Context: an optimization exercise on an open-source flow, tuned for small area. The choices shown serve that exercise and are no tape-out recipe. Where RTL was checked, it was by simulation tests only, not by an equivalence proof against the original. Not every run is shown, and edits may drop behaviour that the tests do not exercise. Function not checked in run 3: the RTL went through the layout flow alone. No driver is modelled on the clock port, so clocking that relies on it looks cheaper here than on a real chip.

Fig. 1: run 1, congestion heat map
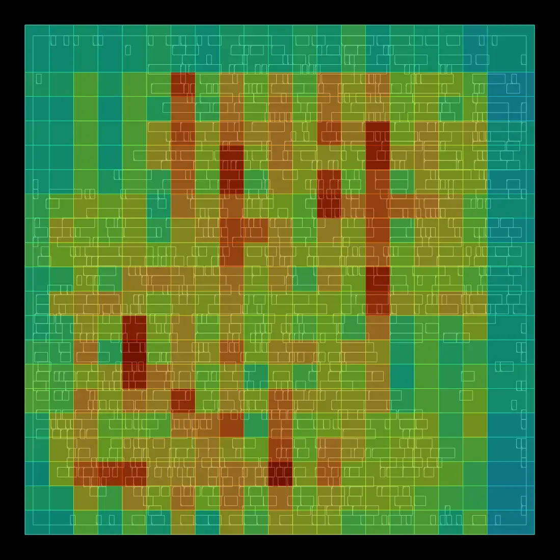
Fig. 2: run 1, metal 3
The bar under the picture is 50 um long. Cells faint in the background.
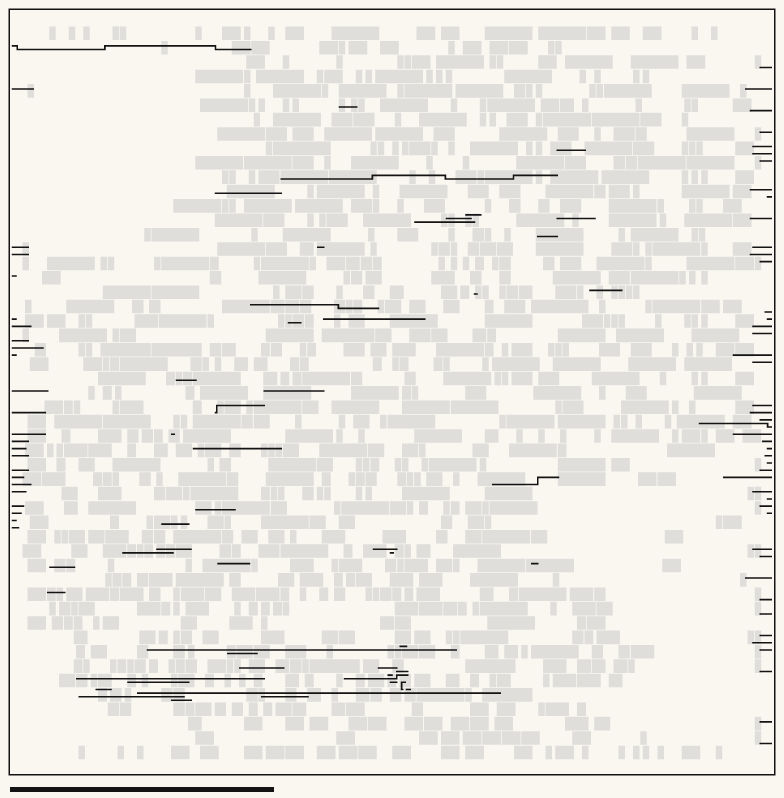
Fig. 3: run 1, wiring by layer
The bar under the picture is 50 um long. Only two layers are drawn.
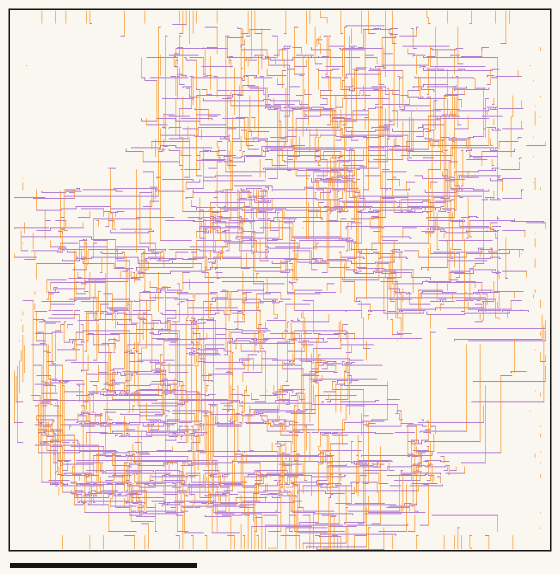
<file path="flow/run.sh">
#!/bin/bash
# synth_recipe.tcl (not shown) runs the flow's synth.tcl, then flattens the netlist and writes it again
# the make line also repeats each setting of config.mk as NAME=value (left out here)
make -C /OpenROAD-flow-scripts/flow DESIGN_CONFIG=/design/flow/config.mk WORK_HOME=/design/flow/orfs CLKGATE_MAP_FILE= SYNTH_SCRIPT=/design/flow/synth_recipe.tcl finish
</file>
<file path="flow/config.mk">
export PLATFORM = sky130hd
export DESIGN_NAME = FSM
export DESIGN_NICKNAME = FSM
export VERILOG_FILES = /design/flow/design.v
export SDC_FILE = /design/flow/constraint.sdc
export NUM_CORES = 4
export LEC_CHECK = 0
export CAP_MARGIN = 20
export CORE_MARGIN = 2
export CORE_UTILIZATION = 40
export SLEW_MARGIN = 20
</file>
<file path="flow/constraint.sdc">
create_clock -name core_clock -period 10.0 [get_ports {clk}]
set_input_delay 2.0000 -clock core_clock [delete_from_list [all_inputs] [get_ports {clk}]]
set_output_delay 2.0000 -clock core_clock [all_outputs]
set_load 0.01 [all_outputs]
</file>
<file path="flow/design.v">
`timescale 1ns / 1ps
module CLKGEN(
	input wire clk,
	input wire reset,
	input wire DXMIT_BAR,
	output reg SYS_CLK,
	output  DCLK,
	input wire [31:0] TINT,
	output reg CONV,
	output wire sys_tick
    );
	 reg [4:0] cnt_10M;  
	 reg [27:0] cnt_int;  
	 assign sys_tick = !(cnt_10M<5-1) && !SYS_CLK;
	 always @(posedge clk or posedge reset)
	 begin
		if (reset)
		begin
			cnt_10M <=0;
			SYS_CLK <=0;
		end
		else
		begin
			if (cnt_10M<5-1) 
			begin
				cnt_10M 	<=cnt_10M+1;
			end
			else
			begin
				SYS_CLK	<=~SYS_CLK;
				cnt_10M 	<=0;
			end
		end
	 end	
	reg dxmit_bar_del;
	 always @(posedge clk or posedge reset)
	 begin
		if (reset)
		begin
			cnt_int 	<=0;
			CONV		<=0;
			dxmit_bar_del<=0;
		end
		else if (sys_tick)
		begin
			dxmit_bar_del<=DXMIT_BAR;
			if (cnt_int<TINT-1) 
			begin
				cnt_int <=cnt_int+1;
			end
			else
			begin
				CONV		<=~CONV;
				cnt_int 	<=0;
			end
		end
	 end
assign 	 DCLK = (dxmit_bar_del==0)? SYS_CLK:0;
endmodule
`timescale 1ns / 1ps
module READOUT(
	input wire clk,
	input wire sys_tick,
	input wire RST,
	input wire DVALID_BAR,
	input wire DOUT,
	input wire  [9:0] fifo_cnt,
	input wire  [31:0] TINT,
	output reg DXMIT_BAR,
	output wire fifo_flag,
	output reg [64-1:0] data2pipe,
	output reg state,
	output reg done,
	output reg [31:0] fifo_th
    );
	 parameter bitnum=40; 
	 reg [8:0] bitcnt;
	 reg [bitnum-1:0] doutreg;
	 reg dxmit_bar_old;
	 reg dvalid_bar_old;
	 parameter IDLE=0, RETRIEVE=1;
	 wire tintless1msec;
	 wire tintless5msec;
	 wire tintless10msec;
	 wire tintless05msec;
	 assign tintless05msec = ((TINT<5000))? 1:0;
	 assign tintless1msec = ((TINT<10000)&&(TINT>5000-1))? 1:0;
	 assign tintless5msec = ((TINT<50000)&&(TINT>10000-1))? 1:0;
	 assign tintless10msec = ((TINT<100000)&&(TINT>50000-1))? 1:0;
	 assign fifo_flag= (fifo_cnt>(2*fifo_th))? 1:0;
	 always @(posedge clk or posedge RST)
	 begin
		if (RST)
		begin
			doutreg			<=0;
			dxmit_bar_old	<=1;
			dvalid_bar_old	<=1;
			bitcnt			<=0;
			state				<= IDLE;
			done 				<=0;
			data2pipe 		<=0;
			DXMIT_BAR 		<=1;
			fifo_th			<=100;
		end
		else if (sys_tick)
		begin
			if (tintless05msec)
			begin
				fifo_th <= 400;
			end
			else
			begin
				if (tintless1msec)
				begin
					fifo_th <= 200;
				end
				else
				begin
					if (tintless5msec)
					begin
						fifo_th <= 50;
					end
					else
					begin
						if (tintless10msec)
						begin
							fifo_th <= 25;
						end
						else
						begin
							fifo_th <= 20;
						end
					end
				end
			end
			dvalid_bar_old	<=DVALID_BAR;
			case (state)
			IDLE:
			begin
				done 			<= 0;
				if ((DVALID_BAR==0)&(dvalid_bar_old==1))  
				begin
					state <=RETRIEVE;
					DXMIT_BAR <=0;
				end
				else
				begin
					state <=IDLE;
					DXMIT_BAR <=1;
				end
			end
			RETRIEVE:
			begin
				if (bitcnt<bitnum) 
				begin
					doutreg[bitcnt]	<=DOUT;  
					bitcnt	<= bitcnt+1;
					done 		<= 0;
					DXMIT_BAR<= 0;
				end
				else
				begin
					done 			<= 1;
					data2pipe 	<= doutreg;  
					state 		<= IDLE;
					DXMIT_BAR	<= 1;
					bitcnt		<= 0;
				end
			end
			default:
			begin
				doutreg		<= 0;
				data2pipe	<= 0;
				done			<= 0;
				bitcnt		<= 0;
				dxmit_bar_old		<= 1;
				state 		<= IDLE;
				DXMIT_BAR	<= 1;
			end
			endcase
		end
	 end
endmodule
`timescale 1ns / 1ps
module FSM(
        input wire clk,				 
		  input wire reset_fsm, 		 
		  input wire DOUT, 				 
		  input wire DVALID_BAR, 		 
		  output wire DXMIT_BAR, 		 
		  output wire SYS_CLK, 			 
		  output wire DCLK, 				 
		  output wire CONV, 				 
		  output wire fifo_flag, 		 
		  input wire [9:0] fifo_cnt,	 
		  output wire [63:0] data2pipe,	 
		  output wire done,				 
		  input [31:0] TINT,  
		  output [31:0] fifo_th 
    );
    wire sys_tick;
	 wire state;
	 CLKGEN clkgen1 (
			.clk(clk),
			.reset(reset_fsm),
			.DXMIT_BAR(DXMIT_BAR),
			.SYS_CLK(SYS_CLK),
			.DCLK(DCLK),
			.TINT(TINT),
			.CONV(CONV),
			.sys_tick(sys_tick)
		);
	READOUT readout1(
			.clk(clk),
			.sys_tick(sys_tick),
			.RST(reset_fsm),
			.DVALID_BAR(DVALID_BAR),
			.DOUT(DOUT),
			.DXMIT_BAR(DXMIT_BAR),
			.fifo_flag(fifo_flag),
			.data2pipe(data2pipe),
			.state(state),
			.done(done),
			.fifo_cnt(fifo_cnt),
			.fifo_th(fifo_th),
			.TINT(TINT)
    );
endmodule
</file>
==> out/metrics.yaml, run 1 <==
global_route:
  antenna_found_initial: 0
clock_tree:
  path_clk_slew_ns: 0.06
  cts-resized-gates: 0
  hold_buffers: 0
  cts_root_buf: "clkbuf_16"
worst_setup_path:
  worstSetupPathType: "input port to output port"
  cp-endpoint: "fifo_flag"
  ff2ff_setup_slack_ns: 6.82
  crit_buf_inv: 3
  cp_common_cell: "clkdlybuf4s50_1"
  ff2ff_path_depth: 7
  cp.depth: 8
floorplanning:
  tap_cells: 265
  rows: 51
  die_x_um: 144
yosys:
  synth-adder-area-share: 0.0666
  yosys-mux-area-fraction: 0.0597
  synth-seq-area-share: 0.438
  synth_top_family_by_area: "simple AND/OR/NAND/NOR gates"
  yosysTopAreaCell: "dfrtp_1"
finish:
  nFlopsAndLatches: 138
  biggestCellCategory: "multi-input gates"
  nNonClkInverters: 23
  n_antenna_cell: 0
  clock_buffers: 18
worst_hold_path:
  holdPathStages: 1
  holdPathEnd: "clkgen1.cnt_10M[0]"
placement:
  post-dp-hpwl_mm: 13.2
  place_inst: 1209
timing:
  worst_pin_slew_ns: 0.963
  fin_crit_sh: 0.647
routing:
  viasPerCell: 4.93
  drt_first_pass_iters: 4
  drt-initial-drc-count: 327
run_status:
  run_status: "no timing/DRC/antenna violations"
-- Fig. 1 (at the start) --
GRT Max-Usage Layer: met2
GR Layer Usage met1: 0.264
Core Util, Final: 0.492
met3 usage: 0.0411

-- Fig. 2 (at the start) --
- nets with wire on the layer: 98
- longest straight run: 68.5 um

-- Fig. 3 (at the start) --
- metal 2: orange (wire length 7910 um)
- metal 1: purple (wire length 9040 um)

Fig. 4: run 1, hierarchy map of the flops
The bar under the picture is 50 um long. Other cells in grey.
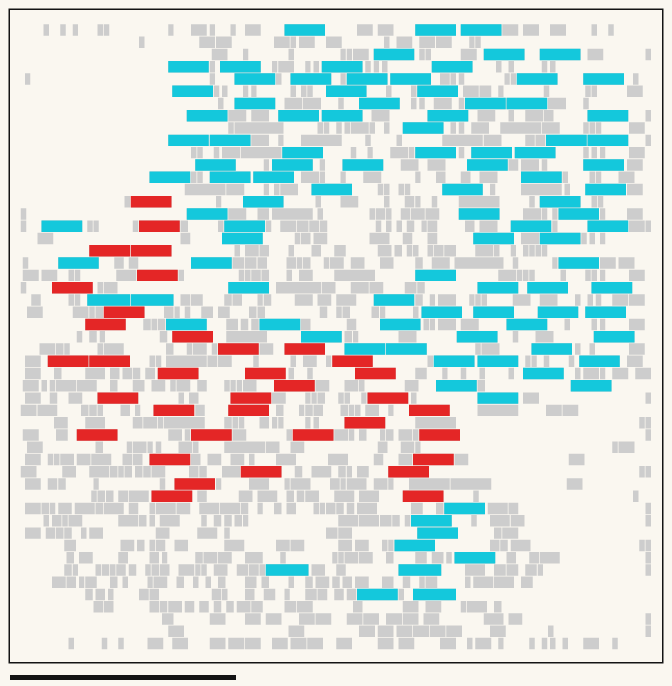

==> run 2, diff against run 1 <==
==> flow/design.v (replaced) <==
`timescale 1ns / 1ps
module CLKGEN(
	input  wire        clk,
	input  wire        reset,
	input  wire [31:0] TINT,
	output reg         SYS_CLK,
	output reg         CONV,
	output wire        sys_tick
    );
	reg  [2:0]  cnt_10M;
	reg  [27:0] cnt_int;
	wire        last = (cnt_10M == 3'd4);
	assign sys_tick = last && !SYS_CLK;
	always @(posedge clk or posedge reset)
		if (reset) begin
			cnt_10M <= 0;
			SYS_CLK <= 0;
		end else if (last) begin
			cnt_10M <= 0;
			SYS_CLK <= ~SYS_CLK;
		end else
			cnt_10M <= cnt_10M + 1'b1;
	wire [28:0] k;
	wire [27:0] inc;
	assign k[0] = 1'b1;
	genvar i;
	generate for (i = 0; i < 28; i = i + 1) begin : g_inc
		assign k[i+1] = k[i] & cnt_int[i];
		assign inc[i] = cnt_int[i] ^ k[i];
	end endgenerate
	wire [32:0] ge;               
	assign ge[0] = 1'b1;
	generate for (i = 0; i < 32; i = i + 1) begin : g_cmp
		wire a = (i < 28) ? inc[i] : (i == 28) ? k[28] : 1'b0;
		assign ge[i+1] = (a & ~TINT[i]) | ((a | ~TINT[i]) & ge[i]);
	end endgenerate
	wire lt  = ~ge[32] | (TINT == 32'd0);
	wire clr = sys_tick & ~lt;
	always @(posedge clk or posedge reset)
		if (reset) begin
			cnt_int <= 0;
			CONV    <= 0;
		end else begin
			cnt_int <= clr ? 28'd0 : (sys_tick ? inc : cnt_int);
			if (clr)
				CONV <= ~CONV;
		end
endmodule
`timescale 1ns / 1ps
module READOUT(
	input  wire        clk,
	input  wire        RST,
	input  wire        sys_tick,
	input  wire        SYS_CLK,
	input  wire        DVALID_BAR,
	input  wire        DOUT,
	input  wire [9:0]  fifo_cnt,
	input  wire [31:0] TINT,
	output wire        DXMIT_BAR,
	output wire        DCLK,
	output wire        done,
	output wire [63:0] data2pipe,
	output wire [31:0] fifo_th,
	output wire        fifo_flag
    );
	reg [5:0]  st;
	reg        dvalid_old;
	reg [39:0] doutreg;
	reg [2:0]  th;
	wire idle = (st == 6'd0) || (st == 6'd42);
	assign DXMIT_BAR = idle;
	assign done      = (st == 6'd42);
	assign DCLK      = SYS_CLK && (st >= 6'd2);
	assign data2pipe = {24'd0, doutreg};
	always @(posedge clk or posedge RST)
		if (RST) begin
			st         <= 0;
			dvalid_old <= 1;
		end else if (sys_tick) begin
			dvalid_old <= DVALID_BAR;
			if (idle)
				st <= (!DVALID_BAR && dvalid_old) ? 6'd1 : 6'd0;
			else
				st <= st + 1'b1;
		end
	always @(posedge clk)
		if (sys_tick && !idle && st <= 6'd40)
			doutreg <= {DOUT, doutreg[39:1]};
	always @(posedge clk or posedge RST)
		if (RST)
			th <= 0;
		else if (sys_tick)
			th <= (TINT < 5000)   ? 3'd1 :
			      (TINT < 10000)  ? 3'd2 :
			      (TINT < 50000)  ? 3'd3 :
			      (TINT < 100000) ? 3'd4 : 3'd5;
	reg [8:0] thv;
	always @*
		case (th)
			3'd1: thv = 9'd400;
			3'd2: thv = 9'd200;
			3'd3: thv = 9'd50;
			3'd4: thv = 9'd25;
			3'd5: thv = 9'd20;
			default: thv = 9'd100;
		endcase
	assign fifo_th   = {23'd0, thv};
	assign fifo_flag = fifo_cnt > {thv, 1'b0};
endmodule
`timescale 1ns / 1ps
module FSM(
	input  wire        clk,
	input  wire        reset_fsm,
	input  wire        DOUT,
	input  wire        DVALID_BAR,
	output wire        DXMIT_BAR,
	output wire        SYS_CLK,
	output wire        DCLK,
	output wire        CONV,
	output wire        fifo_flag,
	input  wire [9:0]  fifo_cnt,
	output wire [63:0] data2pipe,
	output wire        done,
	input  wire [31:0] TINT,
	output wire [31:0] fifo_th
    );
	wire sys_tick;
	CLKGEN clkgen1 (
		.clk(clk), .reset(reset_fsm), .TINT(TINT),
		.SYS_CLK(SYS_CLK), .CONV(CONV), .sys_tick(sys_tick));
	READOUT readout1 (
		.clk(clk), .RST(reset_fsm), .sys_tick(sys_tick), .SYS_CLK(SYS_CLK),
		.DVALID_BAR(DVALID_BAR), .DOUT(DOUT), .fifo_cnt(fifo_cnt), .TINT(TINT),
		.DXMIT_BAR(DXMIT_BAR), .DCLK(DCLK), .done(done), .data2pipe(data2pipe),
		.fifo_th(fifo_th), .fifo_flag(fifo_flag));
endmodule
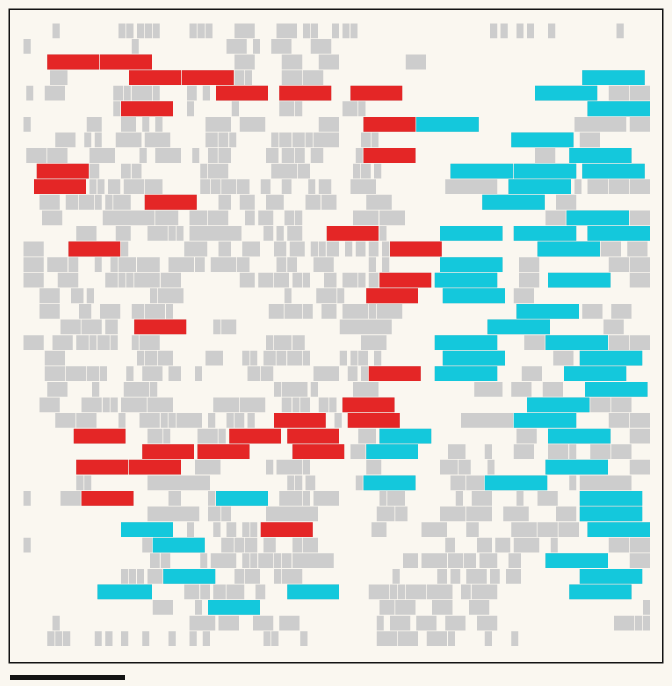
Fig. 5. Hierarchy map of the flops (run 2).
The bar under the picture is 20 um long. Other cells in grey.
- readout1: cyan (sequential cells 50)
- clkgen1: red (sequential cells 33)

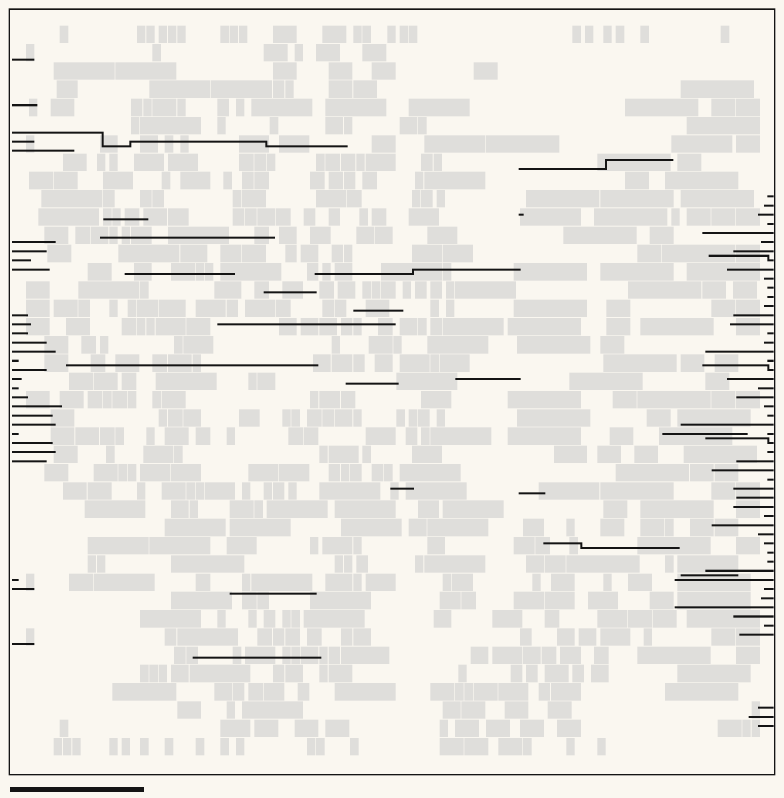
Fig. 6. Metal 3 (run 2).
The bar under the picture is 20 um long. Cells faint in the background.
- wire length on this layer: 666 um
- longest straight run: 37.3 um
- main direction: horizontal
- nets with wire on the layer: 90
- share of all routed wire: 6.5%

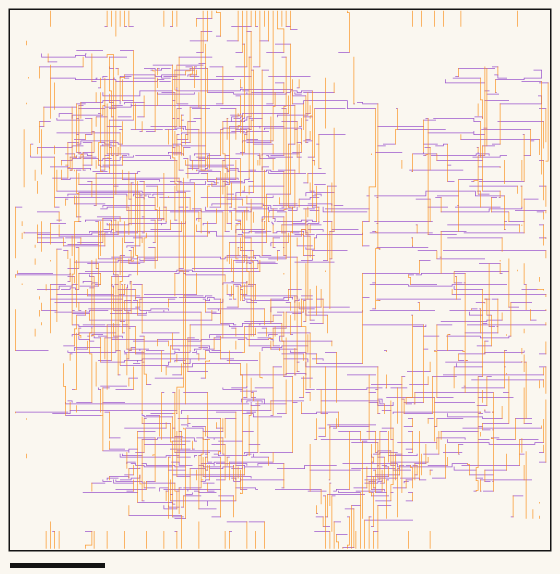
Fig. 7. Wiring by layer (run 2).
The bar under the picture is 20 um long. Only two layers are drawn.
- metal 1: purple (wire length 4880 um)
- metal 2: orange (wire length 4600 um)

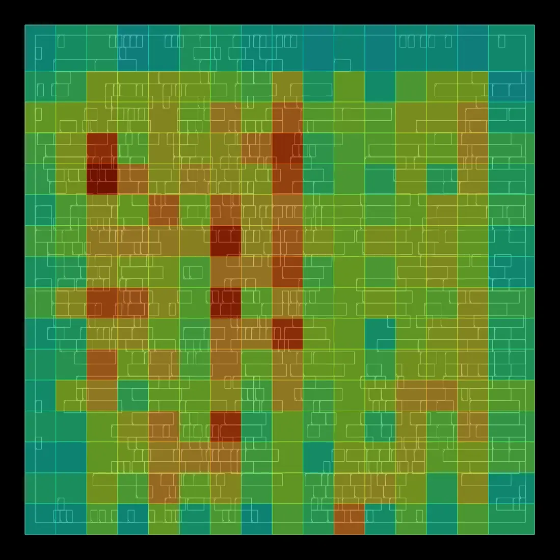
Fig. 8. Congestion heat map (run 2).
Core Util, Final: 0.514
GR Layer Usage met2: 0.268

==> out/metrics.yaml, run 2 <==
run_status:
  run_status: "no timing/DRC/antenna violations"  # unchanged
routing:
  wl_met2_mm: 4.60  # was 7.91 mm
  drt_first_pass_iters: 4  # unchanged
  viasPerCell: 4.95  # was 4.93
floorplanning:
  tap_cells: 147  # was 265
  rows: 40  # was 51
  die_x_um: 114  # was 144 um
timing:
  fin_crit_sh: 0.705  # was 0.647
  worst_pin_slew_ns: 0.750  # was 0.963 ns
  layout_setup_ws_ns: 2.95  # was 3.53 ns
worst_setup_path:
  cp_common_cell: "ha_1"  # was clkdlybuf4s50_1
  cp-endpoint: "clkgen1.cnt_int[22]"  # was fifo_flag
  worstSetupPathType: "flop to flop"  # was input port to output port
  rr_endpoint: "clkgen1.cnt_int[22]"  # was readout1.doutreg[31]
  ff2ff_path_depth: 33  # was 7
  cp.depth: 33  # was 8
  ff2ff_setup_slack_ns: 2.95  # was 6.82 ns
  crit_buf_inv: 1  # was 3
worst_hold_path:
  holdPathEnd: "readout1.doutreg[32]"  # was clkgen1.cnt_10M[0]
  holdPathStages: 0  # was 1
finish:
  seq_share: 0.372  # was 0.363
  nNonClkInverters: 38  # was 23
  clock_buffers: 12  # was 18
  nFlopsAndLatches: 83  # was 138
  n_antenna_cell: 0  # unchanged
yosys:
  synth-adder-area-share: 0.124  # was 0.0666
  synth-seq-area-share: 0.472  # was 0.438
  yosysTopAreaCell: "edfxtp_1"  # was dfrtp_1
  yosys-mux-area-fraction: 0.00441  # was 0.0597
  synth_top_family_by_area: "simple AND/OR/NAND/NOR gates"  # unchanged
  synth.cell_area_sq_um: 4820  # was 7900 sq um
clock_tree:
  cts_root_buf: "clkbuf_16"  # unchanged
  hold_buffers: 0  # unchanged
  cts-resized-gates: 0  # unchanged
  path_clk_slew_ns: 0.06  # about the same
global_route:
  top_usage_layer: "met2"  # unchanged
  grt_use_met3: 0.0457  # was 0.0411
  grt_use_total: 0.167  # was 0.183
  use_met1: 0.219  # was 0.264
  antenna_found_initial: 0  # unchanged
placement:
  place_inst: 709  # was 1209
  post-dp-hpwl_mm: 7.74  # was 13.2 mm
==> run 3, diff against run 2 <==
--- a/flow/design.v
+++ b/flow/design.v
@@ -68,22 +68,23 @@
 	reg [39:0] doutreg;
 	reg [2:0]  th;
-	wire idle = (st == 6'd0) || (st == 6'd42);
+	wire idle = st[5] & st[4];
 	assign DXMIT_BAR = idle;
-	assign done      = (st == 6'd42);
-	assign DCLK      = SYS_CLK && (st >= 6'd2);
+	assign done      = idle & st[0];
+	wire r0 = st[5] & ~st[4] & st[3] & ~st[2] & ~st[1] & ~st[0];
+	assign DCLK      = SYS_CLK & ~(idle & ~st[0]) & ~r0;
 	assign data2pipe = {24'd0, doutreg};
 	always @(posedge clk or posedge RST)
 		if (RST) begin
-			st         <= 0;
+			st         <= 6'd62;
 			dvalid_old <= 1;
 		end else if (sys_tick) begin
 			dvalid_old <= DVALID_BAR;
 			if (idle)
-				st <= (!DVALID_BAR && dvalid_old) ? 6'd1 : 6'd0;
+				st <= (!DVALID_BAR && dvalid_old) ? 6'd40 : 6'd62;
 			else
-				st <= st + 1'b1;
+				st <= st - 1'b1;
 		end
 	always @(posedge clk)
-		if (sys_tick && !idle && st <= 6'd40)
+		if (sys_tick && !idle && st != 6'd0)
 			doutreg <= {DOUT, doutreg[39:1]};
 	always @(posedge clk or posedge RST)
==> flow/flow/run.sh (new file) <==
#!/bin/bash
# ORFS layout (standard.sh) with these changes:
# - synthesis maps logic with an area-oriented ABC script (flow/abc_area.script);
#   everything else in synthesis is the standard flow's own script, so registers are unchanged
# - port buffers are buf_1
# - one tie cell per constant value (no tie fanout repair)
# - clock tree built from small clock buffers, without dummy loads
set -euo pipefail
W=$(pwd)
{
  echo 'proc abc {args} {'
  echo '  set i [lsearch $args -script]'
  echo "  if {\$i >= 0} { set args [lreplace \$args \$i [expr {\$i+1}] -script $W/flow/abc_area.script] }"
  echo '  yosys abc {*}$args'
  echo '}'
  cat synth_recipe.tcl
} > my_synth.tcl
sed "s#SYNTH_SCRIPT=[^ ]*#SYNTH_SCRIPT=$W/my_synth.tcl#" standard.sh > my_standard.sh
grep -q "SYNTH_SCRIPT=$W/my_synth.tcl" my_standard.sh
export BUFFER_PORTS_ARGS="-buffer_cell sky130_fd_sc_hd__buf_1"
export SKIP_REPAIR_TIE_FANOUT=1
export CTS_ARGS="${CTS_ARGS_OVERRIDE:--sink_clustering_enable -repair_clock_nets -buf_list sky130_fd_sc_hd__clkbuf_8 -root_buf sky130_fd_sc_hd__clkbuf_8 -sink_clustering_size 20 -dont_use_dummy_load}"
bash my_standard.sh finish > standard.log 2>&1
==> flow/flow/abc_area.script (new file) <==
strash
dch -f
map -a
strash
dch -f
map -a
strash
dch -f
map -a
topo
==> flow/standard.sh (new file) <==
#!/bin/bash
# synth_recipe.tcl (not shown) runs the flow's synth.tcl, then flattens the netlist and writes it again
# the make line also repeats each setting of config.mk as NAME=value (left out here)
make -C /OpenROAD-flow-scripts/flow DESIGN_CONFIG=/design/flow/config.mk WORK_HOME=/design/flow/orfs CLKGATE_MAP_FILE= SYNTH_SCRIPT=/design/flow/synth_recipe.tcl "${@:-finish}"
removed: flow/run.sh
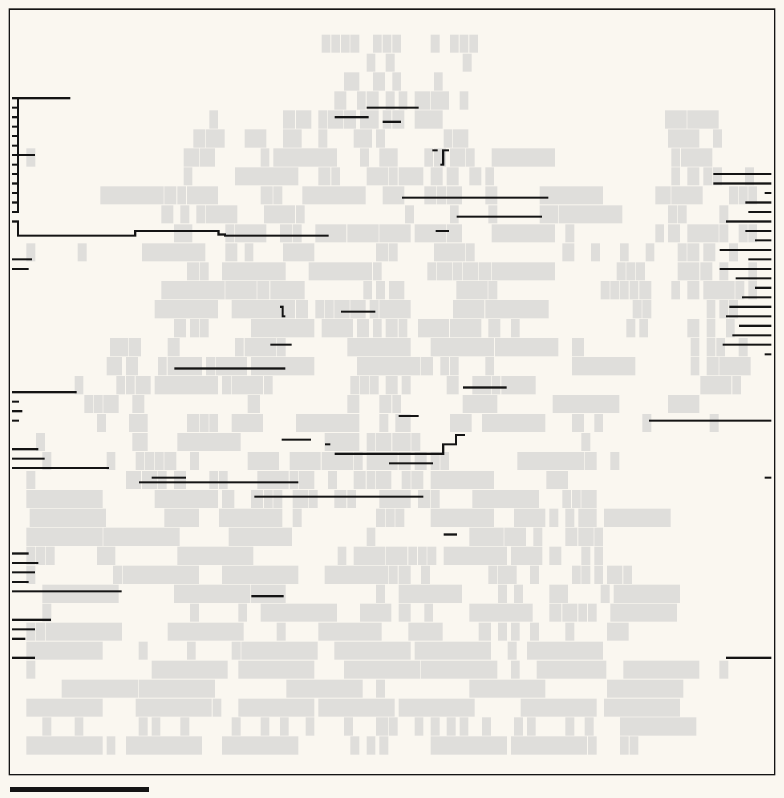
Fig. 9. Metal 3 (run 3).
The bar under the picture is 20 um long. Cells faint in the background.
- wire length on this layer: 449 um
- longest straight run: 23.9 um
- share of all routed wire: 4.9%
- nets with wire on the layer: 57
- main direction: horizontal

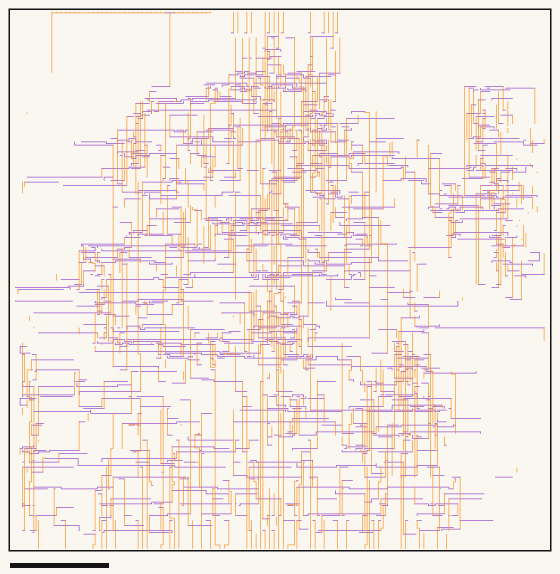
Fig. 10. Wiring by layer (run 3).
The bar under the picture is 20 um long. Only two layers are drawn.
- metal 2: orange (wire length 4620 um)
- metal 1: purple (wire length 3950 um)

==> out/metrics.yaml, run 3 <==
worst_setup_path:
  cp.depth: 32  # was 33
  rr_endpoint: "clkgen1.cnt_int[15]"  # was clkgen1.cnt_int[22]
  ff2ff_setup_slack_ns: 2.93  # was 2.95 ns
  ff2ff_path_depth: 32  # was 33
  worstSetupPathType: "flop to flop"  # unchanged
  cp-endpoint: "clkgen1.cnt_int[15]"  # was clkgen1.cnt_int[22]
  cp_common_cell: "ha_1"  # unchanged
run_status:
  run_status: "no timing/DRC/antenna violations"  # unchanged
floorplanning:
  die_x_um: 110  # was 114 um
  tap_cells: 140  # was 147
  rows: 38  # was 40
yosys:
  synth.cell_area_sq_um: 4460  # was 4820 sq um
  synth-seq-area-share: 0.513  # was 0.472
  yosys-mux-area-fraction: 0  # was 0.00441
  yosysTopAreaCell: "edfxtp_1"  # unchanged
  synth_top_family_by_area: "buffers and inverters"  # was simple AND/OR/NAND/NOR gates
worst_hold_path:
  holdPathStages: 0  # unchanged
finish:
  nFlopsAndLatches: 83  # unchanged
  n_antenna_cell: 0  # unchanged
  fin_cells: 653  # was 725
  clock_buffers: 9  # was 12
  biggestCellCategory: "sequential cells"  # unchanged
  nonClkBufAreaFrac: 0.0840  # was 0.170
  nNonClkInverters: 69  # was 38
placement:
  post-dp-hpwl_mm: 7.01  # was 7.74 mm
  place_inst: 644  # was 709
clock_tree:
  path_clk_slew_ns: 0.09  # was 0.06 ns
  cts_root_buf: "clkbuf_8"  # was clkbuf_16
  cts-resized-gates: 0  # unchanged
  hold_buffers: 0  # unchanged
routing:
  drt_first_pass_iters: 7  # was 4
  routed-wl-met3_um: 449  # was 666 um
  viasPerCell: 4.98  # was 4.95
  wl_met2_mm: 4.62  # was 4.60 mm
  drt-initial-drc-count: 105  # was 255
timing:
  layout_setup_ws_ns: 2.93  # was 2.95 ns
  worst_pin_slew_ns: 0.687  # was 0.750 ns
  fin_crit_sh: 0.707  # was 0.705
global_route:
  use_met1: 0.192  # was 0.219
  top_usage_layer: "met2"  # unchanged
  antenna_found_initial: 0  # unchanged
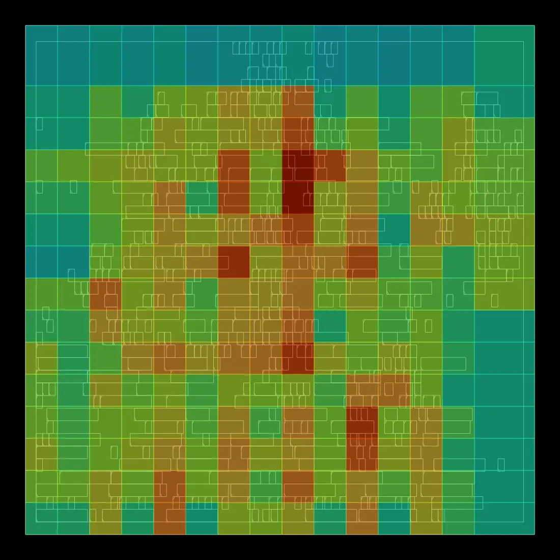
Fig. 11. Congestion heat map (run 3).
DR WL/cell: 14.0 um
Core Util, Final: 0.445
total track usage: 0.161
GR Layer Usage met2: 0.284
met3 usage: 0.0362

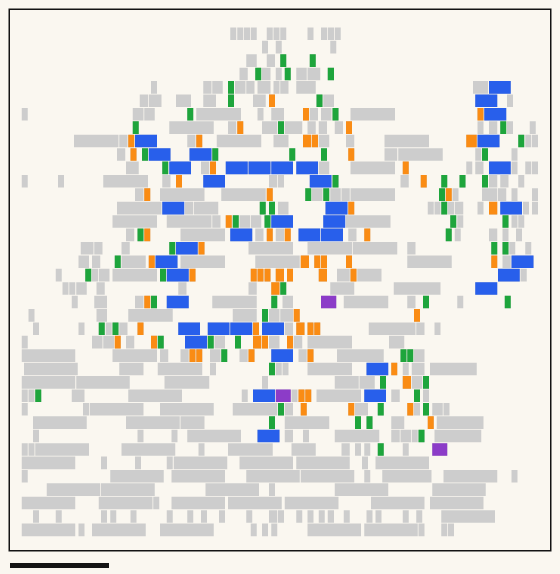
Fig. 12. Logic cells by family (run 3).
The bar under the picture is 20 um long.
- inv cells: green (cells 69; most used clkinv_1)
- xor and xnor cells: purple (cells 3; most used xnor2_1)
- nand cells: orange (cells 67; most used nand2_1)
- fa/ha/maj cells: blue (cells 40; most used ha_1)

Fig. 13: run 3, hierarchy map of the flops
The bar under the picture is 20 um long. Other cells in grey.
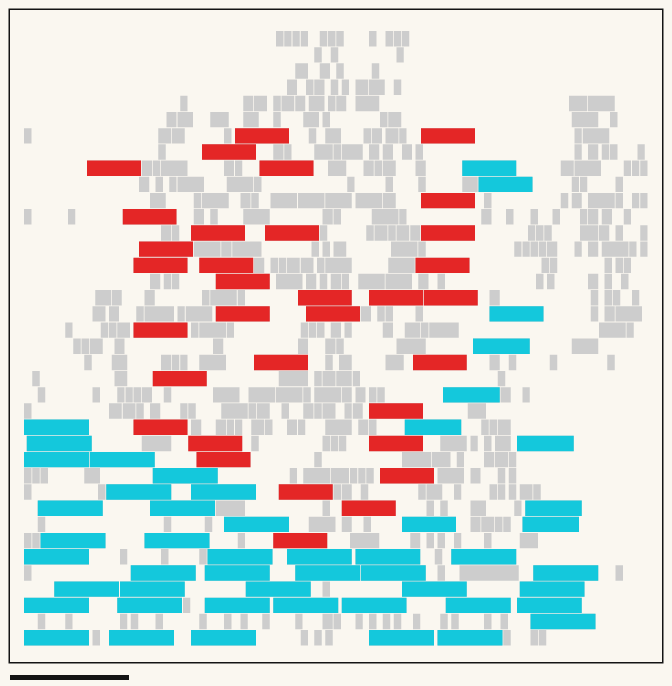

==> run 4, diff against run 3 <==
--- a/flow/design.v
+++ b/flow/design.v
@@ -21,20 +21,19 @@
 		end else
 			cnt_10M <= cnt_10M + 1'b1;
-	wire [28:0] k;
-	wire [27:0] inc;
-	assign k[0] = 1'b1;
+	wire [28:0] t;
+	wire [27:0] xn;
+	assign t[0] = sys_tick;
 	genvar i;
 	generate for (i = 0; i < 28; i = i + 1) begin : g_inc
-		assign k[i+1] = k[i] & cnt_int[i];
-		assign inc[i] = cnt_int[i] ^ k[i];
+		assign t[i+1] = t[i] & cnt_int[i];
+		assign xn[i]  = ~(cnt_int[i] ^ t[i]);
 	end endgenerate
-	wire [32:0] ge;               
-	assign ge[0] = 1'b1;
+	wire [32:0] lt;
+	assign lt[0] = 1'b0;
 	generate for (i = 0; i < 32; i = i + 1) begin : g_cmp
-		wire a = (i < 28) ? inc[i] : (i == 28) ? k[28] : 1'b0;
-		assign ge[i+1] = (a & ~TINT[i]) | ((a | ~TINT[i]) & ge[i]);
+		wire na = (i < 28) ? xn[i] : (i == 28) ? ~t[28] : 1'b1;
+		assign lt[i+1] = (na & TINT[i]) | ((na | TINT[i]) & lt[i]);
 	end endgenerate
-	wire lt  = ~ge[32] | (TINT == 32'd0);
-	wire clr = sys_tick & ~lt;
+	wire clr = sys_tick & ~(lt[32] | (TINT == 32'd0));
 	always @(posedge clk or posedge reset)
 		if (reset) begin
@@ -42,5 +41,5 @@
 			CONV    <= 0;
 		end else begin
-			cnt_int <= clr ? 28'd0 : (sys_tick ? inc : cnt_int);
+			cnt_int <= ~xn & {28{~clr}};
 			if (clr)
 				CONV <= ~CONV;
@@ -67,5 +66,4 @@
 	reg        dvalid_old;
 	reg [39:0] doutreg;
-	reg [2:0]  th;
 	wire idle = st[5] & st[4];
 	assign DXMIT_BAR = idle;
@@ -88,22 +86,21 @@
 		if (sys_tick && !idle && st != 6'd0)
 			doutreg <= {DOUT, doutreg[39:1]};
+	wire z   = (TINT[31:17] == 15'd0);
+	wire t1  = z && (TINT[16:0] < 17'd5000);
+	wire t2  = z && (TINT[16:0] < 17'd10000);
+	wire t3  = z && (TINT[16:0] < 17'd50000);
+	wire t4  = z && (TINT[16:0] < 17'd100000);
+	reg th7, th5, th4, th3;
 	always @(posedge clk or posedge RST)
-		if (RST)
-			th <= 0;
-		else if (sys_tick)
-			th <= (TINT < 5000)   ? 3'd1 :
-			      (TINT < 10000)  ? 3'd2 :
-			      (TINT < 50000)  ? 3'd3 :
-			      (TINT < 100000) ? 3'd4 : 3'd5;
-	reg [8:0] thv;
-	always @*
-		case (th)
-			3'd1: thv = 9'd400;
-			3'd2: thv = 9'd200;
-			3'd3: thv = 9'd50;
-			3'd4: thv = 9'd25;
-			3'd5: thv = 9'd20;
-			default: thv = 9'd100;
-		endcase
+		if (RST) begin
+			th7 <= 0; th5 <= 1; th4 <= 0; th3 <= 0;
+		end else if (sys_tick) begin
+			th7 <= t2;
+			th5 <= t3 & ~t2;
+			th4 <= t1 | ~t2;
+			th3 <= (t2 & ~t1) | (t4 & ~t3);
+		end
+	wire [8:0] thv = {th4 & th7, th7, ~th4, th5, th4, th3,
+	                  ~th7 & ~th3 & (th4 ^ th5), th4 & th5, th4 & th3};
 	assign fifo_th   = {23'd0, thv};
 	assign fifo_flag = fifo_cnt > {thv, 1'b0};
==> flow/flow/run.sh (replaced) <==
#!/bin/bash
# ORFS layout (standard.sh) with these changes:
# - synthesis maps logic with an area-oriented ABC script (flow/abc_area.script) and
#   leaves adders to ABC (no half/full adder cells); everything else in synthesis is
#   the standard flow's own script, so the registers are the same
# - port buffers are buf_1
# - one tie cell per constant value (no tie fanout repair)
# - clock tree from mid-size clock buffers, without dummy loads
set -euo pipefail
W=$(pwd)
{
  echo 'proc abc {args} {'
  echo '  set i [lsearch $args -script]'
  echo "  if {\$i >= 0} { set args [lreplace \$args \$i [expr {\$i+1}] -script $W/flow/abc_area.script] }"
  echo '  yosys abc {*}$args'
  echo '}'
  cat synth_recipe.tcl
} > my_synth.tcl
sed "s#SYNTH_SCRIPT=[^ ]*#SYNTH_SCRIPT=$W/my_synth.tcl#" standard.sh > my_standard.sh
grep -q "SYNTH_SCRIPT=$W/my_synth.tcl" my_standard.sh
export ADDER_MAP_FILE=
export BUFFER_PORTS_ARGS="-buffer_cell sky130_fd_sc_hd__buf_1"
export SKIP_REPAIR_TIE_FANOUT=1
export CTS_ARGS="-sink_clustering_enable -repair_clock_nets -buf_list sky130_fd_sc_hd__clkbuf_4 -root_buf sky130_fd_sc_hd__clkbuf_8 -sink_clustering_size 7 -dont_use_dummy_load"
bash my_standard.sh finish > standard.log 2>&1
==> flow/flow/abc_area.script (replaced) <==
strash
dc2
&get -n
&st
&dch -f
&nf -R 1000
&st
&dch -f
&nf -R 1000
&put
topo
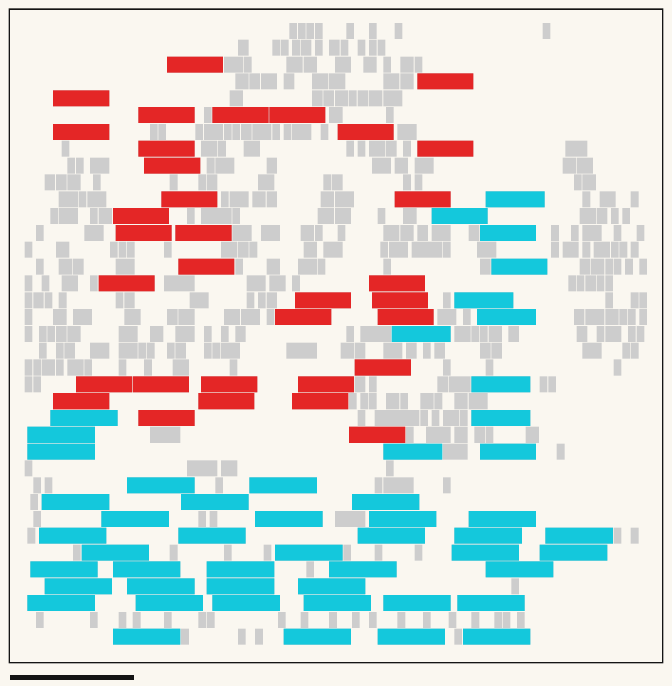
Fig. 14. Hierarchy map of the flops (run 4).
The bar under the picture is 20 um long. Other cells in grey.
- clkgen1: red (sequential cells 33)
- readout1: cyan (sequential cells 51)

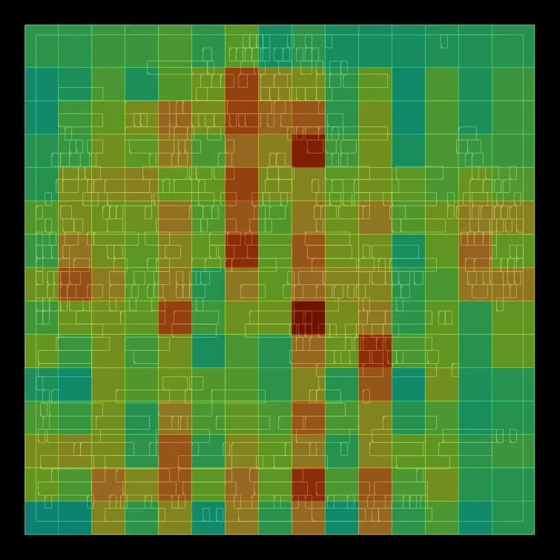
Fig. 15. Congestion heat map (run 4).
Core Util, Final: 0.437
total track usage: 0.148
met3 usage: 0.0328

==> out/metrics.yaml, run 4 <==
floorplanning:
  die_x_um: 105  # was 110 um
  rows: 37  # was 38
routing:
  wl_per_cell_um: 14.0  # about the same
  drt-initial-drc-count: 193  # was 105
  routed-wl-met3_um: 382  # was 449 um
  viasPerCell: 5.20  # was 4.98
worst_setup_path:
  cp.depth: 27  # was 32
  ff2ff_setup_slack_ns: 3.44  # was 2.93 ns
  ff2ff_path_depth: 27  # was 32
  cp-endpoint: "clkgen1.CONV"  # was clkgen1.cnt_int[15]
  crit_buf_inv: 0  # unchanged
  rr_endpoint: "clkgen1.CONV"  # was clkgen1.cnt_int[15]
run_status:
  run_status: "no timing/DRC/antenna violations"  # unchanged
worst_hold_path:
  holdPathEnd: "readout1.doutreg[34]"  # was readout1.doutreg[5]
  holdPathStages: 0  # unchanged
clock_tree:
  cts_root_buf: "clkbuf_8"  # unchanged
  cts-resized-gates: 0  # unchanged
  path_clk_slew_ns: 0.09  # about the same
  hold_buffers: 0  # unchanged
timing:
  fin_crit_sh: 0.656  # was 0.707
  layout_setup_ws_ns: 3.44  # was 2.93 ns
global_route:
  antenna_found_initial: 0  # unchanged
yosys:
  synth.cell_area_sq_um: 4110  # was 4460 sq um
  yosysTopAreaCell: "edfxtp_1"  # unchanged
finish:
  clock_buffers: 9  # unchanged
  n_antenna_cell: 0  # unchanged
  fin_cells: 584  # was 653
  nonClkBufAreaFrac: 0.0909  # was 0.0840
placement:
  post-dp-hpwl_mm: 6.07  # was 7.01 mm
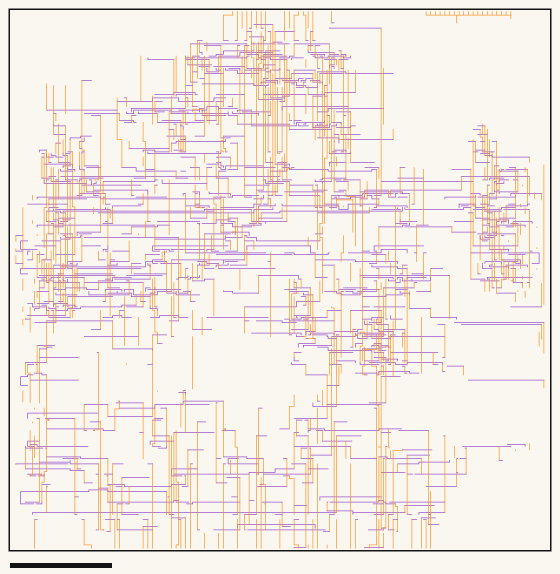
Fig. 16. Wiring by layer (run 4).
The bar under the picture is 20 um long. Only two layers are drawn.
- metal 1: purple (wire length 3750 um)
- metal 2: orange (wire length 3870 um)

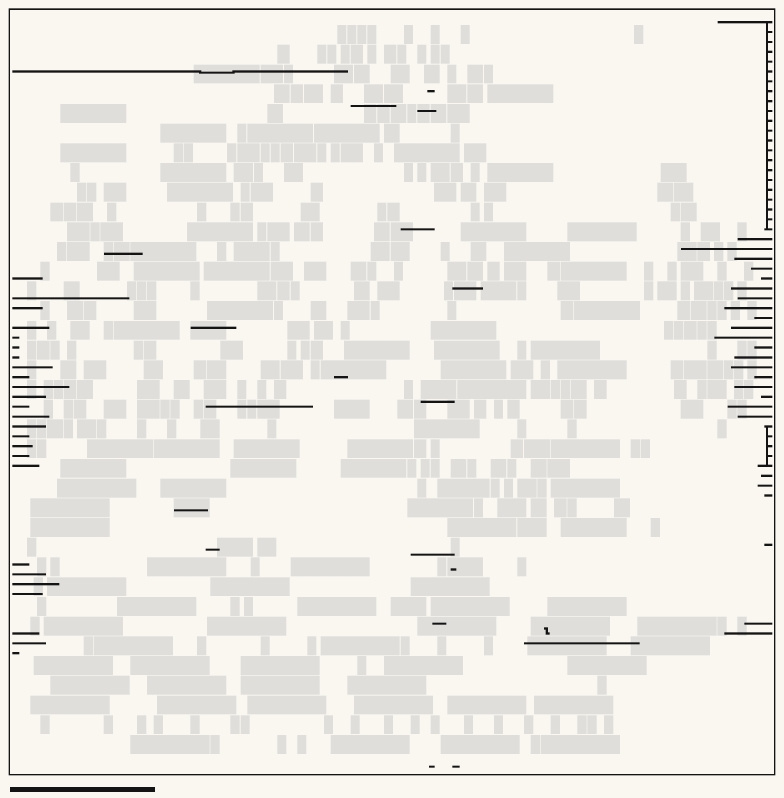
Fig. 17. Metal 3 (run 4).
The bar under the picture is 20 um long. Cells faint in the background.
- longest straight run: 28.6 um
- share of all routed wire: 4.7%

==> run 5, diff against run 4 <==
--- a/flow/flow/run.sh
+++ b/flow/flow/run.sh
@@ -22,4 +22,4 @@
 export BUFFER_PORTS_ARGS="-buffer_cell sky130_fd_sc_hd__buf_1"
 export SKIP_REPAIR_TIE_FANOUT=1
-export CTS_ARGS="-sink_clustering_enable -repair_clock_nets -buf_list sky130_fd_sc_hd__clkbuf_4 -root_buf sky130_fd_sc_hd__clkbuf_8 -sink_clustering_size 7 -dont_use_dummy_load"
+export CTS_ARGS="-sink_clustering_enable -repair_clock_nets -buf_list sky130_fd_sc_hd__clkbuf_8 -root_buf sky130_fd_sc_hd__clkbuf_8 -sink_clustering_size 20 -dont_use_dummy_load"
 bash my_standard.sh finish > standard.log 2>&1
==> out/metrics.yaml, run 5 <==
global_route:
  use_met2: 0.241  # unchanged
  use_met1: 0.191  # unchanged
  top_usage_layer: "met2"  # unchanged
  grt_use_met3: 0.0328  # unchanged
clock_tree:
  cts_root_buf: "clkbuf_8"  # unchanged
  hold_buffers: 0  # unchanged
  path_clk_slew_ns: 0.09  # about the same
yosys:
  synth.cell_area_sq_um: 4110  # unchanged
  synth_top_family_by_area: "compound AO/OA/AOI/OAI gates"  # unchanged
  synth-adder-area-share: 0.00243  # unchanged
  yosys-mux-area-fraction: 0  # unchanged
finish:
  nFlopsAndLatches: 84  # unchanged
  nNonClkInverters: 19  # unchanged
  biggestCellCategory: "sequential cells"  # unchanged
  n_antenna_cell: 0  # unchanged
  nonClkBufAreaFrac: 0.0909  # unchanged
routing:
  wl_met2_mm: 3.87  # unchanged
timing:
  fin_crit_sh: 0.656  # unchanged
worst_setup_path:
  worstSetupPathType: "flop to flop"  # unchanged
  ff2ff_path_depth: 27  # unchanged
  crit_buf_inv: 0  # unchanged
floorplanning:
  rows: 37  # unchanged
placement:
  place_inst: 574  # unchanged
run_status:
  run_status: "no timing/DRC/antenna violations"  # unchanged
==> run 6, diff against run 5 <==
--- a/flow/flow/run.sh
+++ b/flow/flow/run.sh
@@ -6,5 +6,4 @@
 # - port buffers are buf_1
 # - one tie cell per constant value (no tie fanout repair)
-# - clock tree from mid-size clock buffers, without dummy loads
 set -euo pipefail
 W=$(pwd)
@@ -22,4 +21,5 @@
 export BUFFER_PORTS_ARGS="-buffer_cell sky130_fd_sc_hd__buf_1"
 export SKIP_REPAIR_TIE_FANOUT=1
-export CTS_ARGS="-sink_clustering_enable -repair_clock_nets -buf_list sky130_fd_sc_hd__clkbuf_8 -root_buf sky130_fd_sc_hd__clkbuf_8 -sink_clustering_size 20 -dont_use_dummy_load"
+export CTS_ARGS="-sink_clustering_enable -repair_clock_nets -buf_list sky130_fd_sc_hd__clkbuf_4 -root_buf sky130_fd_sc_hd__clkbuf_4 -dont_use_dummy_load"
+export POST_CTS_TCL=$W/flow/post_cts.tcl
 bash my_standard.sh finish > standard.log 2>&1
==> flow/flow/post_cts.tcl (new file) <==
estimate_parasitics -placement
set n_up 0
foreach inst [get_cells -hierarchical *] {
  if {[get_property $inst ref_name] != "sky130_fd_sc_hd__clkbuf_4"} { continue }
  set out [get_pins -of $inst -filter "direction == output"]
  set worst 0
  foreach p [get_pins -of [get_nets -of $out] -filter "direction == input"] {
    set s [get_property $p slew_max]
    if {$s > $worst} { set worst $s }
  }
  if {$worst > 0.118} {
    puts "upsizing [get_full_name $inst]: sink slew $worst"
    replace_cell $inst sky130_fd_sc_hd__clkbuf_8
    incr n_up
  }
}
if {$n_up > 0} {
  detailed_placement
  estimate_parasitics -placement
}
--- a/flow/config.mk
+++ b/flow/config.mk
@@ -8,4 +8,5 @@
 export CAP_MARGIN = 20
 export CORE_MARGIN = 2
-export CORE_UTILIZATION = 40
+export CORE_UTILIZATION = 65
+export PLACE_DENSITY = 0.75
 export SLEW_MARGIN = 20
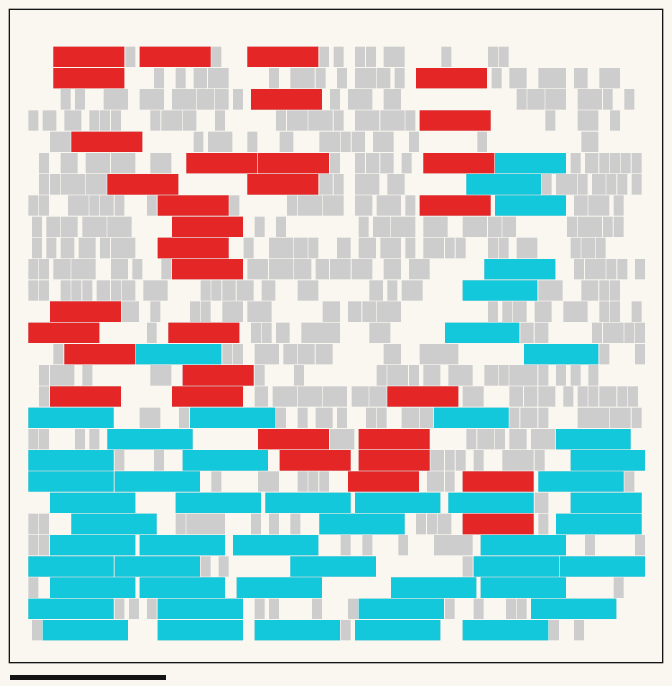
Fig. 18. Hierarchy map of the flops (run 6).
The bar under the picture is 20 um long. Other cells in grey.
- readout1: cyan (sequential cells 51)
- clkgen1: red (sequential cells 33)

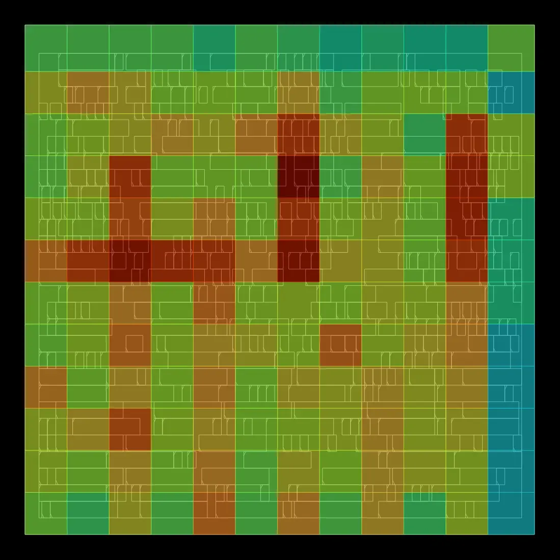
Fig. 19. Congestion heat map (run 6).
met3 usage: 0.0495
Core Util, Final: 0.716

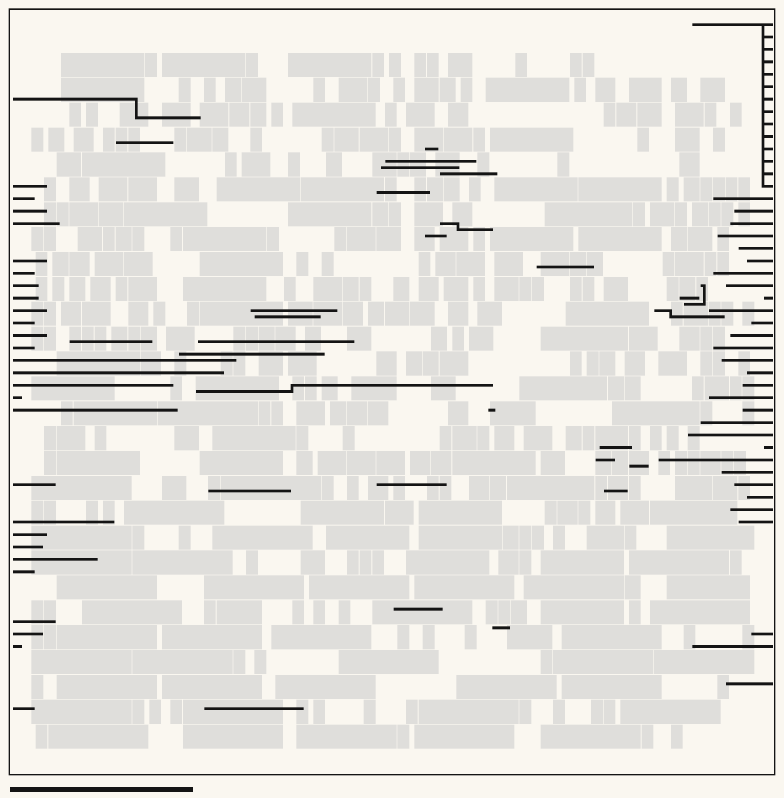
Fig. 20. Metal 3 (run 6).
The bar under the picture is 20 um long. Cells faint in the background.
- share of all routed wire: 7.2%
- nets with wire on the layer: 78
- wire length on this layer: 561 um
- main direction: horizontal

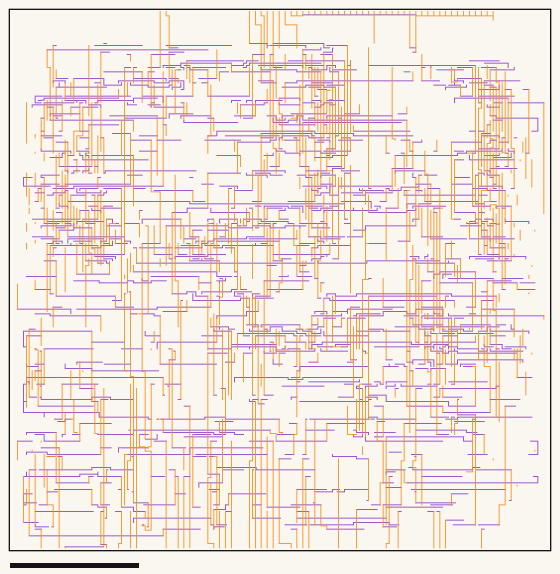
Fig. 21. Wiring by layer (run 6).
The bar under the picture is 20 um long. Only two layers are drawn.
- metal 2: orange (wire length 3700 um)
- metal 1: purple (wire length 3470 um)

==> out/metrics.yaml, run 6 <==
run_status:
  run_status: "no timing/DRC/antenna violations"  # unchanged
global_route:
  use_met1: 0.339  # was 0.191
  grt_use_total: 0.236  # was 0.148
finish:
  fin_cells: 523  # was 584
  nFlopsAndLatches: 84  # unchanged
  layout.nets: 496  # unchanged
  nonClkBufAreaFrac: 0.0905  # was 0.0909
  biggestCellCategory: "sequential cells"  # unchanged
  n_antenna_cell: 0  # unchanged
  seq_share: 0.536  # was 0.521
  clock_buffers: 9  # unchanged
  nNonClkInverters: 19  # unchanged
routing:
  wl_per_cell_um: 14.9  # was 14.0 um
  wl_met2_mm: 3.70  # was 3.87 mm
  viasPerCell: 5.76  # was 5.20
  drt_first_pass_iters: 4  # unchanged
timing:
  layout_setup_ws_ns: 3.88  # was 3.44 ns
  worst_pin_slew_ns: 1.05  # about the same
yosys:
  synth-seq-area-share: 0.562  # unchanged
  synth.cell_area_sq_um: 4110  # unchanged
  yosysMostFrequentCell: "nor2_1"  # unchanged
  synth_top_family_by_area: "compound AO/OA/AOI/OAI gates"  # unchanged
  netlist.area_leader.share: 0.292  # unchanged
  yosys-mux-area-fraction: 0  # unchanged
worst_setup_path:
  crit_buf_inv: 1  # was 0
  ff2ff_setup_slack_ns: 3.88  # was 3.44 ns
  cp-endpoint: "clkgen1.CONV"  # unchanged
  cp.depth: 27  # unchanged
  cp_common_cell: "nor2_1"  # unchanged
  ff2ff_path_depth: 27  # unchanged
floorplanning:
  rows: 28  # was 37
  tap_cells: 75  # was 136
placement:
  place_inst: 514  # was 574
  post-dp-hpwl_mm: 5.76  # was 6.07 mm
worst_hold_path:
  holdPathStages: 0  # unchanged
==> run 7, diff against run 6 <==
--- a/flow/config.mk
+++ b/flow/config.mk
@@ -8,5 +8,5 @@
 export CAP_MARGIN = 20
 export CORE_MARGIN = 2
-export CORE_UTILIZATION = 65
-export PLACE_DENSITY = 0.75
+export CORE_UTILIZATION = 80
+export PLACE_DENSITY = 0.9
 export SLEW_MARGIN = 20
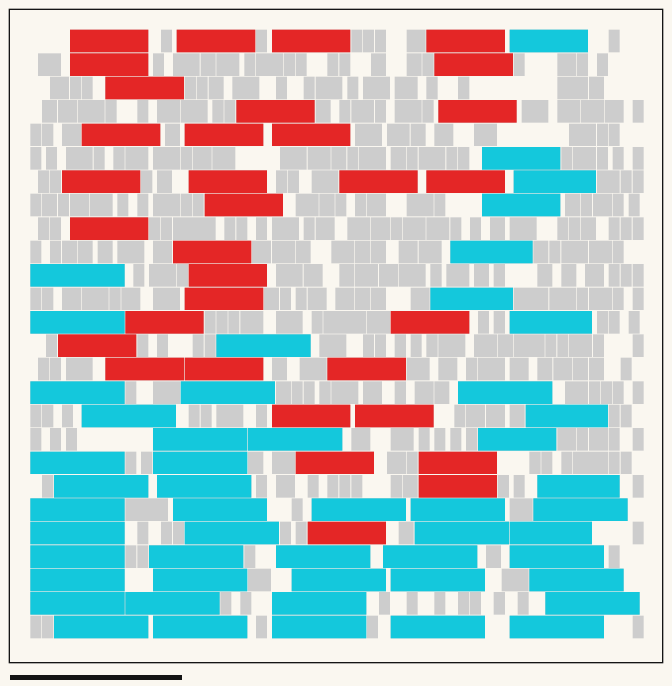
Fig. 22. Hierarchy map of the flops (run 7).
The bar under the picture is 20 um long. Other cells in grey.
- clkgen1: red (sequential cells 33)
- readout1: cyan (sequential cells 51)

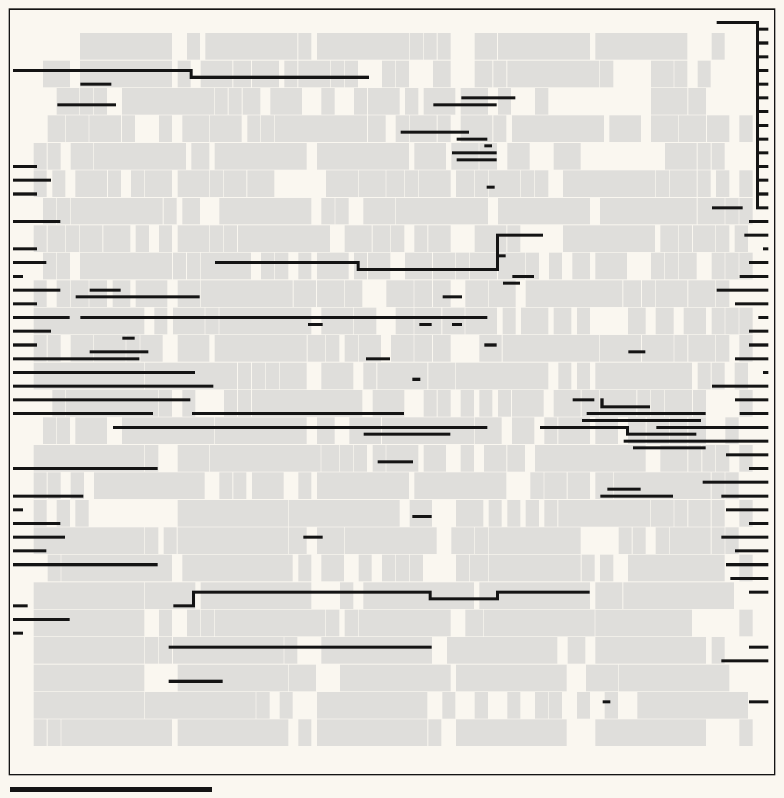
Fig. 23. Metal 3 (run 7).
The bar under the picture is 20 um long. Cells faint in the background.
- wire length on this layer: 704 um
- nets with wire on the layer: 96

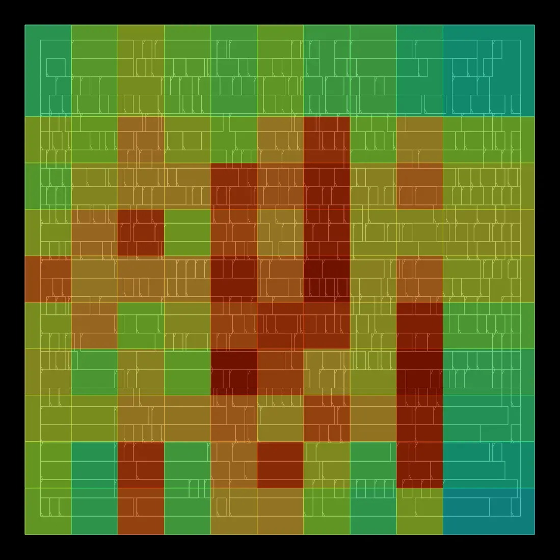
Fig. 24. Congestion heat map (run 7).
DR WL/cell: 16.3 um
GR Layer Usage met1: 0.358
Core Util, Final: 0.852
total track usage: 0.305

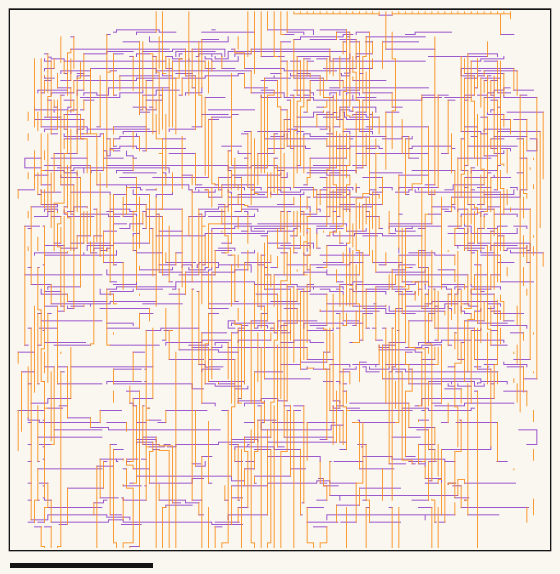
Fig. 25. Wiring by layer (run 7).
The bar under the picture is 20 um long. Only two layers are drawn.
- metal 2: orange (wire length 4400 um)
- metal 1: purple (wire length 3230 um)

==> out/metrics.yaml, run 7 <==
placement:
  place_inst: 508  # was 514
  post-dp-hpwl_mm: 6.34  # was 5.76 mm
worst_setup_path:
  cp.depth: 27  # unchanged
  crit_buf_inv: 0  # was 1
  ff2ff_path_depth: 27  # unchanged
  ff2ff_setup_slack_ns: 3.28  # was 3.88 ns
  cp-endpoint: "clkgen1.CONV"  # unchanged
  worstSetupPathType: "flop to flop"  # unchanged
routing:
  routed-wl-met3_um: 704  # was 561 um
  viasPerCell: 6.00  # was 5.76
  drt-initial-drc-count: 156  # was 227
clock_tree:
  path_clk_slew_ns: 0.11  # was 0.10 ns
finish:
  clock_buffers: 9  # unchanged
  seq_share: 0.538  # was 0.536
  nFlopsAndLatches: 84  # unchanged
  nNonClkInverters: 19  # unchanged
  fin_cells: 518  # was 523
yosys:
  yosysMostFrequentCell: "nor2_1"  # unchanged
  synth.cell_area_sq_um: 4110  # unchanged
  yosysTopAreaCell: "edfxtp_1"  # unchanged
  yosys-mux-area-fraction: 0  # unchanged
  netlist.area_leader.share: 0.292  # unchanged
  synth-seq-area-share: 0.562  # unchanged
timing:
  worst_pin_slew_ns: 1.05  # about the same
global_route:
  grt_use_met3: 0.104  # was 0.0495
  use_met2: 0.525  # was 0.359
  antenna_found_initial: 1  # was 0
floorplanning:
  die_x_um: 75.7  # was 83.5 um
  tap_cells: 70  # was 75
run_status:
  run_status: "no timing/DRC/antenna violations"  # unchanged
worst_hold_path:
  holdPathStages: 0  # unchanged
  holdPathEnd: "readout1.doutreg[34]"  # was readout1.doutreg[32]
==> run 8, diff against run 7 <==
--- a/flow/design.v
+++ b/flow/design.v
@@ -8,17 +8,15 @@
 	output wire        sys_tick
     );
-	reg  [2:0]  cnt_10M;
+	reg  [3:0]  jc;
 	reg  [27:0] cnt_int;
-	wire        last = (cnt_10M == 3'd4);
-	assign sys_tick = last && !SYS_CLK;
+	assign sys_tick = jc[3] & ~SYS_CLK;
 	always @(posedge clk or posedge reset)
 		if (reset) begin
-			cnt_10M <= 0;
+			jc      <= 0;
 			SYS_CLK <= 0;
-		end else if (last) begin
-			cnt_10M <= 0;
-			SYS_CLK <= ~SYS_CLK;
-		end else
-			cnt_10M <= cnt_10M + 1'b1;
+		end else begin
+			jc      <= {jc[2:0], ~SYS_CLK};
+			SYS_CLK <= jc[3];
+		end
 	wire [28:0] t;
 	wire [27:0] xn;
@@ -63,7 +61,8 @@
 	output wire        fifo_flag
     );
-	reg [5:0]  st;
-	reg        dvalid_old;
-	reg [39:0] doutreg;
+	reg  [5:0]  st_n;
+	reg         dvalid_old_n;
+	reg  [39:0] doutreg;
+	wire [5:0]  st = ~st_n;
 	wire idle = st[5] & st[4];
 	assign DXMIT_BAR = idle;
@@ -74,12 +73,12 @@
 	always @(posedge clk or posedge RST)
 		if (RST) begin
-			st         <= 6'd62;
-			dvalid_old <= 1;
+			st_n         <= ~6'd62;
+			dvalid_old_n <= 0;
 		end else if (sys_tick) begin
-			dvalid_old <= DVALID_BAR;
+			dvalid_old_n <= ~DVALID_BAR;
 			if (idle)
-				st <= (!DVALID_BAR && dvalid_old) ? 6'd40 : 6'd62;
+				st_n <= (!DVALID_BAR && !dvalid_old_n) ? ~6'd40 : ~6'd62;
 			else
-				st <= st - 1'b1;
+				st_n <= st_n + 1'b1;
 		end
 	always @(posedge clk)
@@ -91,13 +90,14 @@
 	wire t3  = z && (TINT[16:0] < 17'd50000);
 	wire t4  = z && (TINT[16:0] < 17'd100000);
-	reg th7, th5, th4, th3;
+	reg th7, th5_n, th4, th3;
+	wire th5 = ~th5_n;
 	always @(posedge clk or posedge RST)
 		if (RST) begin
-			th7 <= 0; th5 <= 1; th4 <= 0; th3 <= 0;
+			th7 <= 0; th5_n <= 0; th4 <= 0; th3 <= 0;
 		end else if (sys_tick) begin
-			th7 <= t2;
-			th5 <= t3 & ~t2;
-			th4 <= t1 | ~t2;
-			th3 <= (t2 & ~t1) | (t4 & ~t3);
+			th7   <= t2;
+			th5_n <= ~(t3 & ~t2);
+			th4   <= t1 | ~t2;
+			th3   <= (t2 & ~t1) | (t4 & ~t3);
 		end
 	wire [8:0] thv = {th4 & th7, th7, ~th4, th5, th4, th3,
==> flow/flow/abc_area.script (replaced) <==
strash
dc2
&get -n
&st
&dch -f
&nf -R 1000 -C 32 -p
&st
&dch -f
&nf -R 1000 -C 32 -p
&put
topo
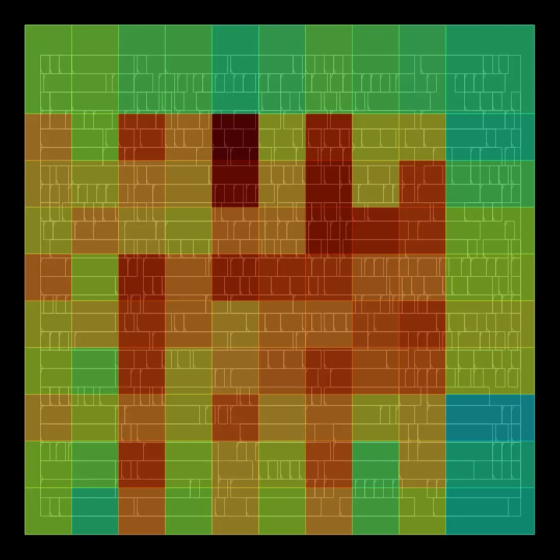
Fig. 26. Congestion heat map (run 8).
met3 usage: 0.129
DR WL/cell: 17.8 um
total track usage: 0.326
GR Layer Usage met1: 0.383
Core Util, Final: 0.889

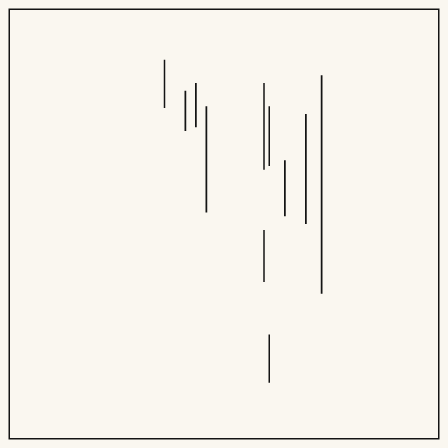
Fig. 27. Met4 routing (run 8).
- longest straight run: 38.1 um
- main direction: vertical

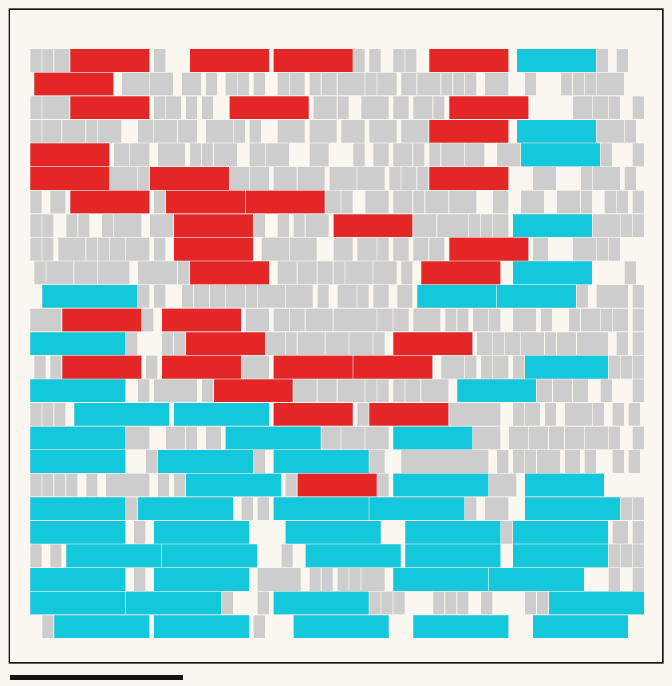
Fig. 28. Hierarchy map of the flops (run 8).
The bar under the picture is 20 um long. Other cells in grey.
- readout1: cyan (sequential cells 51)
- clkgen1: red (sequential cells 34)

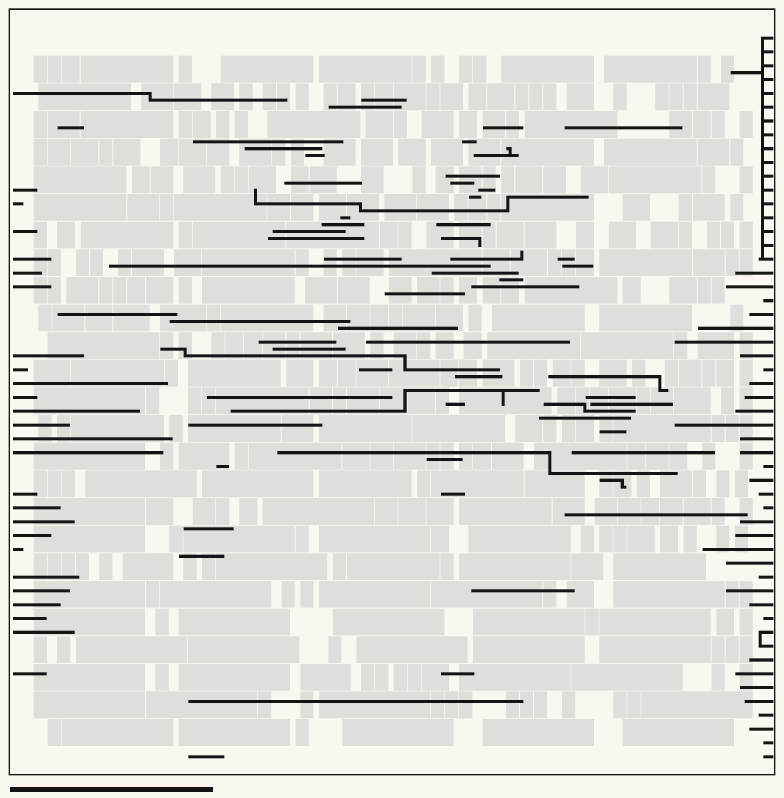
Fig. 29. Metal 3 (run 8).
The bar under the picture is 20 um long. Cells faint in the background.
- wire length on this layer: 896 um
- main direction: horizontal

==> out/metrics.yaml, run 8 <==
timing:
  fin_crit_sh: 0.677  # was 0.672
  layout_setup_ws_ns: 3.23  # was 3.28 ns
  worst_pin_slew_ns: 0.749  # was 1.05 ns
worst_setup_path:
  cp_common_cell: "nor2b_1"  # was nor2_1
  cp.depth: 27  # unchanged
  ff2ff_setup_slack_ns: 3.23  # was 3.28 ns
  rr_endpoint: "clkgen1.cnt_int[8]"  # was clkgen1.CONV
  worstSetupPathType: "flop to flop"  # unchanged
  crit_buf_inv: 1  # was 0
  setup.worst_path.start: "clkgen1.SYS_CLK"  # was clkgen1.cnt_10M[0]
  critical_path.slowest_cell: "nor2b_1"  # was and4_1
floorplanning:
  tap_cells: 67  # was 70
yosys:
  synth-seq-area-share: 0.574  # was 0.562
  yosys-mux-area-fraction: 0  # unchanged
  yosysTopAreaCell: "edfxtp_1"  # unchanged
  synth.cell_area_sq_um: 4050  # was 4110 sq um
  synth-adder-area-share: 0.00494  # was 0.00243
  synth_top_family_by_area: "simple AND/OR/NAND/NOR gates"  # was compound AO/OA/AOI/OAI gates
  yosysWarnings: 2  # unchanged
  netlist.area_leader.share: 0.296  # was 0.292
finish:
  nonClkBufAreaFrac: 0.0976  # was 0.0891
  clock_buffers: 9  # unchanged
  seq_share: 0.544  # was 0.538
  syn2layout_area_growth_pct: 5.62  # was 4.47%
  biggestCellCategory: "sequential cells"  # unchanged
  n_antenna_cell: 0  # was 1
  fin_cells: 498  # was 518
  layout.nets: 479  # was 495
  nFlopsAndLatches: 85  # was 84
routing:
  drt_first_pass_iters: 6  # was 5
  wl_met2_mm: 4.52  # was 4.40 mm
  viasPerCell: 6.18  # was 6.00
  routed-wl-met3_um: 895  # was 704 um
run_status:
  run_status: "no timing/DRC/antenna violations"  # unchanged
worst_hold_path:
  holdPathEnd: "clkgen1.jc[2]"  # was readout1.doutreg[34]
clock_tree:
  path_clk_slew_ns: 0.09  # was 0.11 ns
placement:
  post-dp-hpwl_mm: 6.38  # was 6.34 mm
global_route:
  use_met2: 0.552  # was 0.525
  antenna_found_initial: 0  # was 1
  top_usage_layer: "met2"  # unchanged
==> run 9, diff against run 8 <==
--- a/flow/flow/post_cts.tcl
+++ b/flow/flow/post_cts.tcl
@@ -9,5 +9,5 @@
     if {$s > $worst} { set worst $s }
   }
-  if {$worst > 0.118} {
+  if {$worst > 0.110} {
     puts "upsizing [get_full_name $inst]: sink slew $worst"
     replace_cell $inst sky130_fd_sc_hd__clkbuf_8
--- a/flow/config.mk
+++ b/flow/config.mk
@@ -9,4 +9,5 @@
 export CORE_MARGIN = 2
 export CORE_UTILIZATION = 80
+export GPL_TIMING_DRIVEN = 0
 export PLACE_DENSITY = 0.9
 export SLEW_MARGIN = 20
==> out/metrics.yaml, run 9 <==
run_status:
  run_status: "stopped before the end"  # was no timing/DRC/antenna violations
  lastStage: "5_1_grt"
  error: "[ERROR GRT-0116] Global routing finished with congestion. Check the congestion regions in the DRC Viewer."
placement:
  post-dp-hpwl_mm: 9.03  # was 6.38 mm
  port_buffers: 100  # unchanged
  place_inst: 540  # was 488
  placed_area_sq_um: 4600  # was 4160 sq um
yosys:
  yosysTopAreaCell: "edfxtp_1"  # unchanged
  yosysWarnings: 2  # unchanged
  synth_top_family_by_area: "simple AND/OR/NAND/NOR gates"  # unchanged
  netlist.area_leader.share: 0.296  # unchanged
  yosysMostFrequentCell: "buf_4"  # unchanged
  netlist_instances: 370  # unchanged
  avgSynthCellArea_sq_um: 11.0  # unchanged
  synth-seq-area-share: 0.574  # unchanged
  synth_xor_xnor_area_share: 0.0454  # unchanged
  synth.cell_area_sq_um: 4050  # unchanged
  synth_seq_cells: 85  # unchanged
  synth-adder-area-share: 0.00494  # unchanged
  yosys-mux-area-fraction: 0  # unchanged
floorplanning:
  rows: 25  # unchanged
  initial_core_util: 0.842  # unchanged
  die_x_um: 75.2  # unchanged
global_route:
  grt_use_met3: 0.549
  top_usage_layer: "met2"
  use_met2: 0.957
  grt_use_total: 0.767
  use_met1: 0.771
==> run 10, diff against run 9 <==
--- a/flow/config.mk
+++ b/flow/config.mk
@@ -9,4 +9,5 @@
 export CORE_MARGIN = 2
 export CORE_UTILIZATION = 80
+export GPL_ROUTABILITY_DRIVEN = 1
 export GPL_TIMING_DRIVEN = 0
 export PLACE_DENSITY = 0.9
==> out/metrics.yaml, run 10 <==
run_status:
  run_status: "stopped before the end"  # unchanged
  lastStage: "5_1_grt"  # unchanged
  error: "[ERROR GRT-0116] Global routing finished with congestion. Check the congestion regions in the DRC Viewer."  # unchanged
yosys:
  yosysMostFrequentCell: "buf_4"  # unchanged
  synth_compound_area_frac: 0.135  # unchanged
  avgSynthCellArea_sq_um: 11.0  # unchanged
  yosys-mux-area-fraction: 0  # unchanged
  synth-seq-area-share: 0.574  # unchanged
  synth-adder-area-share: 0.00494  # unchanged
  yosysTopAreaCell: "edfxtp_1"  # unchanged
  synth_top_family_by_area: "simple AND/OR/NAND/NOR gates"  # unchanged
  synth_xor_xnor_area_share: 0.0454  # unchanged
  netlist_instances: 370  # unchanged
  synth.cell_area_sq_um: 4050  # unchanged
  synth_seq_cells: 85  # unchanged
  yosysWarnings: 2  # unchanged
global_route:
  use_met2: 0.957
  grt_use_total: 0.767
  use_met1: 0.771
floorplanning:
  rows: 25  # unchanged
  initial_core_util: 0.842  # unchanged
  die_x_um: 75.2  # unchanged
placement:
  place_inst: 540  # unchanged
  placed_area_sq_um: 4600  # unchanged
  post-dp-hpwl_mm: 9.03  # unchanged
==> run 11, diff against run 10 <==
--- a/flow/flow/run.sh
+++ b/flow/flow/run.sh
@@ -22,4 +22,5 @@
 export SKIP_REPAIR_TIE_FANOUT=1
 export CTS_ARGS="-sink_clustering_enable -repair_clock_nets -buf_list sky130_fd_sc_hd__clkbuf_4 -root_buf sky130_fd_sc_hd__clkbuf_4 -dont_use_dummy_load"
+export GPL_KEEP_OVERFLOW=0
 export POST_CTS_TCL=$W/flow/post_cts.tcl
 bash my_standard.sh finish > standard.log 2>&1
--- a/flow/config.mk
+++ b/flow/config.mk
@@ -9,6 +9,4 @@
 export CORE_MARGIN = 2
 export CORE_UTILIZATION = 80
-export GPL_ROUTABILITY_DRIVEN = 1
-export GPL_TIMING_DRIVEN = 0
 export PLACE_DENSITY = 0.9
 export SLEW_MARGIN = 20
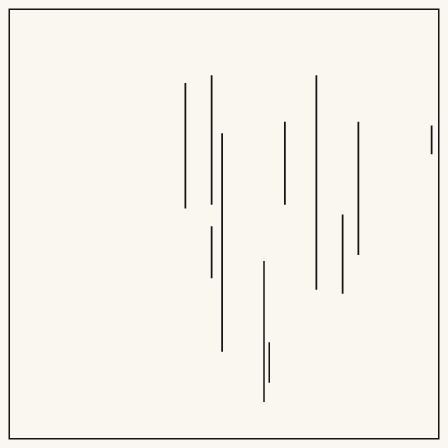
Fig. 30. Met4 routing (run 11).
- longest straight run: 38.1 um
- share of all routed wire: 2.5%
- nets with wire on the layer: 11

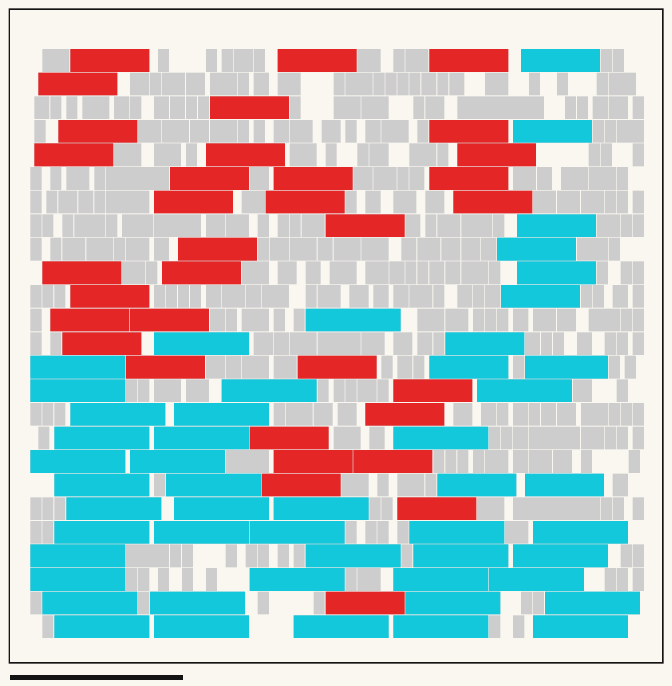
Fig. 31. Hierarchy map of the flops (run 11).
The bar under the picture is 20 um long. Other cells in grey.
- clkgen1: red (sequential cells 34)
- readout1: cyan (sequential cells 51)

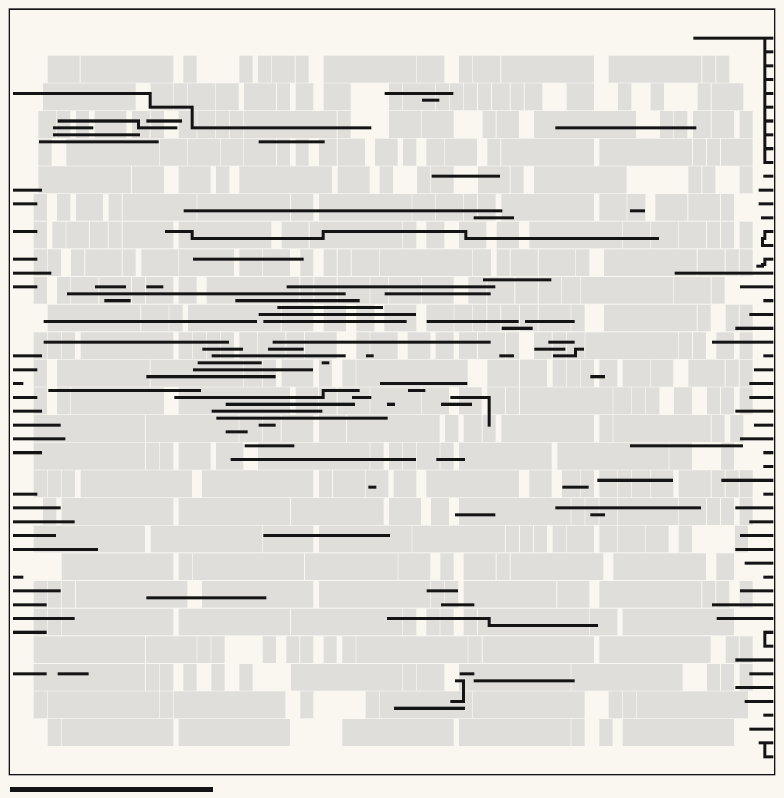
Fig. 32. Metal 3 (run 11).
The bar under the picture is 20 um long. Cells faint in the background.
- longest straight run: 31.0 um
- main direction: horizontal

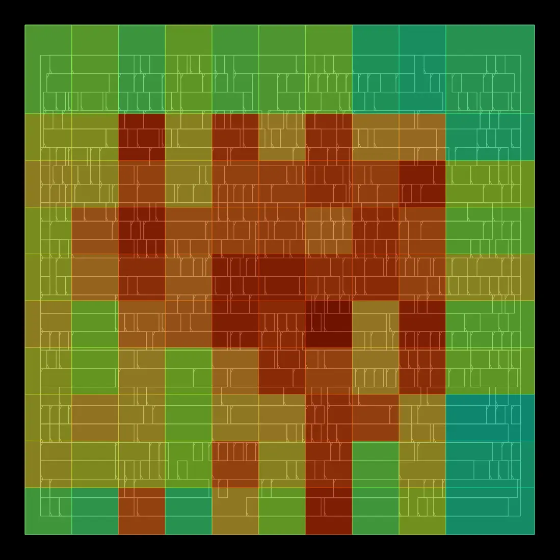
Fig. 33. Congestion heat map (run 11).
total track usage: 0.342
met3 usage: 0.118
DR WL/cell: 17.5 um

==> out/metrics.yaml, run 11 <==
floorplanning:
  initial_core_util: 0.842  # unchanged
  rows: 25  # unchanged
  tap_cells: 67
  die_x_um: 75.2  # unchanged
yosys:
  yosysTopAreaCell: "edfxtp_1"  # unchanged
  netlist.area_leader.share: 0.296  # unchanged
  synth_seq_cells: 85  # unchanged
  synth-seq-area-share: 0.574  # unchanged
  synth-adder-area-share: 0.00494  # unchanged
  synth.cell_area_sq_um: 4050  # unchanged
  yosys-mux-area-fraction: 0  # unchanged
  yosysWarnings: 2  # unchanged
worst_setup_path:
  cp-endpoint: "clkgen1.CONV"
  ff2ff_setup_slack_ns: 3.21
  cp.depth: 25
  crit_buf_inv: 1
  critical_path.slowest_cell: "a211oi_4"
  worstSetupPathType: "flop to flop"
  crit_required_ns: 10.26
  rr_endpoint: "clkgen1.CONV"
finish:
  nonClkBufAreaFrac: 0.103
  biggestCellCategory: "sequential cells"
  final_core_util: 0.896
  nFlopsAndLatches: 85
  syn2layout_area_growth_pct: 6.51
  layout.nets: 479
  clock_buffers: 9
  n_antenna_cell: 0
  multi_input_area_share: 0.308
routing:
  routed-wl-met3_um: 911
  drt-initial-drc-count: 381
  wl_met1_mm: 3.32
  drt_first_pass_iters: 5
placement:
  place_inst: 489  # was 540
  post-dp-hpwl_mm: 6.47  # was 9.03 mm
  placed_area_sq_um: 4230  # was 4600 sq um
timing:
  worst_pin_slew_ns: 0.939
  fin_crit_sh: 0.679
global_route:
  top_usage_layer: "met2"
  use_met2: 0.557
  use_met1: 0.424
  antenna_found_initial: 0
worst_hold_path:
  holdPathStages: 0
run_status:
  run_status: "no timing/DRC/antenna violations"  # was stopped before the end
clock_tree:
  path_clk_slew_ns: 0.11
Fig. 34: run 11, wiring by layer
The bar under the picture is 20 um long. Only two layers are drawn.
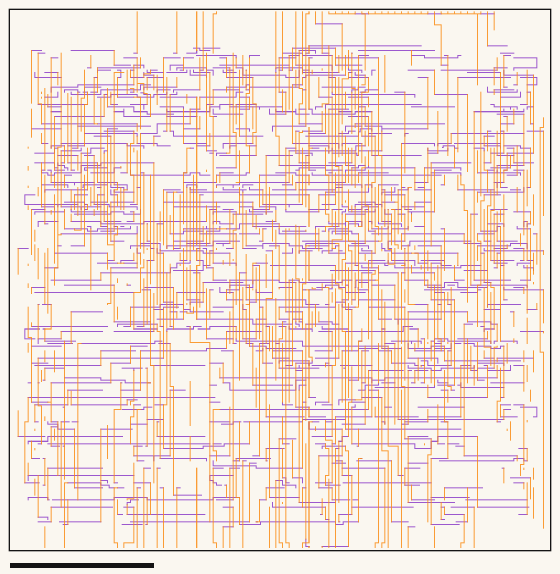

==> run 12, diff against run 11 <==
--- a/flow/flow/run.sh
+++ b/flow/flow/run.sh
@@ -6,4 +6,5 @@
 # - port buffers are buf_1
 # - one tie cell per constant value (no tie fanout repair)
+# - power recovery after global routing (downsizes cells off the critical paths)
 set -euo pipefail
 W=$(pwd)
@@ -22,5 +23,5 @@
 export SKIP_REPAIR_TIE_FANOUT=1
 export CTS_ARGS="-sink_clustering_enable -repair_clock_nets -buf_list sky130_fd_sc_hd__clkbuf_4 -root_buf sky130_fd_sc_hd__clkbuf_4 -dont_use_dummy_load"
-export GPL_KEEP_OVERFLOW=0
+export RECOVER_POWER=100
 export POST_CTS_TCL=$W/flow/post_cts.tcl
 bash my_standard.sh finish > standard.log 2>&1
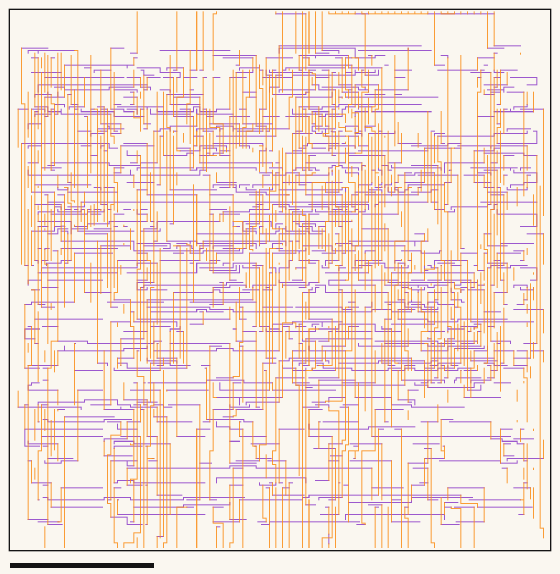
Fig. 35. Wiring by layer (run 12).
The bar under the picture is 20 um long. Only two layers are drawn.
- metal 1: purple (wire length 3430 um)
- metal 2: orange (wire length 4510 um)

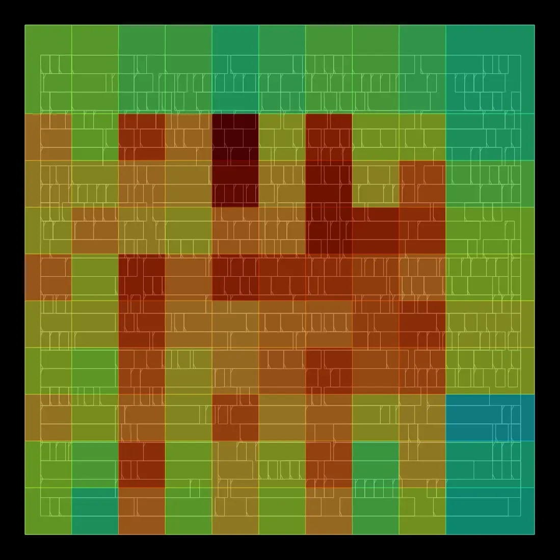
Fig. 36. Congestion heat map (run 12).
GR Layer Usage met2: 0.552
total track usage: 0.326
met3 usage: 0.129
DR WL/cell: 17.9 um

==> out/metrics.yaml, run 12 <==
run_status:
  run_status: "finished with violations"  # was no timing/DRC/antenna violations
  check.faults: "capacitance limit, slew limit"
timing:
  layout_setup_ws_ns: 2.45  # was 3.21 ns
  fin_crit_sh: 0.755  # was 0.679
  drv_slew: 46  # was 0
  worst_pin_slew_ns: 2.35  # was 0.939 ns
worst_setup_path:
  cp.depth: 27  # was 25
  ff2ff_setup_slack_ns: 2.45  # was 3.21 ns
  crit_required_ns: 10.21  # was 10.26 ns
  rr_endpoint: "clkgen1.cnt_int[18]"  # was clkgen1.CONV
  worstSetupPathType: "flop to flop"  # unchanged
  cp_common_cell: "nor2b_1"
  ff2ff_path_depth: 27  # was 25
finish:
  multi_input_area_share: 0.308  # about the same
  biggestCellCategory: "sequential cells"  # unchanged
  clock_buffers: 9  # unchanged
  seq_share: 0.550  # was 0.539
  nFlopsAndLatches: 85  # unchanged
  fin_cells: 498  # unchanged
  final_core_util: 0.879  # was 0.896
  nNonClkInverters: 10  # unchanged
yosys:
  synth-seq-area-share: 0.574  # unchanged
  yosysMostFrequentCell: "buf_4"  # unchanged
  yosysWarnings: 2  # unchanged
  synth.cell_area_sq_um: 4050  # unchanged
  synth-adder-area-share: 0.00494  # unchanged
  synth_xor_xnor_area_share: 0.0454  # unchanged
  netlist.area_leader.share: 0.296  # unchanged
  synth_seq_cells: 85  # unchanged
  yosysTopAreaCell: "edfxtp_1"  # unchanged
floorplanning:
  rows: 25  # unchanged
  initial_core_util: 0.842  # unchanged
  die_x_um: 75.2  # unchanged
placement:
  placed_area_sq_um: 4160  # was 4230 sq um
  post-dp-hpwl_mm: 6.38  # was 6.47 mm
  port_buffers: 100  # unchanged
  place_inst: 488  # was 489
run:
  drv_cap: 1  # was 0
routing:
  wl_met1_mm: 3.43  # was 3.32 mm
  drt_first_pass_iters: 5  # unchanged
  drt-initial-drc-count: 337  # was 381
  routed-wl-met3_um: 796  # was 911 um
clock_tree:
  path_clk_slew_ns: 0.11  # about the same
global_route:
  top_usage_layer: "met2"  # unchanged
  antenna_found_initial: 0  # unchanged
worst_hold_path:
  holdPathStages: 0  # unchanged
  holdPathEnd: "clkgen1.jc[2]"  # was clkgen1.jc[1]
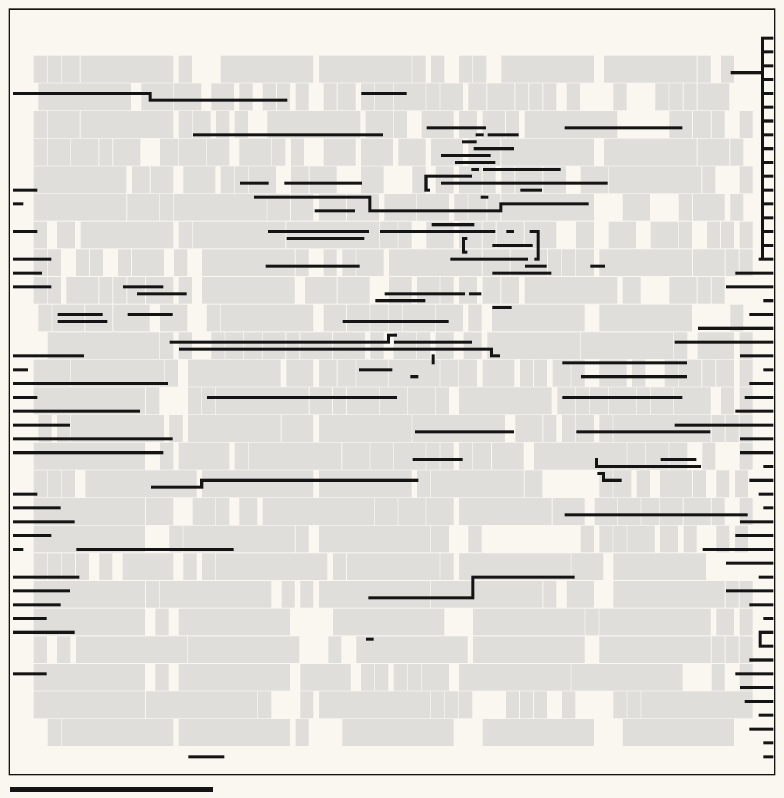
Fig. 37. Metal 3 (run 12).
The bar under the picture is 20 um long. Cells faint in the background.
- share of all routed wire: 9.0%
- longest straight run: 30.6 um
- main direction: horizontal
- nets with wire on the layer: 102

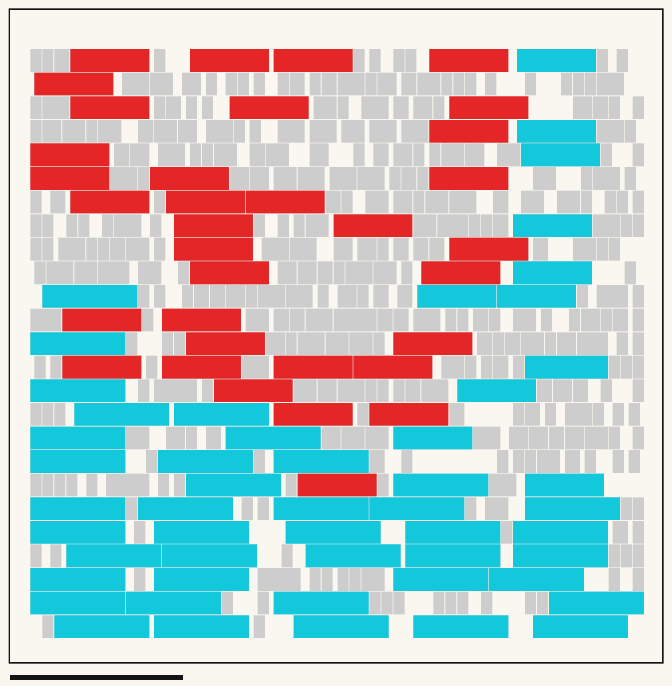
Fig. 38. Hierarchy map of the flops (run 12).
The bar under the picture is 20 um long. Other cells in grey.
- readout1: cyan (sequential cells 51)
- clkgen1: red (sequential cells 34)

==> run 13, diff against run 12 <==
--- a/flow/flow/run.sh
+++ b/flow/flow/run.sh
@@ -6,5 +6,4 @@
 # - port buffers are buf_1
 # - one tie cell per constant value (no tie fanout repair)
-# - power recovery after global routing (downsizes cells off the critical paths)
 set -euo pipefail
 W=$(pwd)
@@ -23,5 +22,4 @@
 export SKIP_REPAIR_TIE_FANOUT=1
 export CTS_ARGS="-sink_clustering_enable -repair_clock_nets -buf_list sky130_fd_sc_hd__clkbuf_4 -root_buf sky130_fd_sc_hd__clkbuf_4 -dont_use_dummy_load"
-export RECOVER_POWER=100
 export POST_CTS_TCL=$W/flow/post_cts.tcl
 bash my_standard.sh finish > standard.log 2>&1
--- a/flow/config.mk
+++ b/flow/config.mk
@@ -8,5 +8,6 @@
 export CAP_MARGIN = 20
 export CORE_MARGIN = 2
-export CORE_UTILIZATION = 80
-export PLACE_DENSITY = 0.9
+export CORE_UTILIZATION = 70
+export GPL_TIMING_DRIVEN = 0
+export PLACE_DENSITY = 0.8
 export SLEW_MARGIN = 20
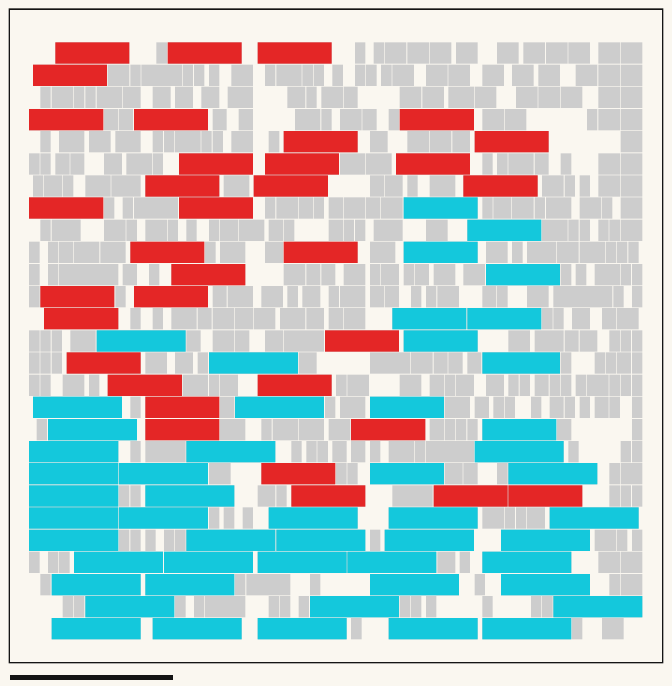
Fig. 39. Hierarchy map of the flops (run 13).
The bar under the picture is 20 um long. Other cells in grey.
- clkgen1: red (sequential cells 34)
- readout1: cyan (sequential cells 51)

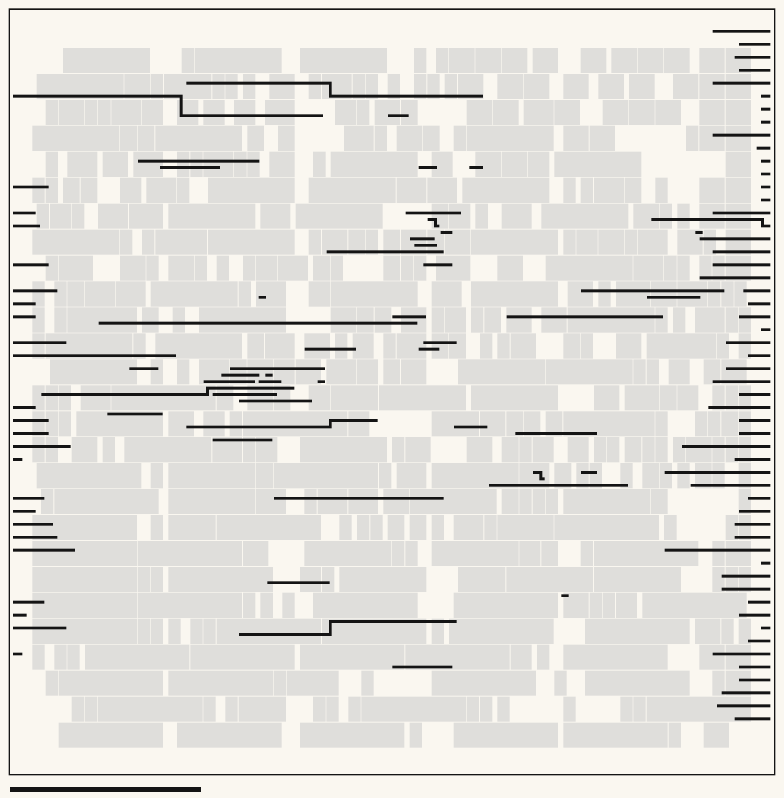
Fig. 40. Metal 3 (run 13).
The bar under the picture is 20 um long. Cells faint in the background.
- share of all routed wire: 7.6%
- longest straight run: 33.1 um
- wire length on this layer: 680 um
- main direction: horizontal

==> out/metrics.yaml, run 13 <==
finish:
  clock_buffers: 9  # unchanged
  layout.nets: 530  # was 479
  biggestCellCategory: "sequential cells"  # unchanged
  multi_input_area_share: 0.283  # was 0.308
  syn2layout_area_growth_pct: 15.9  # was 4.44%
  final_core_util: 0.848  # was 0.879
  nNonClkInverters: 10  # unchanged
  n_antenna_cell: 0  # unchanged
  seq_share: 0.495  # was 0.550
yosys:
  synth_compound_area_frac: 0.135  # unchanged
  synth_seq_cells: 85  # unchanged
  synth_top_family_by_area: "simple AND/OR/NAND/NOR gates"  # unchanged
  netlist_instances: 370  # unchanged
  synth.cell_area_sq_um: 4050  # unchanged
floorplanning:
  rows: 27  # was 25
  initial_core_util: 0.732  # was 0.842
  tap_cells: 72  # was 67
placement:
  place_inst: 545  # was 488
  port_buffers: 100  # unchanged
worst_setup_path:
  crit_buf_inv: 1  # unchanged
  worstSetupPathType: "flop to flop"  # unchanged
  cp.depth: 25  # was 27
  setup.worst_path.start: "clkgen1.SYS_CLK"  # unchanged
  ff2ff_setup_slack_ns: 3.24  # was 2.45 ns
timing:
  fin_crit_sh: 0.676  # was 0.755
  worst_pin_slew_ns: 0.849  # was 2.35 ns
routing:
  drt_first_pass_iters: 5  # unchanged
  wl_met2_mm: 4.58  # was 4.51 mm
run_status:
  run_status: "no timing/DRC/antenna violations"  # was finished with violations
global_route:
  grt_use_total: 0.288  # was 0.326
  antenna_found_initial: 0  # unchanged
clock_tree:
  path_clk_slew_ns: 0.09  # was 0.11 ns
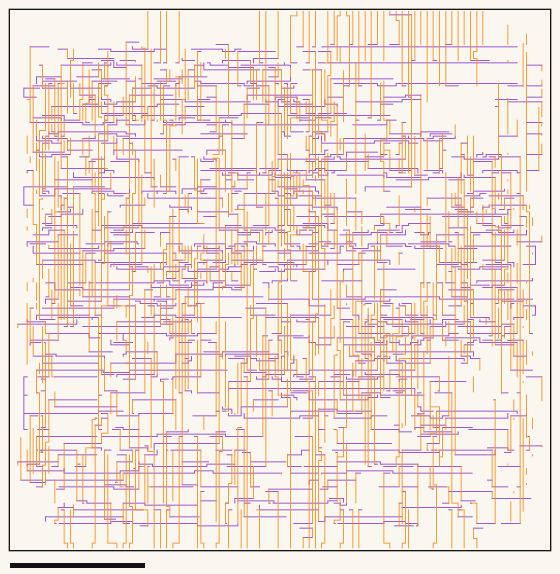
Fig. 41. Wiring by layer (run 13).
The bar under the picture is 20 um long. Only two layers are drawn.
- metal 2: orange (wire length 4580 um)
- metal 1: purple (wire length 3570 um)

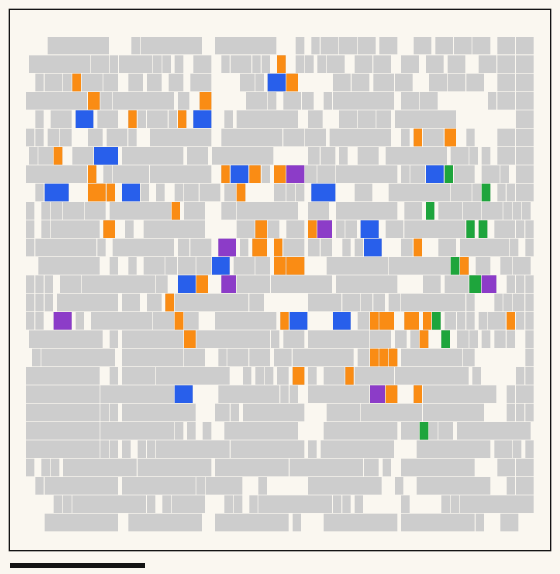
Fig. 42. Logic cells by family (run 13).
The bar under the picture is 20 um long.
- inv cells: green (cells 10; most used clkinv_1; where east)
- and/or cells: purple (cells 7; most used or4_1)
- nand cells: orange (cells 45; most used nand2_1)
- non-inverting ao/oa cells: blue (cells 16; most used a21o_1)

Fig. 43: run 13, congestion heat map
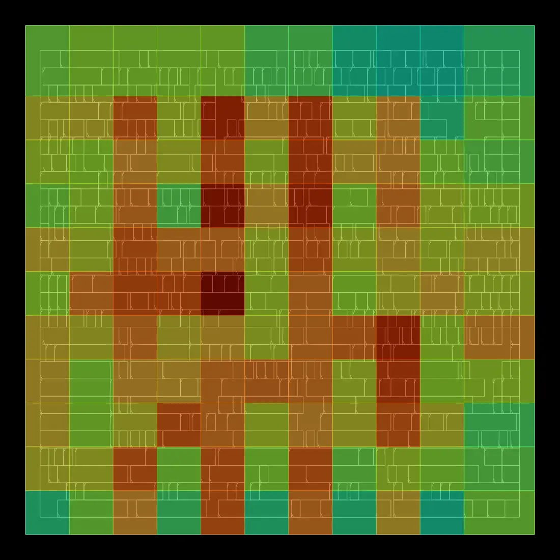

==> run 14, diff against run 13 <==
--- a/flow/flow/run.sh
+++ b/flow/flow/run.sh
@@ -22,4 +22,5 @@
 export SKIP_REPAIR_TIE_FANOUT=1
 export CTS_ARGS="-sink_clustering_enable -repair_clock_nets -buf_list sky130_fd_sc_hd__clkbuf_4 -root_buf sky130_fd_sc_hd__clkbuf_4 -dont_use_dummy_load"
+export SYNTH_INSBUF=0
 export POST_CTS_TCL=$W/flow/post_cts.tcl
 bash my_standard.sh finish > standard.log 2>&1
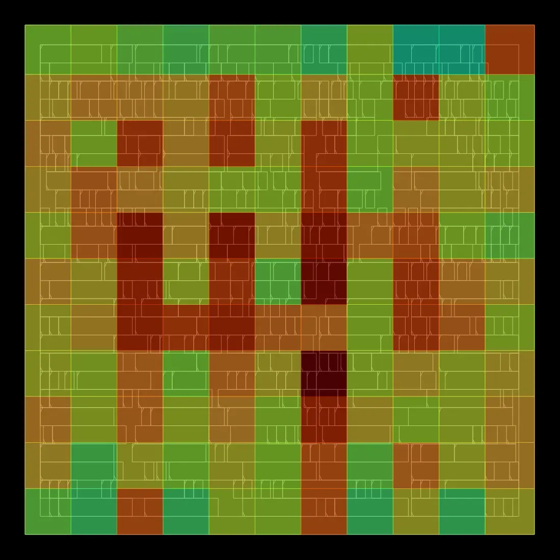
Fig. 44. Congestion heat map (run 14).
total track usage: 0.296
met3 usage: 0.0735

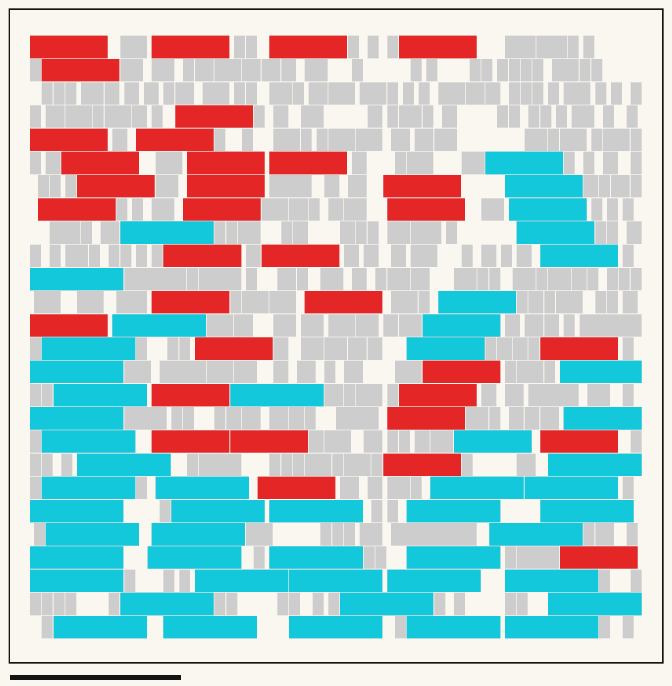
Fig. 45. Hierarchy map of the flops (run 14).
The bar under the picture is 20 um long. Other cells in grey.
- readout1: cyan (sequential cells 51)
- clkgen1: red (sequential cells 34)

==> out/metrics.yaml, run 14 <==
placement:
  placed_area_sq_um: 4220  # was 4590 sq um
  post-dp-hpwl_mm: 6.11  # was 6.80 mm
  place_inst: 492  # was 545
  port_buffers: 100  # unchanged
finish:
  final_core_util: 0.853  # was 0.848
  n_antenna_cell: 0  # unchanged
  nonClkBufAreaFrac: 0.101  # was 0.172
  multi_input_area_share: 0.307  # was 0.283
  layout.nets: 479  # was 530
  clock_buffers: 9  # unchanged
  fin_cells: 501  # was 554
  nFlopsAndLatches: 85  # unchanged
  seq_share: 0.538  # was 0.495
floorplanning:
  die_x_um: 76.4  # was 80.1 um
  rows: 26  # was 27
  tap_cells: 70  # was 72
worst_setup_path:
  setup.worst_path.start: "clkgen1.SYS_CLK"  # unchanged
  critical_path.slowest_cell: "nor2b_1"  # unchanged
  worstSetupPathType: "flop to flop"  # unchanged
  cp.depth: 25  # unchanged
timing:
  layout_setup_ws_ns: 3.19  # was 3.24 ns
  drv_slew: 0  # unchanged
  fin_crit_sh: 0.681  # was 0.676
yosys:
  synth_top_family_by_area: "simple AND/OR/NAND/NOR gates"  # unchanged
  synth_xor_xnor_area_share: 0.0501  # was 0.0454
  synth.cell_area_sq_um: 3670  # was 4050 sq um
  yosys-mux-area-fraction: 0  # unchanged
  yosysWarnings: 2  # unchanged
  synth_seq_cells: 85  # unchanged
  synth-adder-area-share: 0.00545  # was 0.00494
  yosysMostFrequentCell: "nor2_1"  # was buf_4
  avgSynthCellArea_sq_um: 11.5  # was 11.0 sq um
  netlist_instances: 319  # was 370
routing:
  wl_per_cell_um: 16.3  # was 16.1 um
  viasPerCell: 6.01  # was 5.76
  wl_met2_mm: 4.34  # was 4.58 mm
  routed-wl-met3_um: 528  # was 680 um
  drt_first_pass_iters: 5  # unchanged
global_route:
  use_met1: 0.355  # was 0.359
  use_met2: 0.516  # was 0.497
  top_usage_layer: "met2"  # unchanged
worst_hold_path:
  holdPathStages: 0  # unchanged
run_status:
  run_status: "no timing/DRC/antenna violations"  # unchanged
run:
  drv_cap: 0  # unchanged
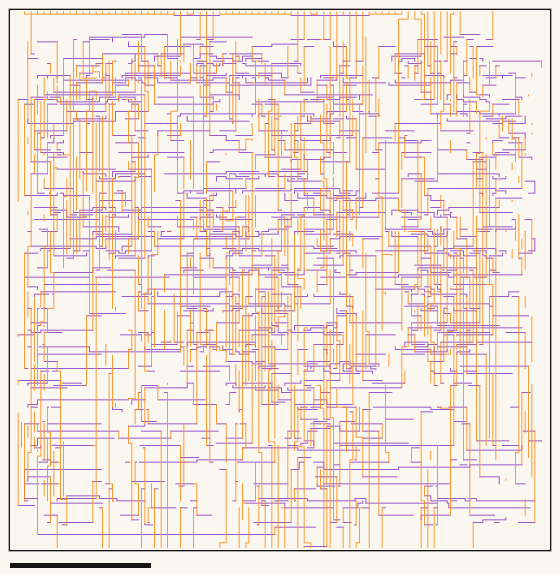
Fig. 46. Wiring by layer (run 14).
The bar under the picture is 20 um long. Only two layers are drawn.
- metal 2: orange (wire length 4340 um)
- metal 1: purple (wire length 3160 um)

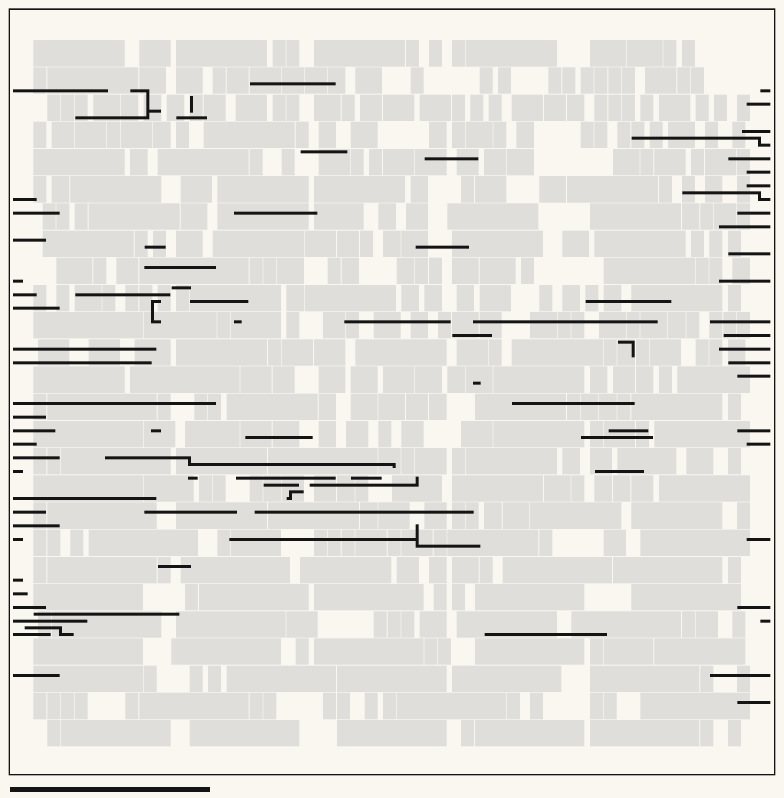
Fig. 47. Metal 3 (run 14).
The bar under the picture is 20 um long. Cells faint in the background.
- share of all routed wire: 6.5%
- wire length on this layer: 528 um

Fig. 48: run 14, met4 routing
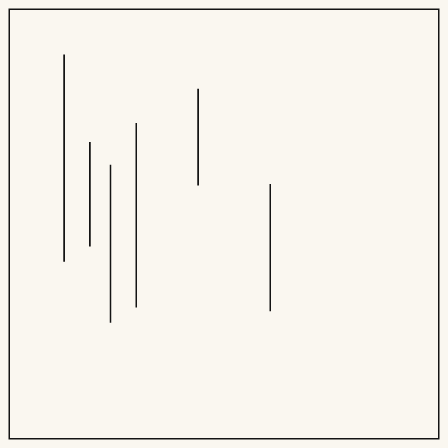

==> run 15, diff against run 14 <==
--- a/flow/flow/run.sh
+++ b/flow/flow/run.sh
@@ -22,5 +22,4 @@
 export SKIP_REPAIR_TIE_FANOUT=1
 export CTS_ARGS="-sink_clustering_enable -repair_clock_nets -buf_list sky130_fd_sc_hd__clkbuf_4 -root_buf sky130_fd_sc_hd__clkbuf_4 -dont_use_dummy_load"
-export SYNTH_INSBUF=0
 export POST_CTS_TCL=$W/flow/post_cts.tcl
 bash my_standard.sh finish > standard.log 2>&1
==> flow/flow/abc_area.script (replaced) <==
strash
dc2
&get -n
&st
&dch -f
&nf -R 1000
&st
&dch -f
&nf -R 1000
&put
topo
--- a/flow/flow/post_cts.tcl
+++ b/flow/flow/post_cts.tcl
@@ -9,5 +9,5 @@
     if {$s > $worst} { set worst $s }
   }
-  if {$worst > 0.110} {
+  if {$worst > 0.118} {
     puts "upsizing [get_full_name $inst]: sink slew $worst"
     replace_cell $inst sky130_fd_sc_hd__clkbuf_8
--- a/flow/config.mk
+++ b/flow/config.mk
@@ -8,6 +8,5 @@
 export CAP_MARGIN = 20
 export CORE_MARGIN = 2
-export CORE_UTILIZATION = 70
-export GPL_TIMING_DRIVEN = 0
-export PLACE_DENSITY = 0.8
+export CORE_UTILIZATION = 80
+export PLACE_DENSITY = 0.9
 export SLEW_MARGIN = 20
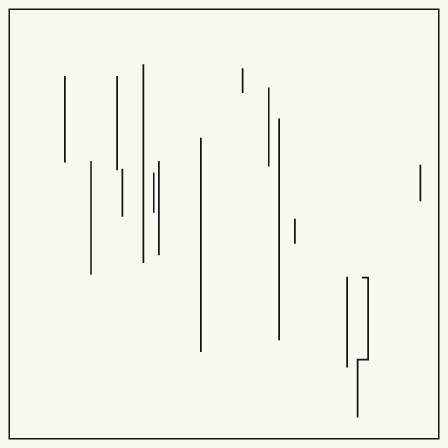
Fig. 49. Met4 routing (run 15).
- longest straight run: 38.8 um
- share of all routed wire: 2.9%

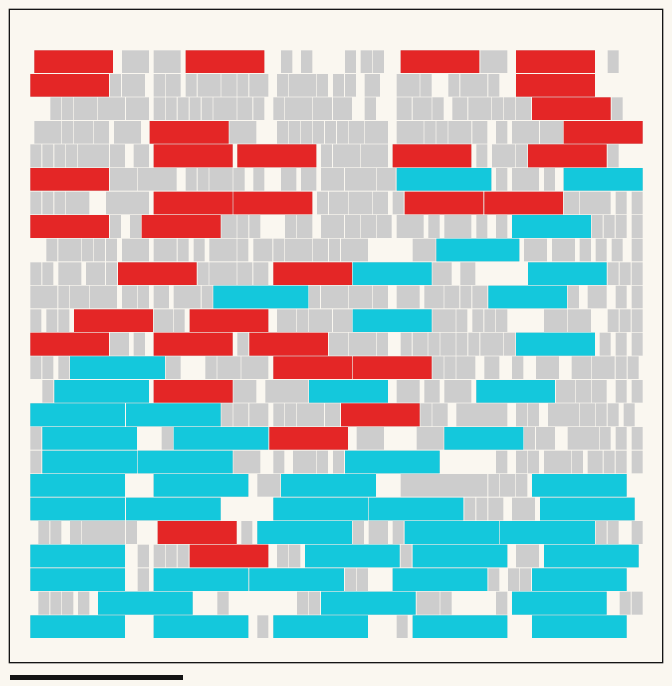
Fig. 50. Hierarchy map of the flops (run 15).
The bar under the picture is 20 um long. Other cells in grey.
- clkgen1: red (sequential cells 34)
- readout1: cyan (sequential cells 51)

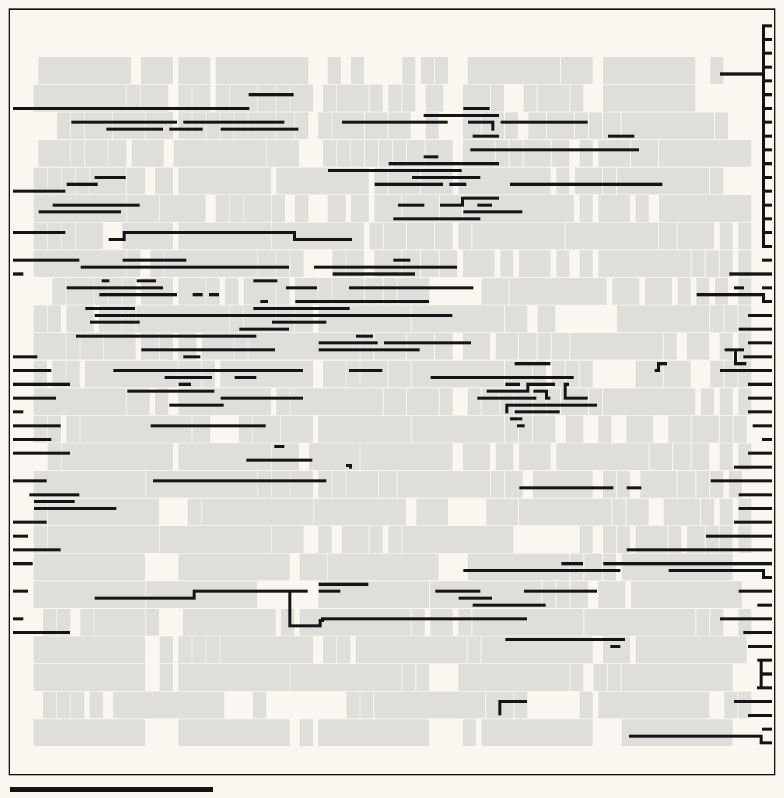
Fig. 51. Metal 3 (run 15).
The bar under the picture is 20 um long. Cells faint in the background.
- nets with wire on the layer: 125
- longest straight run: 35.0 um
- main direction: horizontal

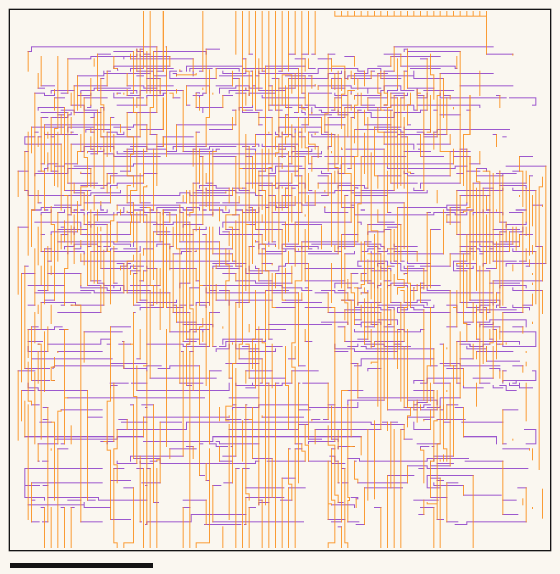
Fig. 52. Wiring by layer (run 15).
The bar under the picture is 20 um long. Only two layers are drawn.
- metal 1: purple (wire length 3290 um)
- metal 2: orange (wire length 4540 um)

==> out/metrics.yaml, run 15 <==
yosys:
  synth_top_family_by_area: "compound AO/OA/AOI/OAI gates"  # was simple AND/OR/NAND/NOR gates
  synth_xor_xnor_area_share: 0.0473  # was 0.0501
  synth_seq_cells: 85  # unchanged
  synth-adder-area-share: 0.00492  # was 0.00545
  yosysMostFrequentCell: "nor2_1"  # unchanged
  netlist.area_leader.share: 0.295  # was 0.327
  yosysWarnings: 2  # unchanged
  netlist_instances: 380  # was 319
worst_setup_path:
  cp-endpoint: "clkgen1.CONV"  # was clkgen1.cnt_int[2]
  ff2ff_path_depth: 24  # was 25
  worstSetupPathType: "flop to flop"  # unchanged
  cp_common_cell: "nand3_1"
global_route:
  antenna_found_initial: 0  # unchanged
  grt_use_met3: 0.0833  # was 0.0735
finish:
  biggestCellCategory: "sequential cells"  # unchanged
  final_core_util: 0.891  # was 0.853
  fin_cells: 508  # was 501
  multi_input_area_share: 0.305  # was 0.307
  nNonClkInverters: 18  # was 10
  clock_buffers: 9  # unchanged
placement:
  port_buffers: 100  # unchanged
  post-dp-hpwl_mm: 6.53  # was 6.11 mm
  placed_area_sq_um: 4180  # was 4220 sq um
routing:
  drt_first_pass_iters: 6  # was 5
  wl_met2_mm: 4.54  # was 4.34 mm
run_status:
  run_status: "no timing/DRC/antenna violations"  # unchanged
timing:
  worst_pin_slew_ns: 0.880  # was 0.853 ns
  fin_crit_sh: 0.670  # was 0.681

afterwards: timing with drivers on the ports:
The flow's constraints put no driver on any port. The routed layouts listed below were extracted and timed again, unchanged, in two steps.
Step 1, drivers: a clkbuf_16 drives clk and a buf_2 each remaining input, both assumed.
Step 2 also shifts input and output timing later by t, the mid clock arrival at the registers, as if the neighbouring blocks saw the same clock.
Slacks: no drivers / after step 1 / after step 2; pairs: no drivers / after step 1.
| run | t (ns) | setup WS [ns] | latest minus earliest clock arrival (ns) |
|---|---|---|---|
| run 1 | 0.457 | 3.534 / 3.501 / 3.211 | 0.009 / 0.009 |
| run 2 | 0.382 | 2.955 / 2.955 / 2.955 | 0.005 / 0.006 |
| run 3 | 0.366 | 2.929 / 2.929 / 2.929 | 0.030 / 0.030 |
| run 4 | 0.363 | 3.440 / 3.440 / 3.440 | 0.032 / 0.033 |
| run 5 | 0.363 | 3.440 / 3.440 / 3.440 | 0.032 / 0.033 |
| run 6 | 0.359 | 3.883 / 3.883 / 3.856 | 0.030 / 0.029 |
| run 7 | 0.370 | 3.279 / 3.279 / 3.279 | 0.028 / 0.028 |
| run 8 | 0.376 | 3.231 / 3.231 / 3.231 | 0.024 / 0.025 |
| run 11 | 0.374 | 3.214 / 3.214 / 3.214 | 0.036 / 0.035 |
| run 12 | 0.375 | 2.450 / 2.450 / 2.450 | 0.027 / 0.026 |
| run 13 | 0.367 | 3.239 / 3.239 / 3.239 | 0.017 / 0.017 |
| run 14 | 0.369 | 3.188 / 3.188 / 3.188 | 0.025 / 0.025 |
| run 15 | 0.386 | 3.298 / 3.298 / 3.298 | 0.033 / 0.033 |
The setup slack of run 1, which loses most, moves by -0.033 ns with the drivers and by -0.323 ns with both steps.
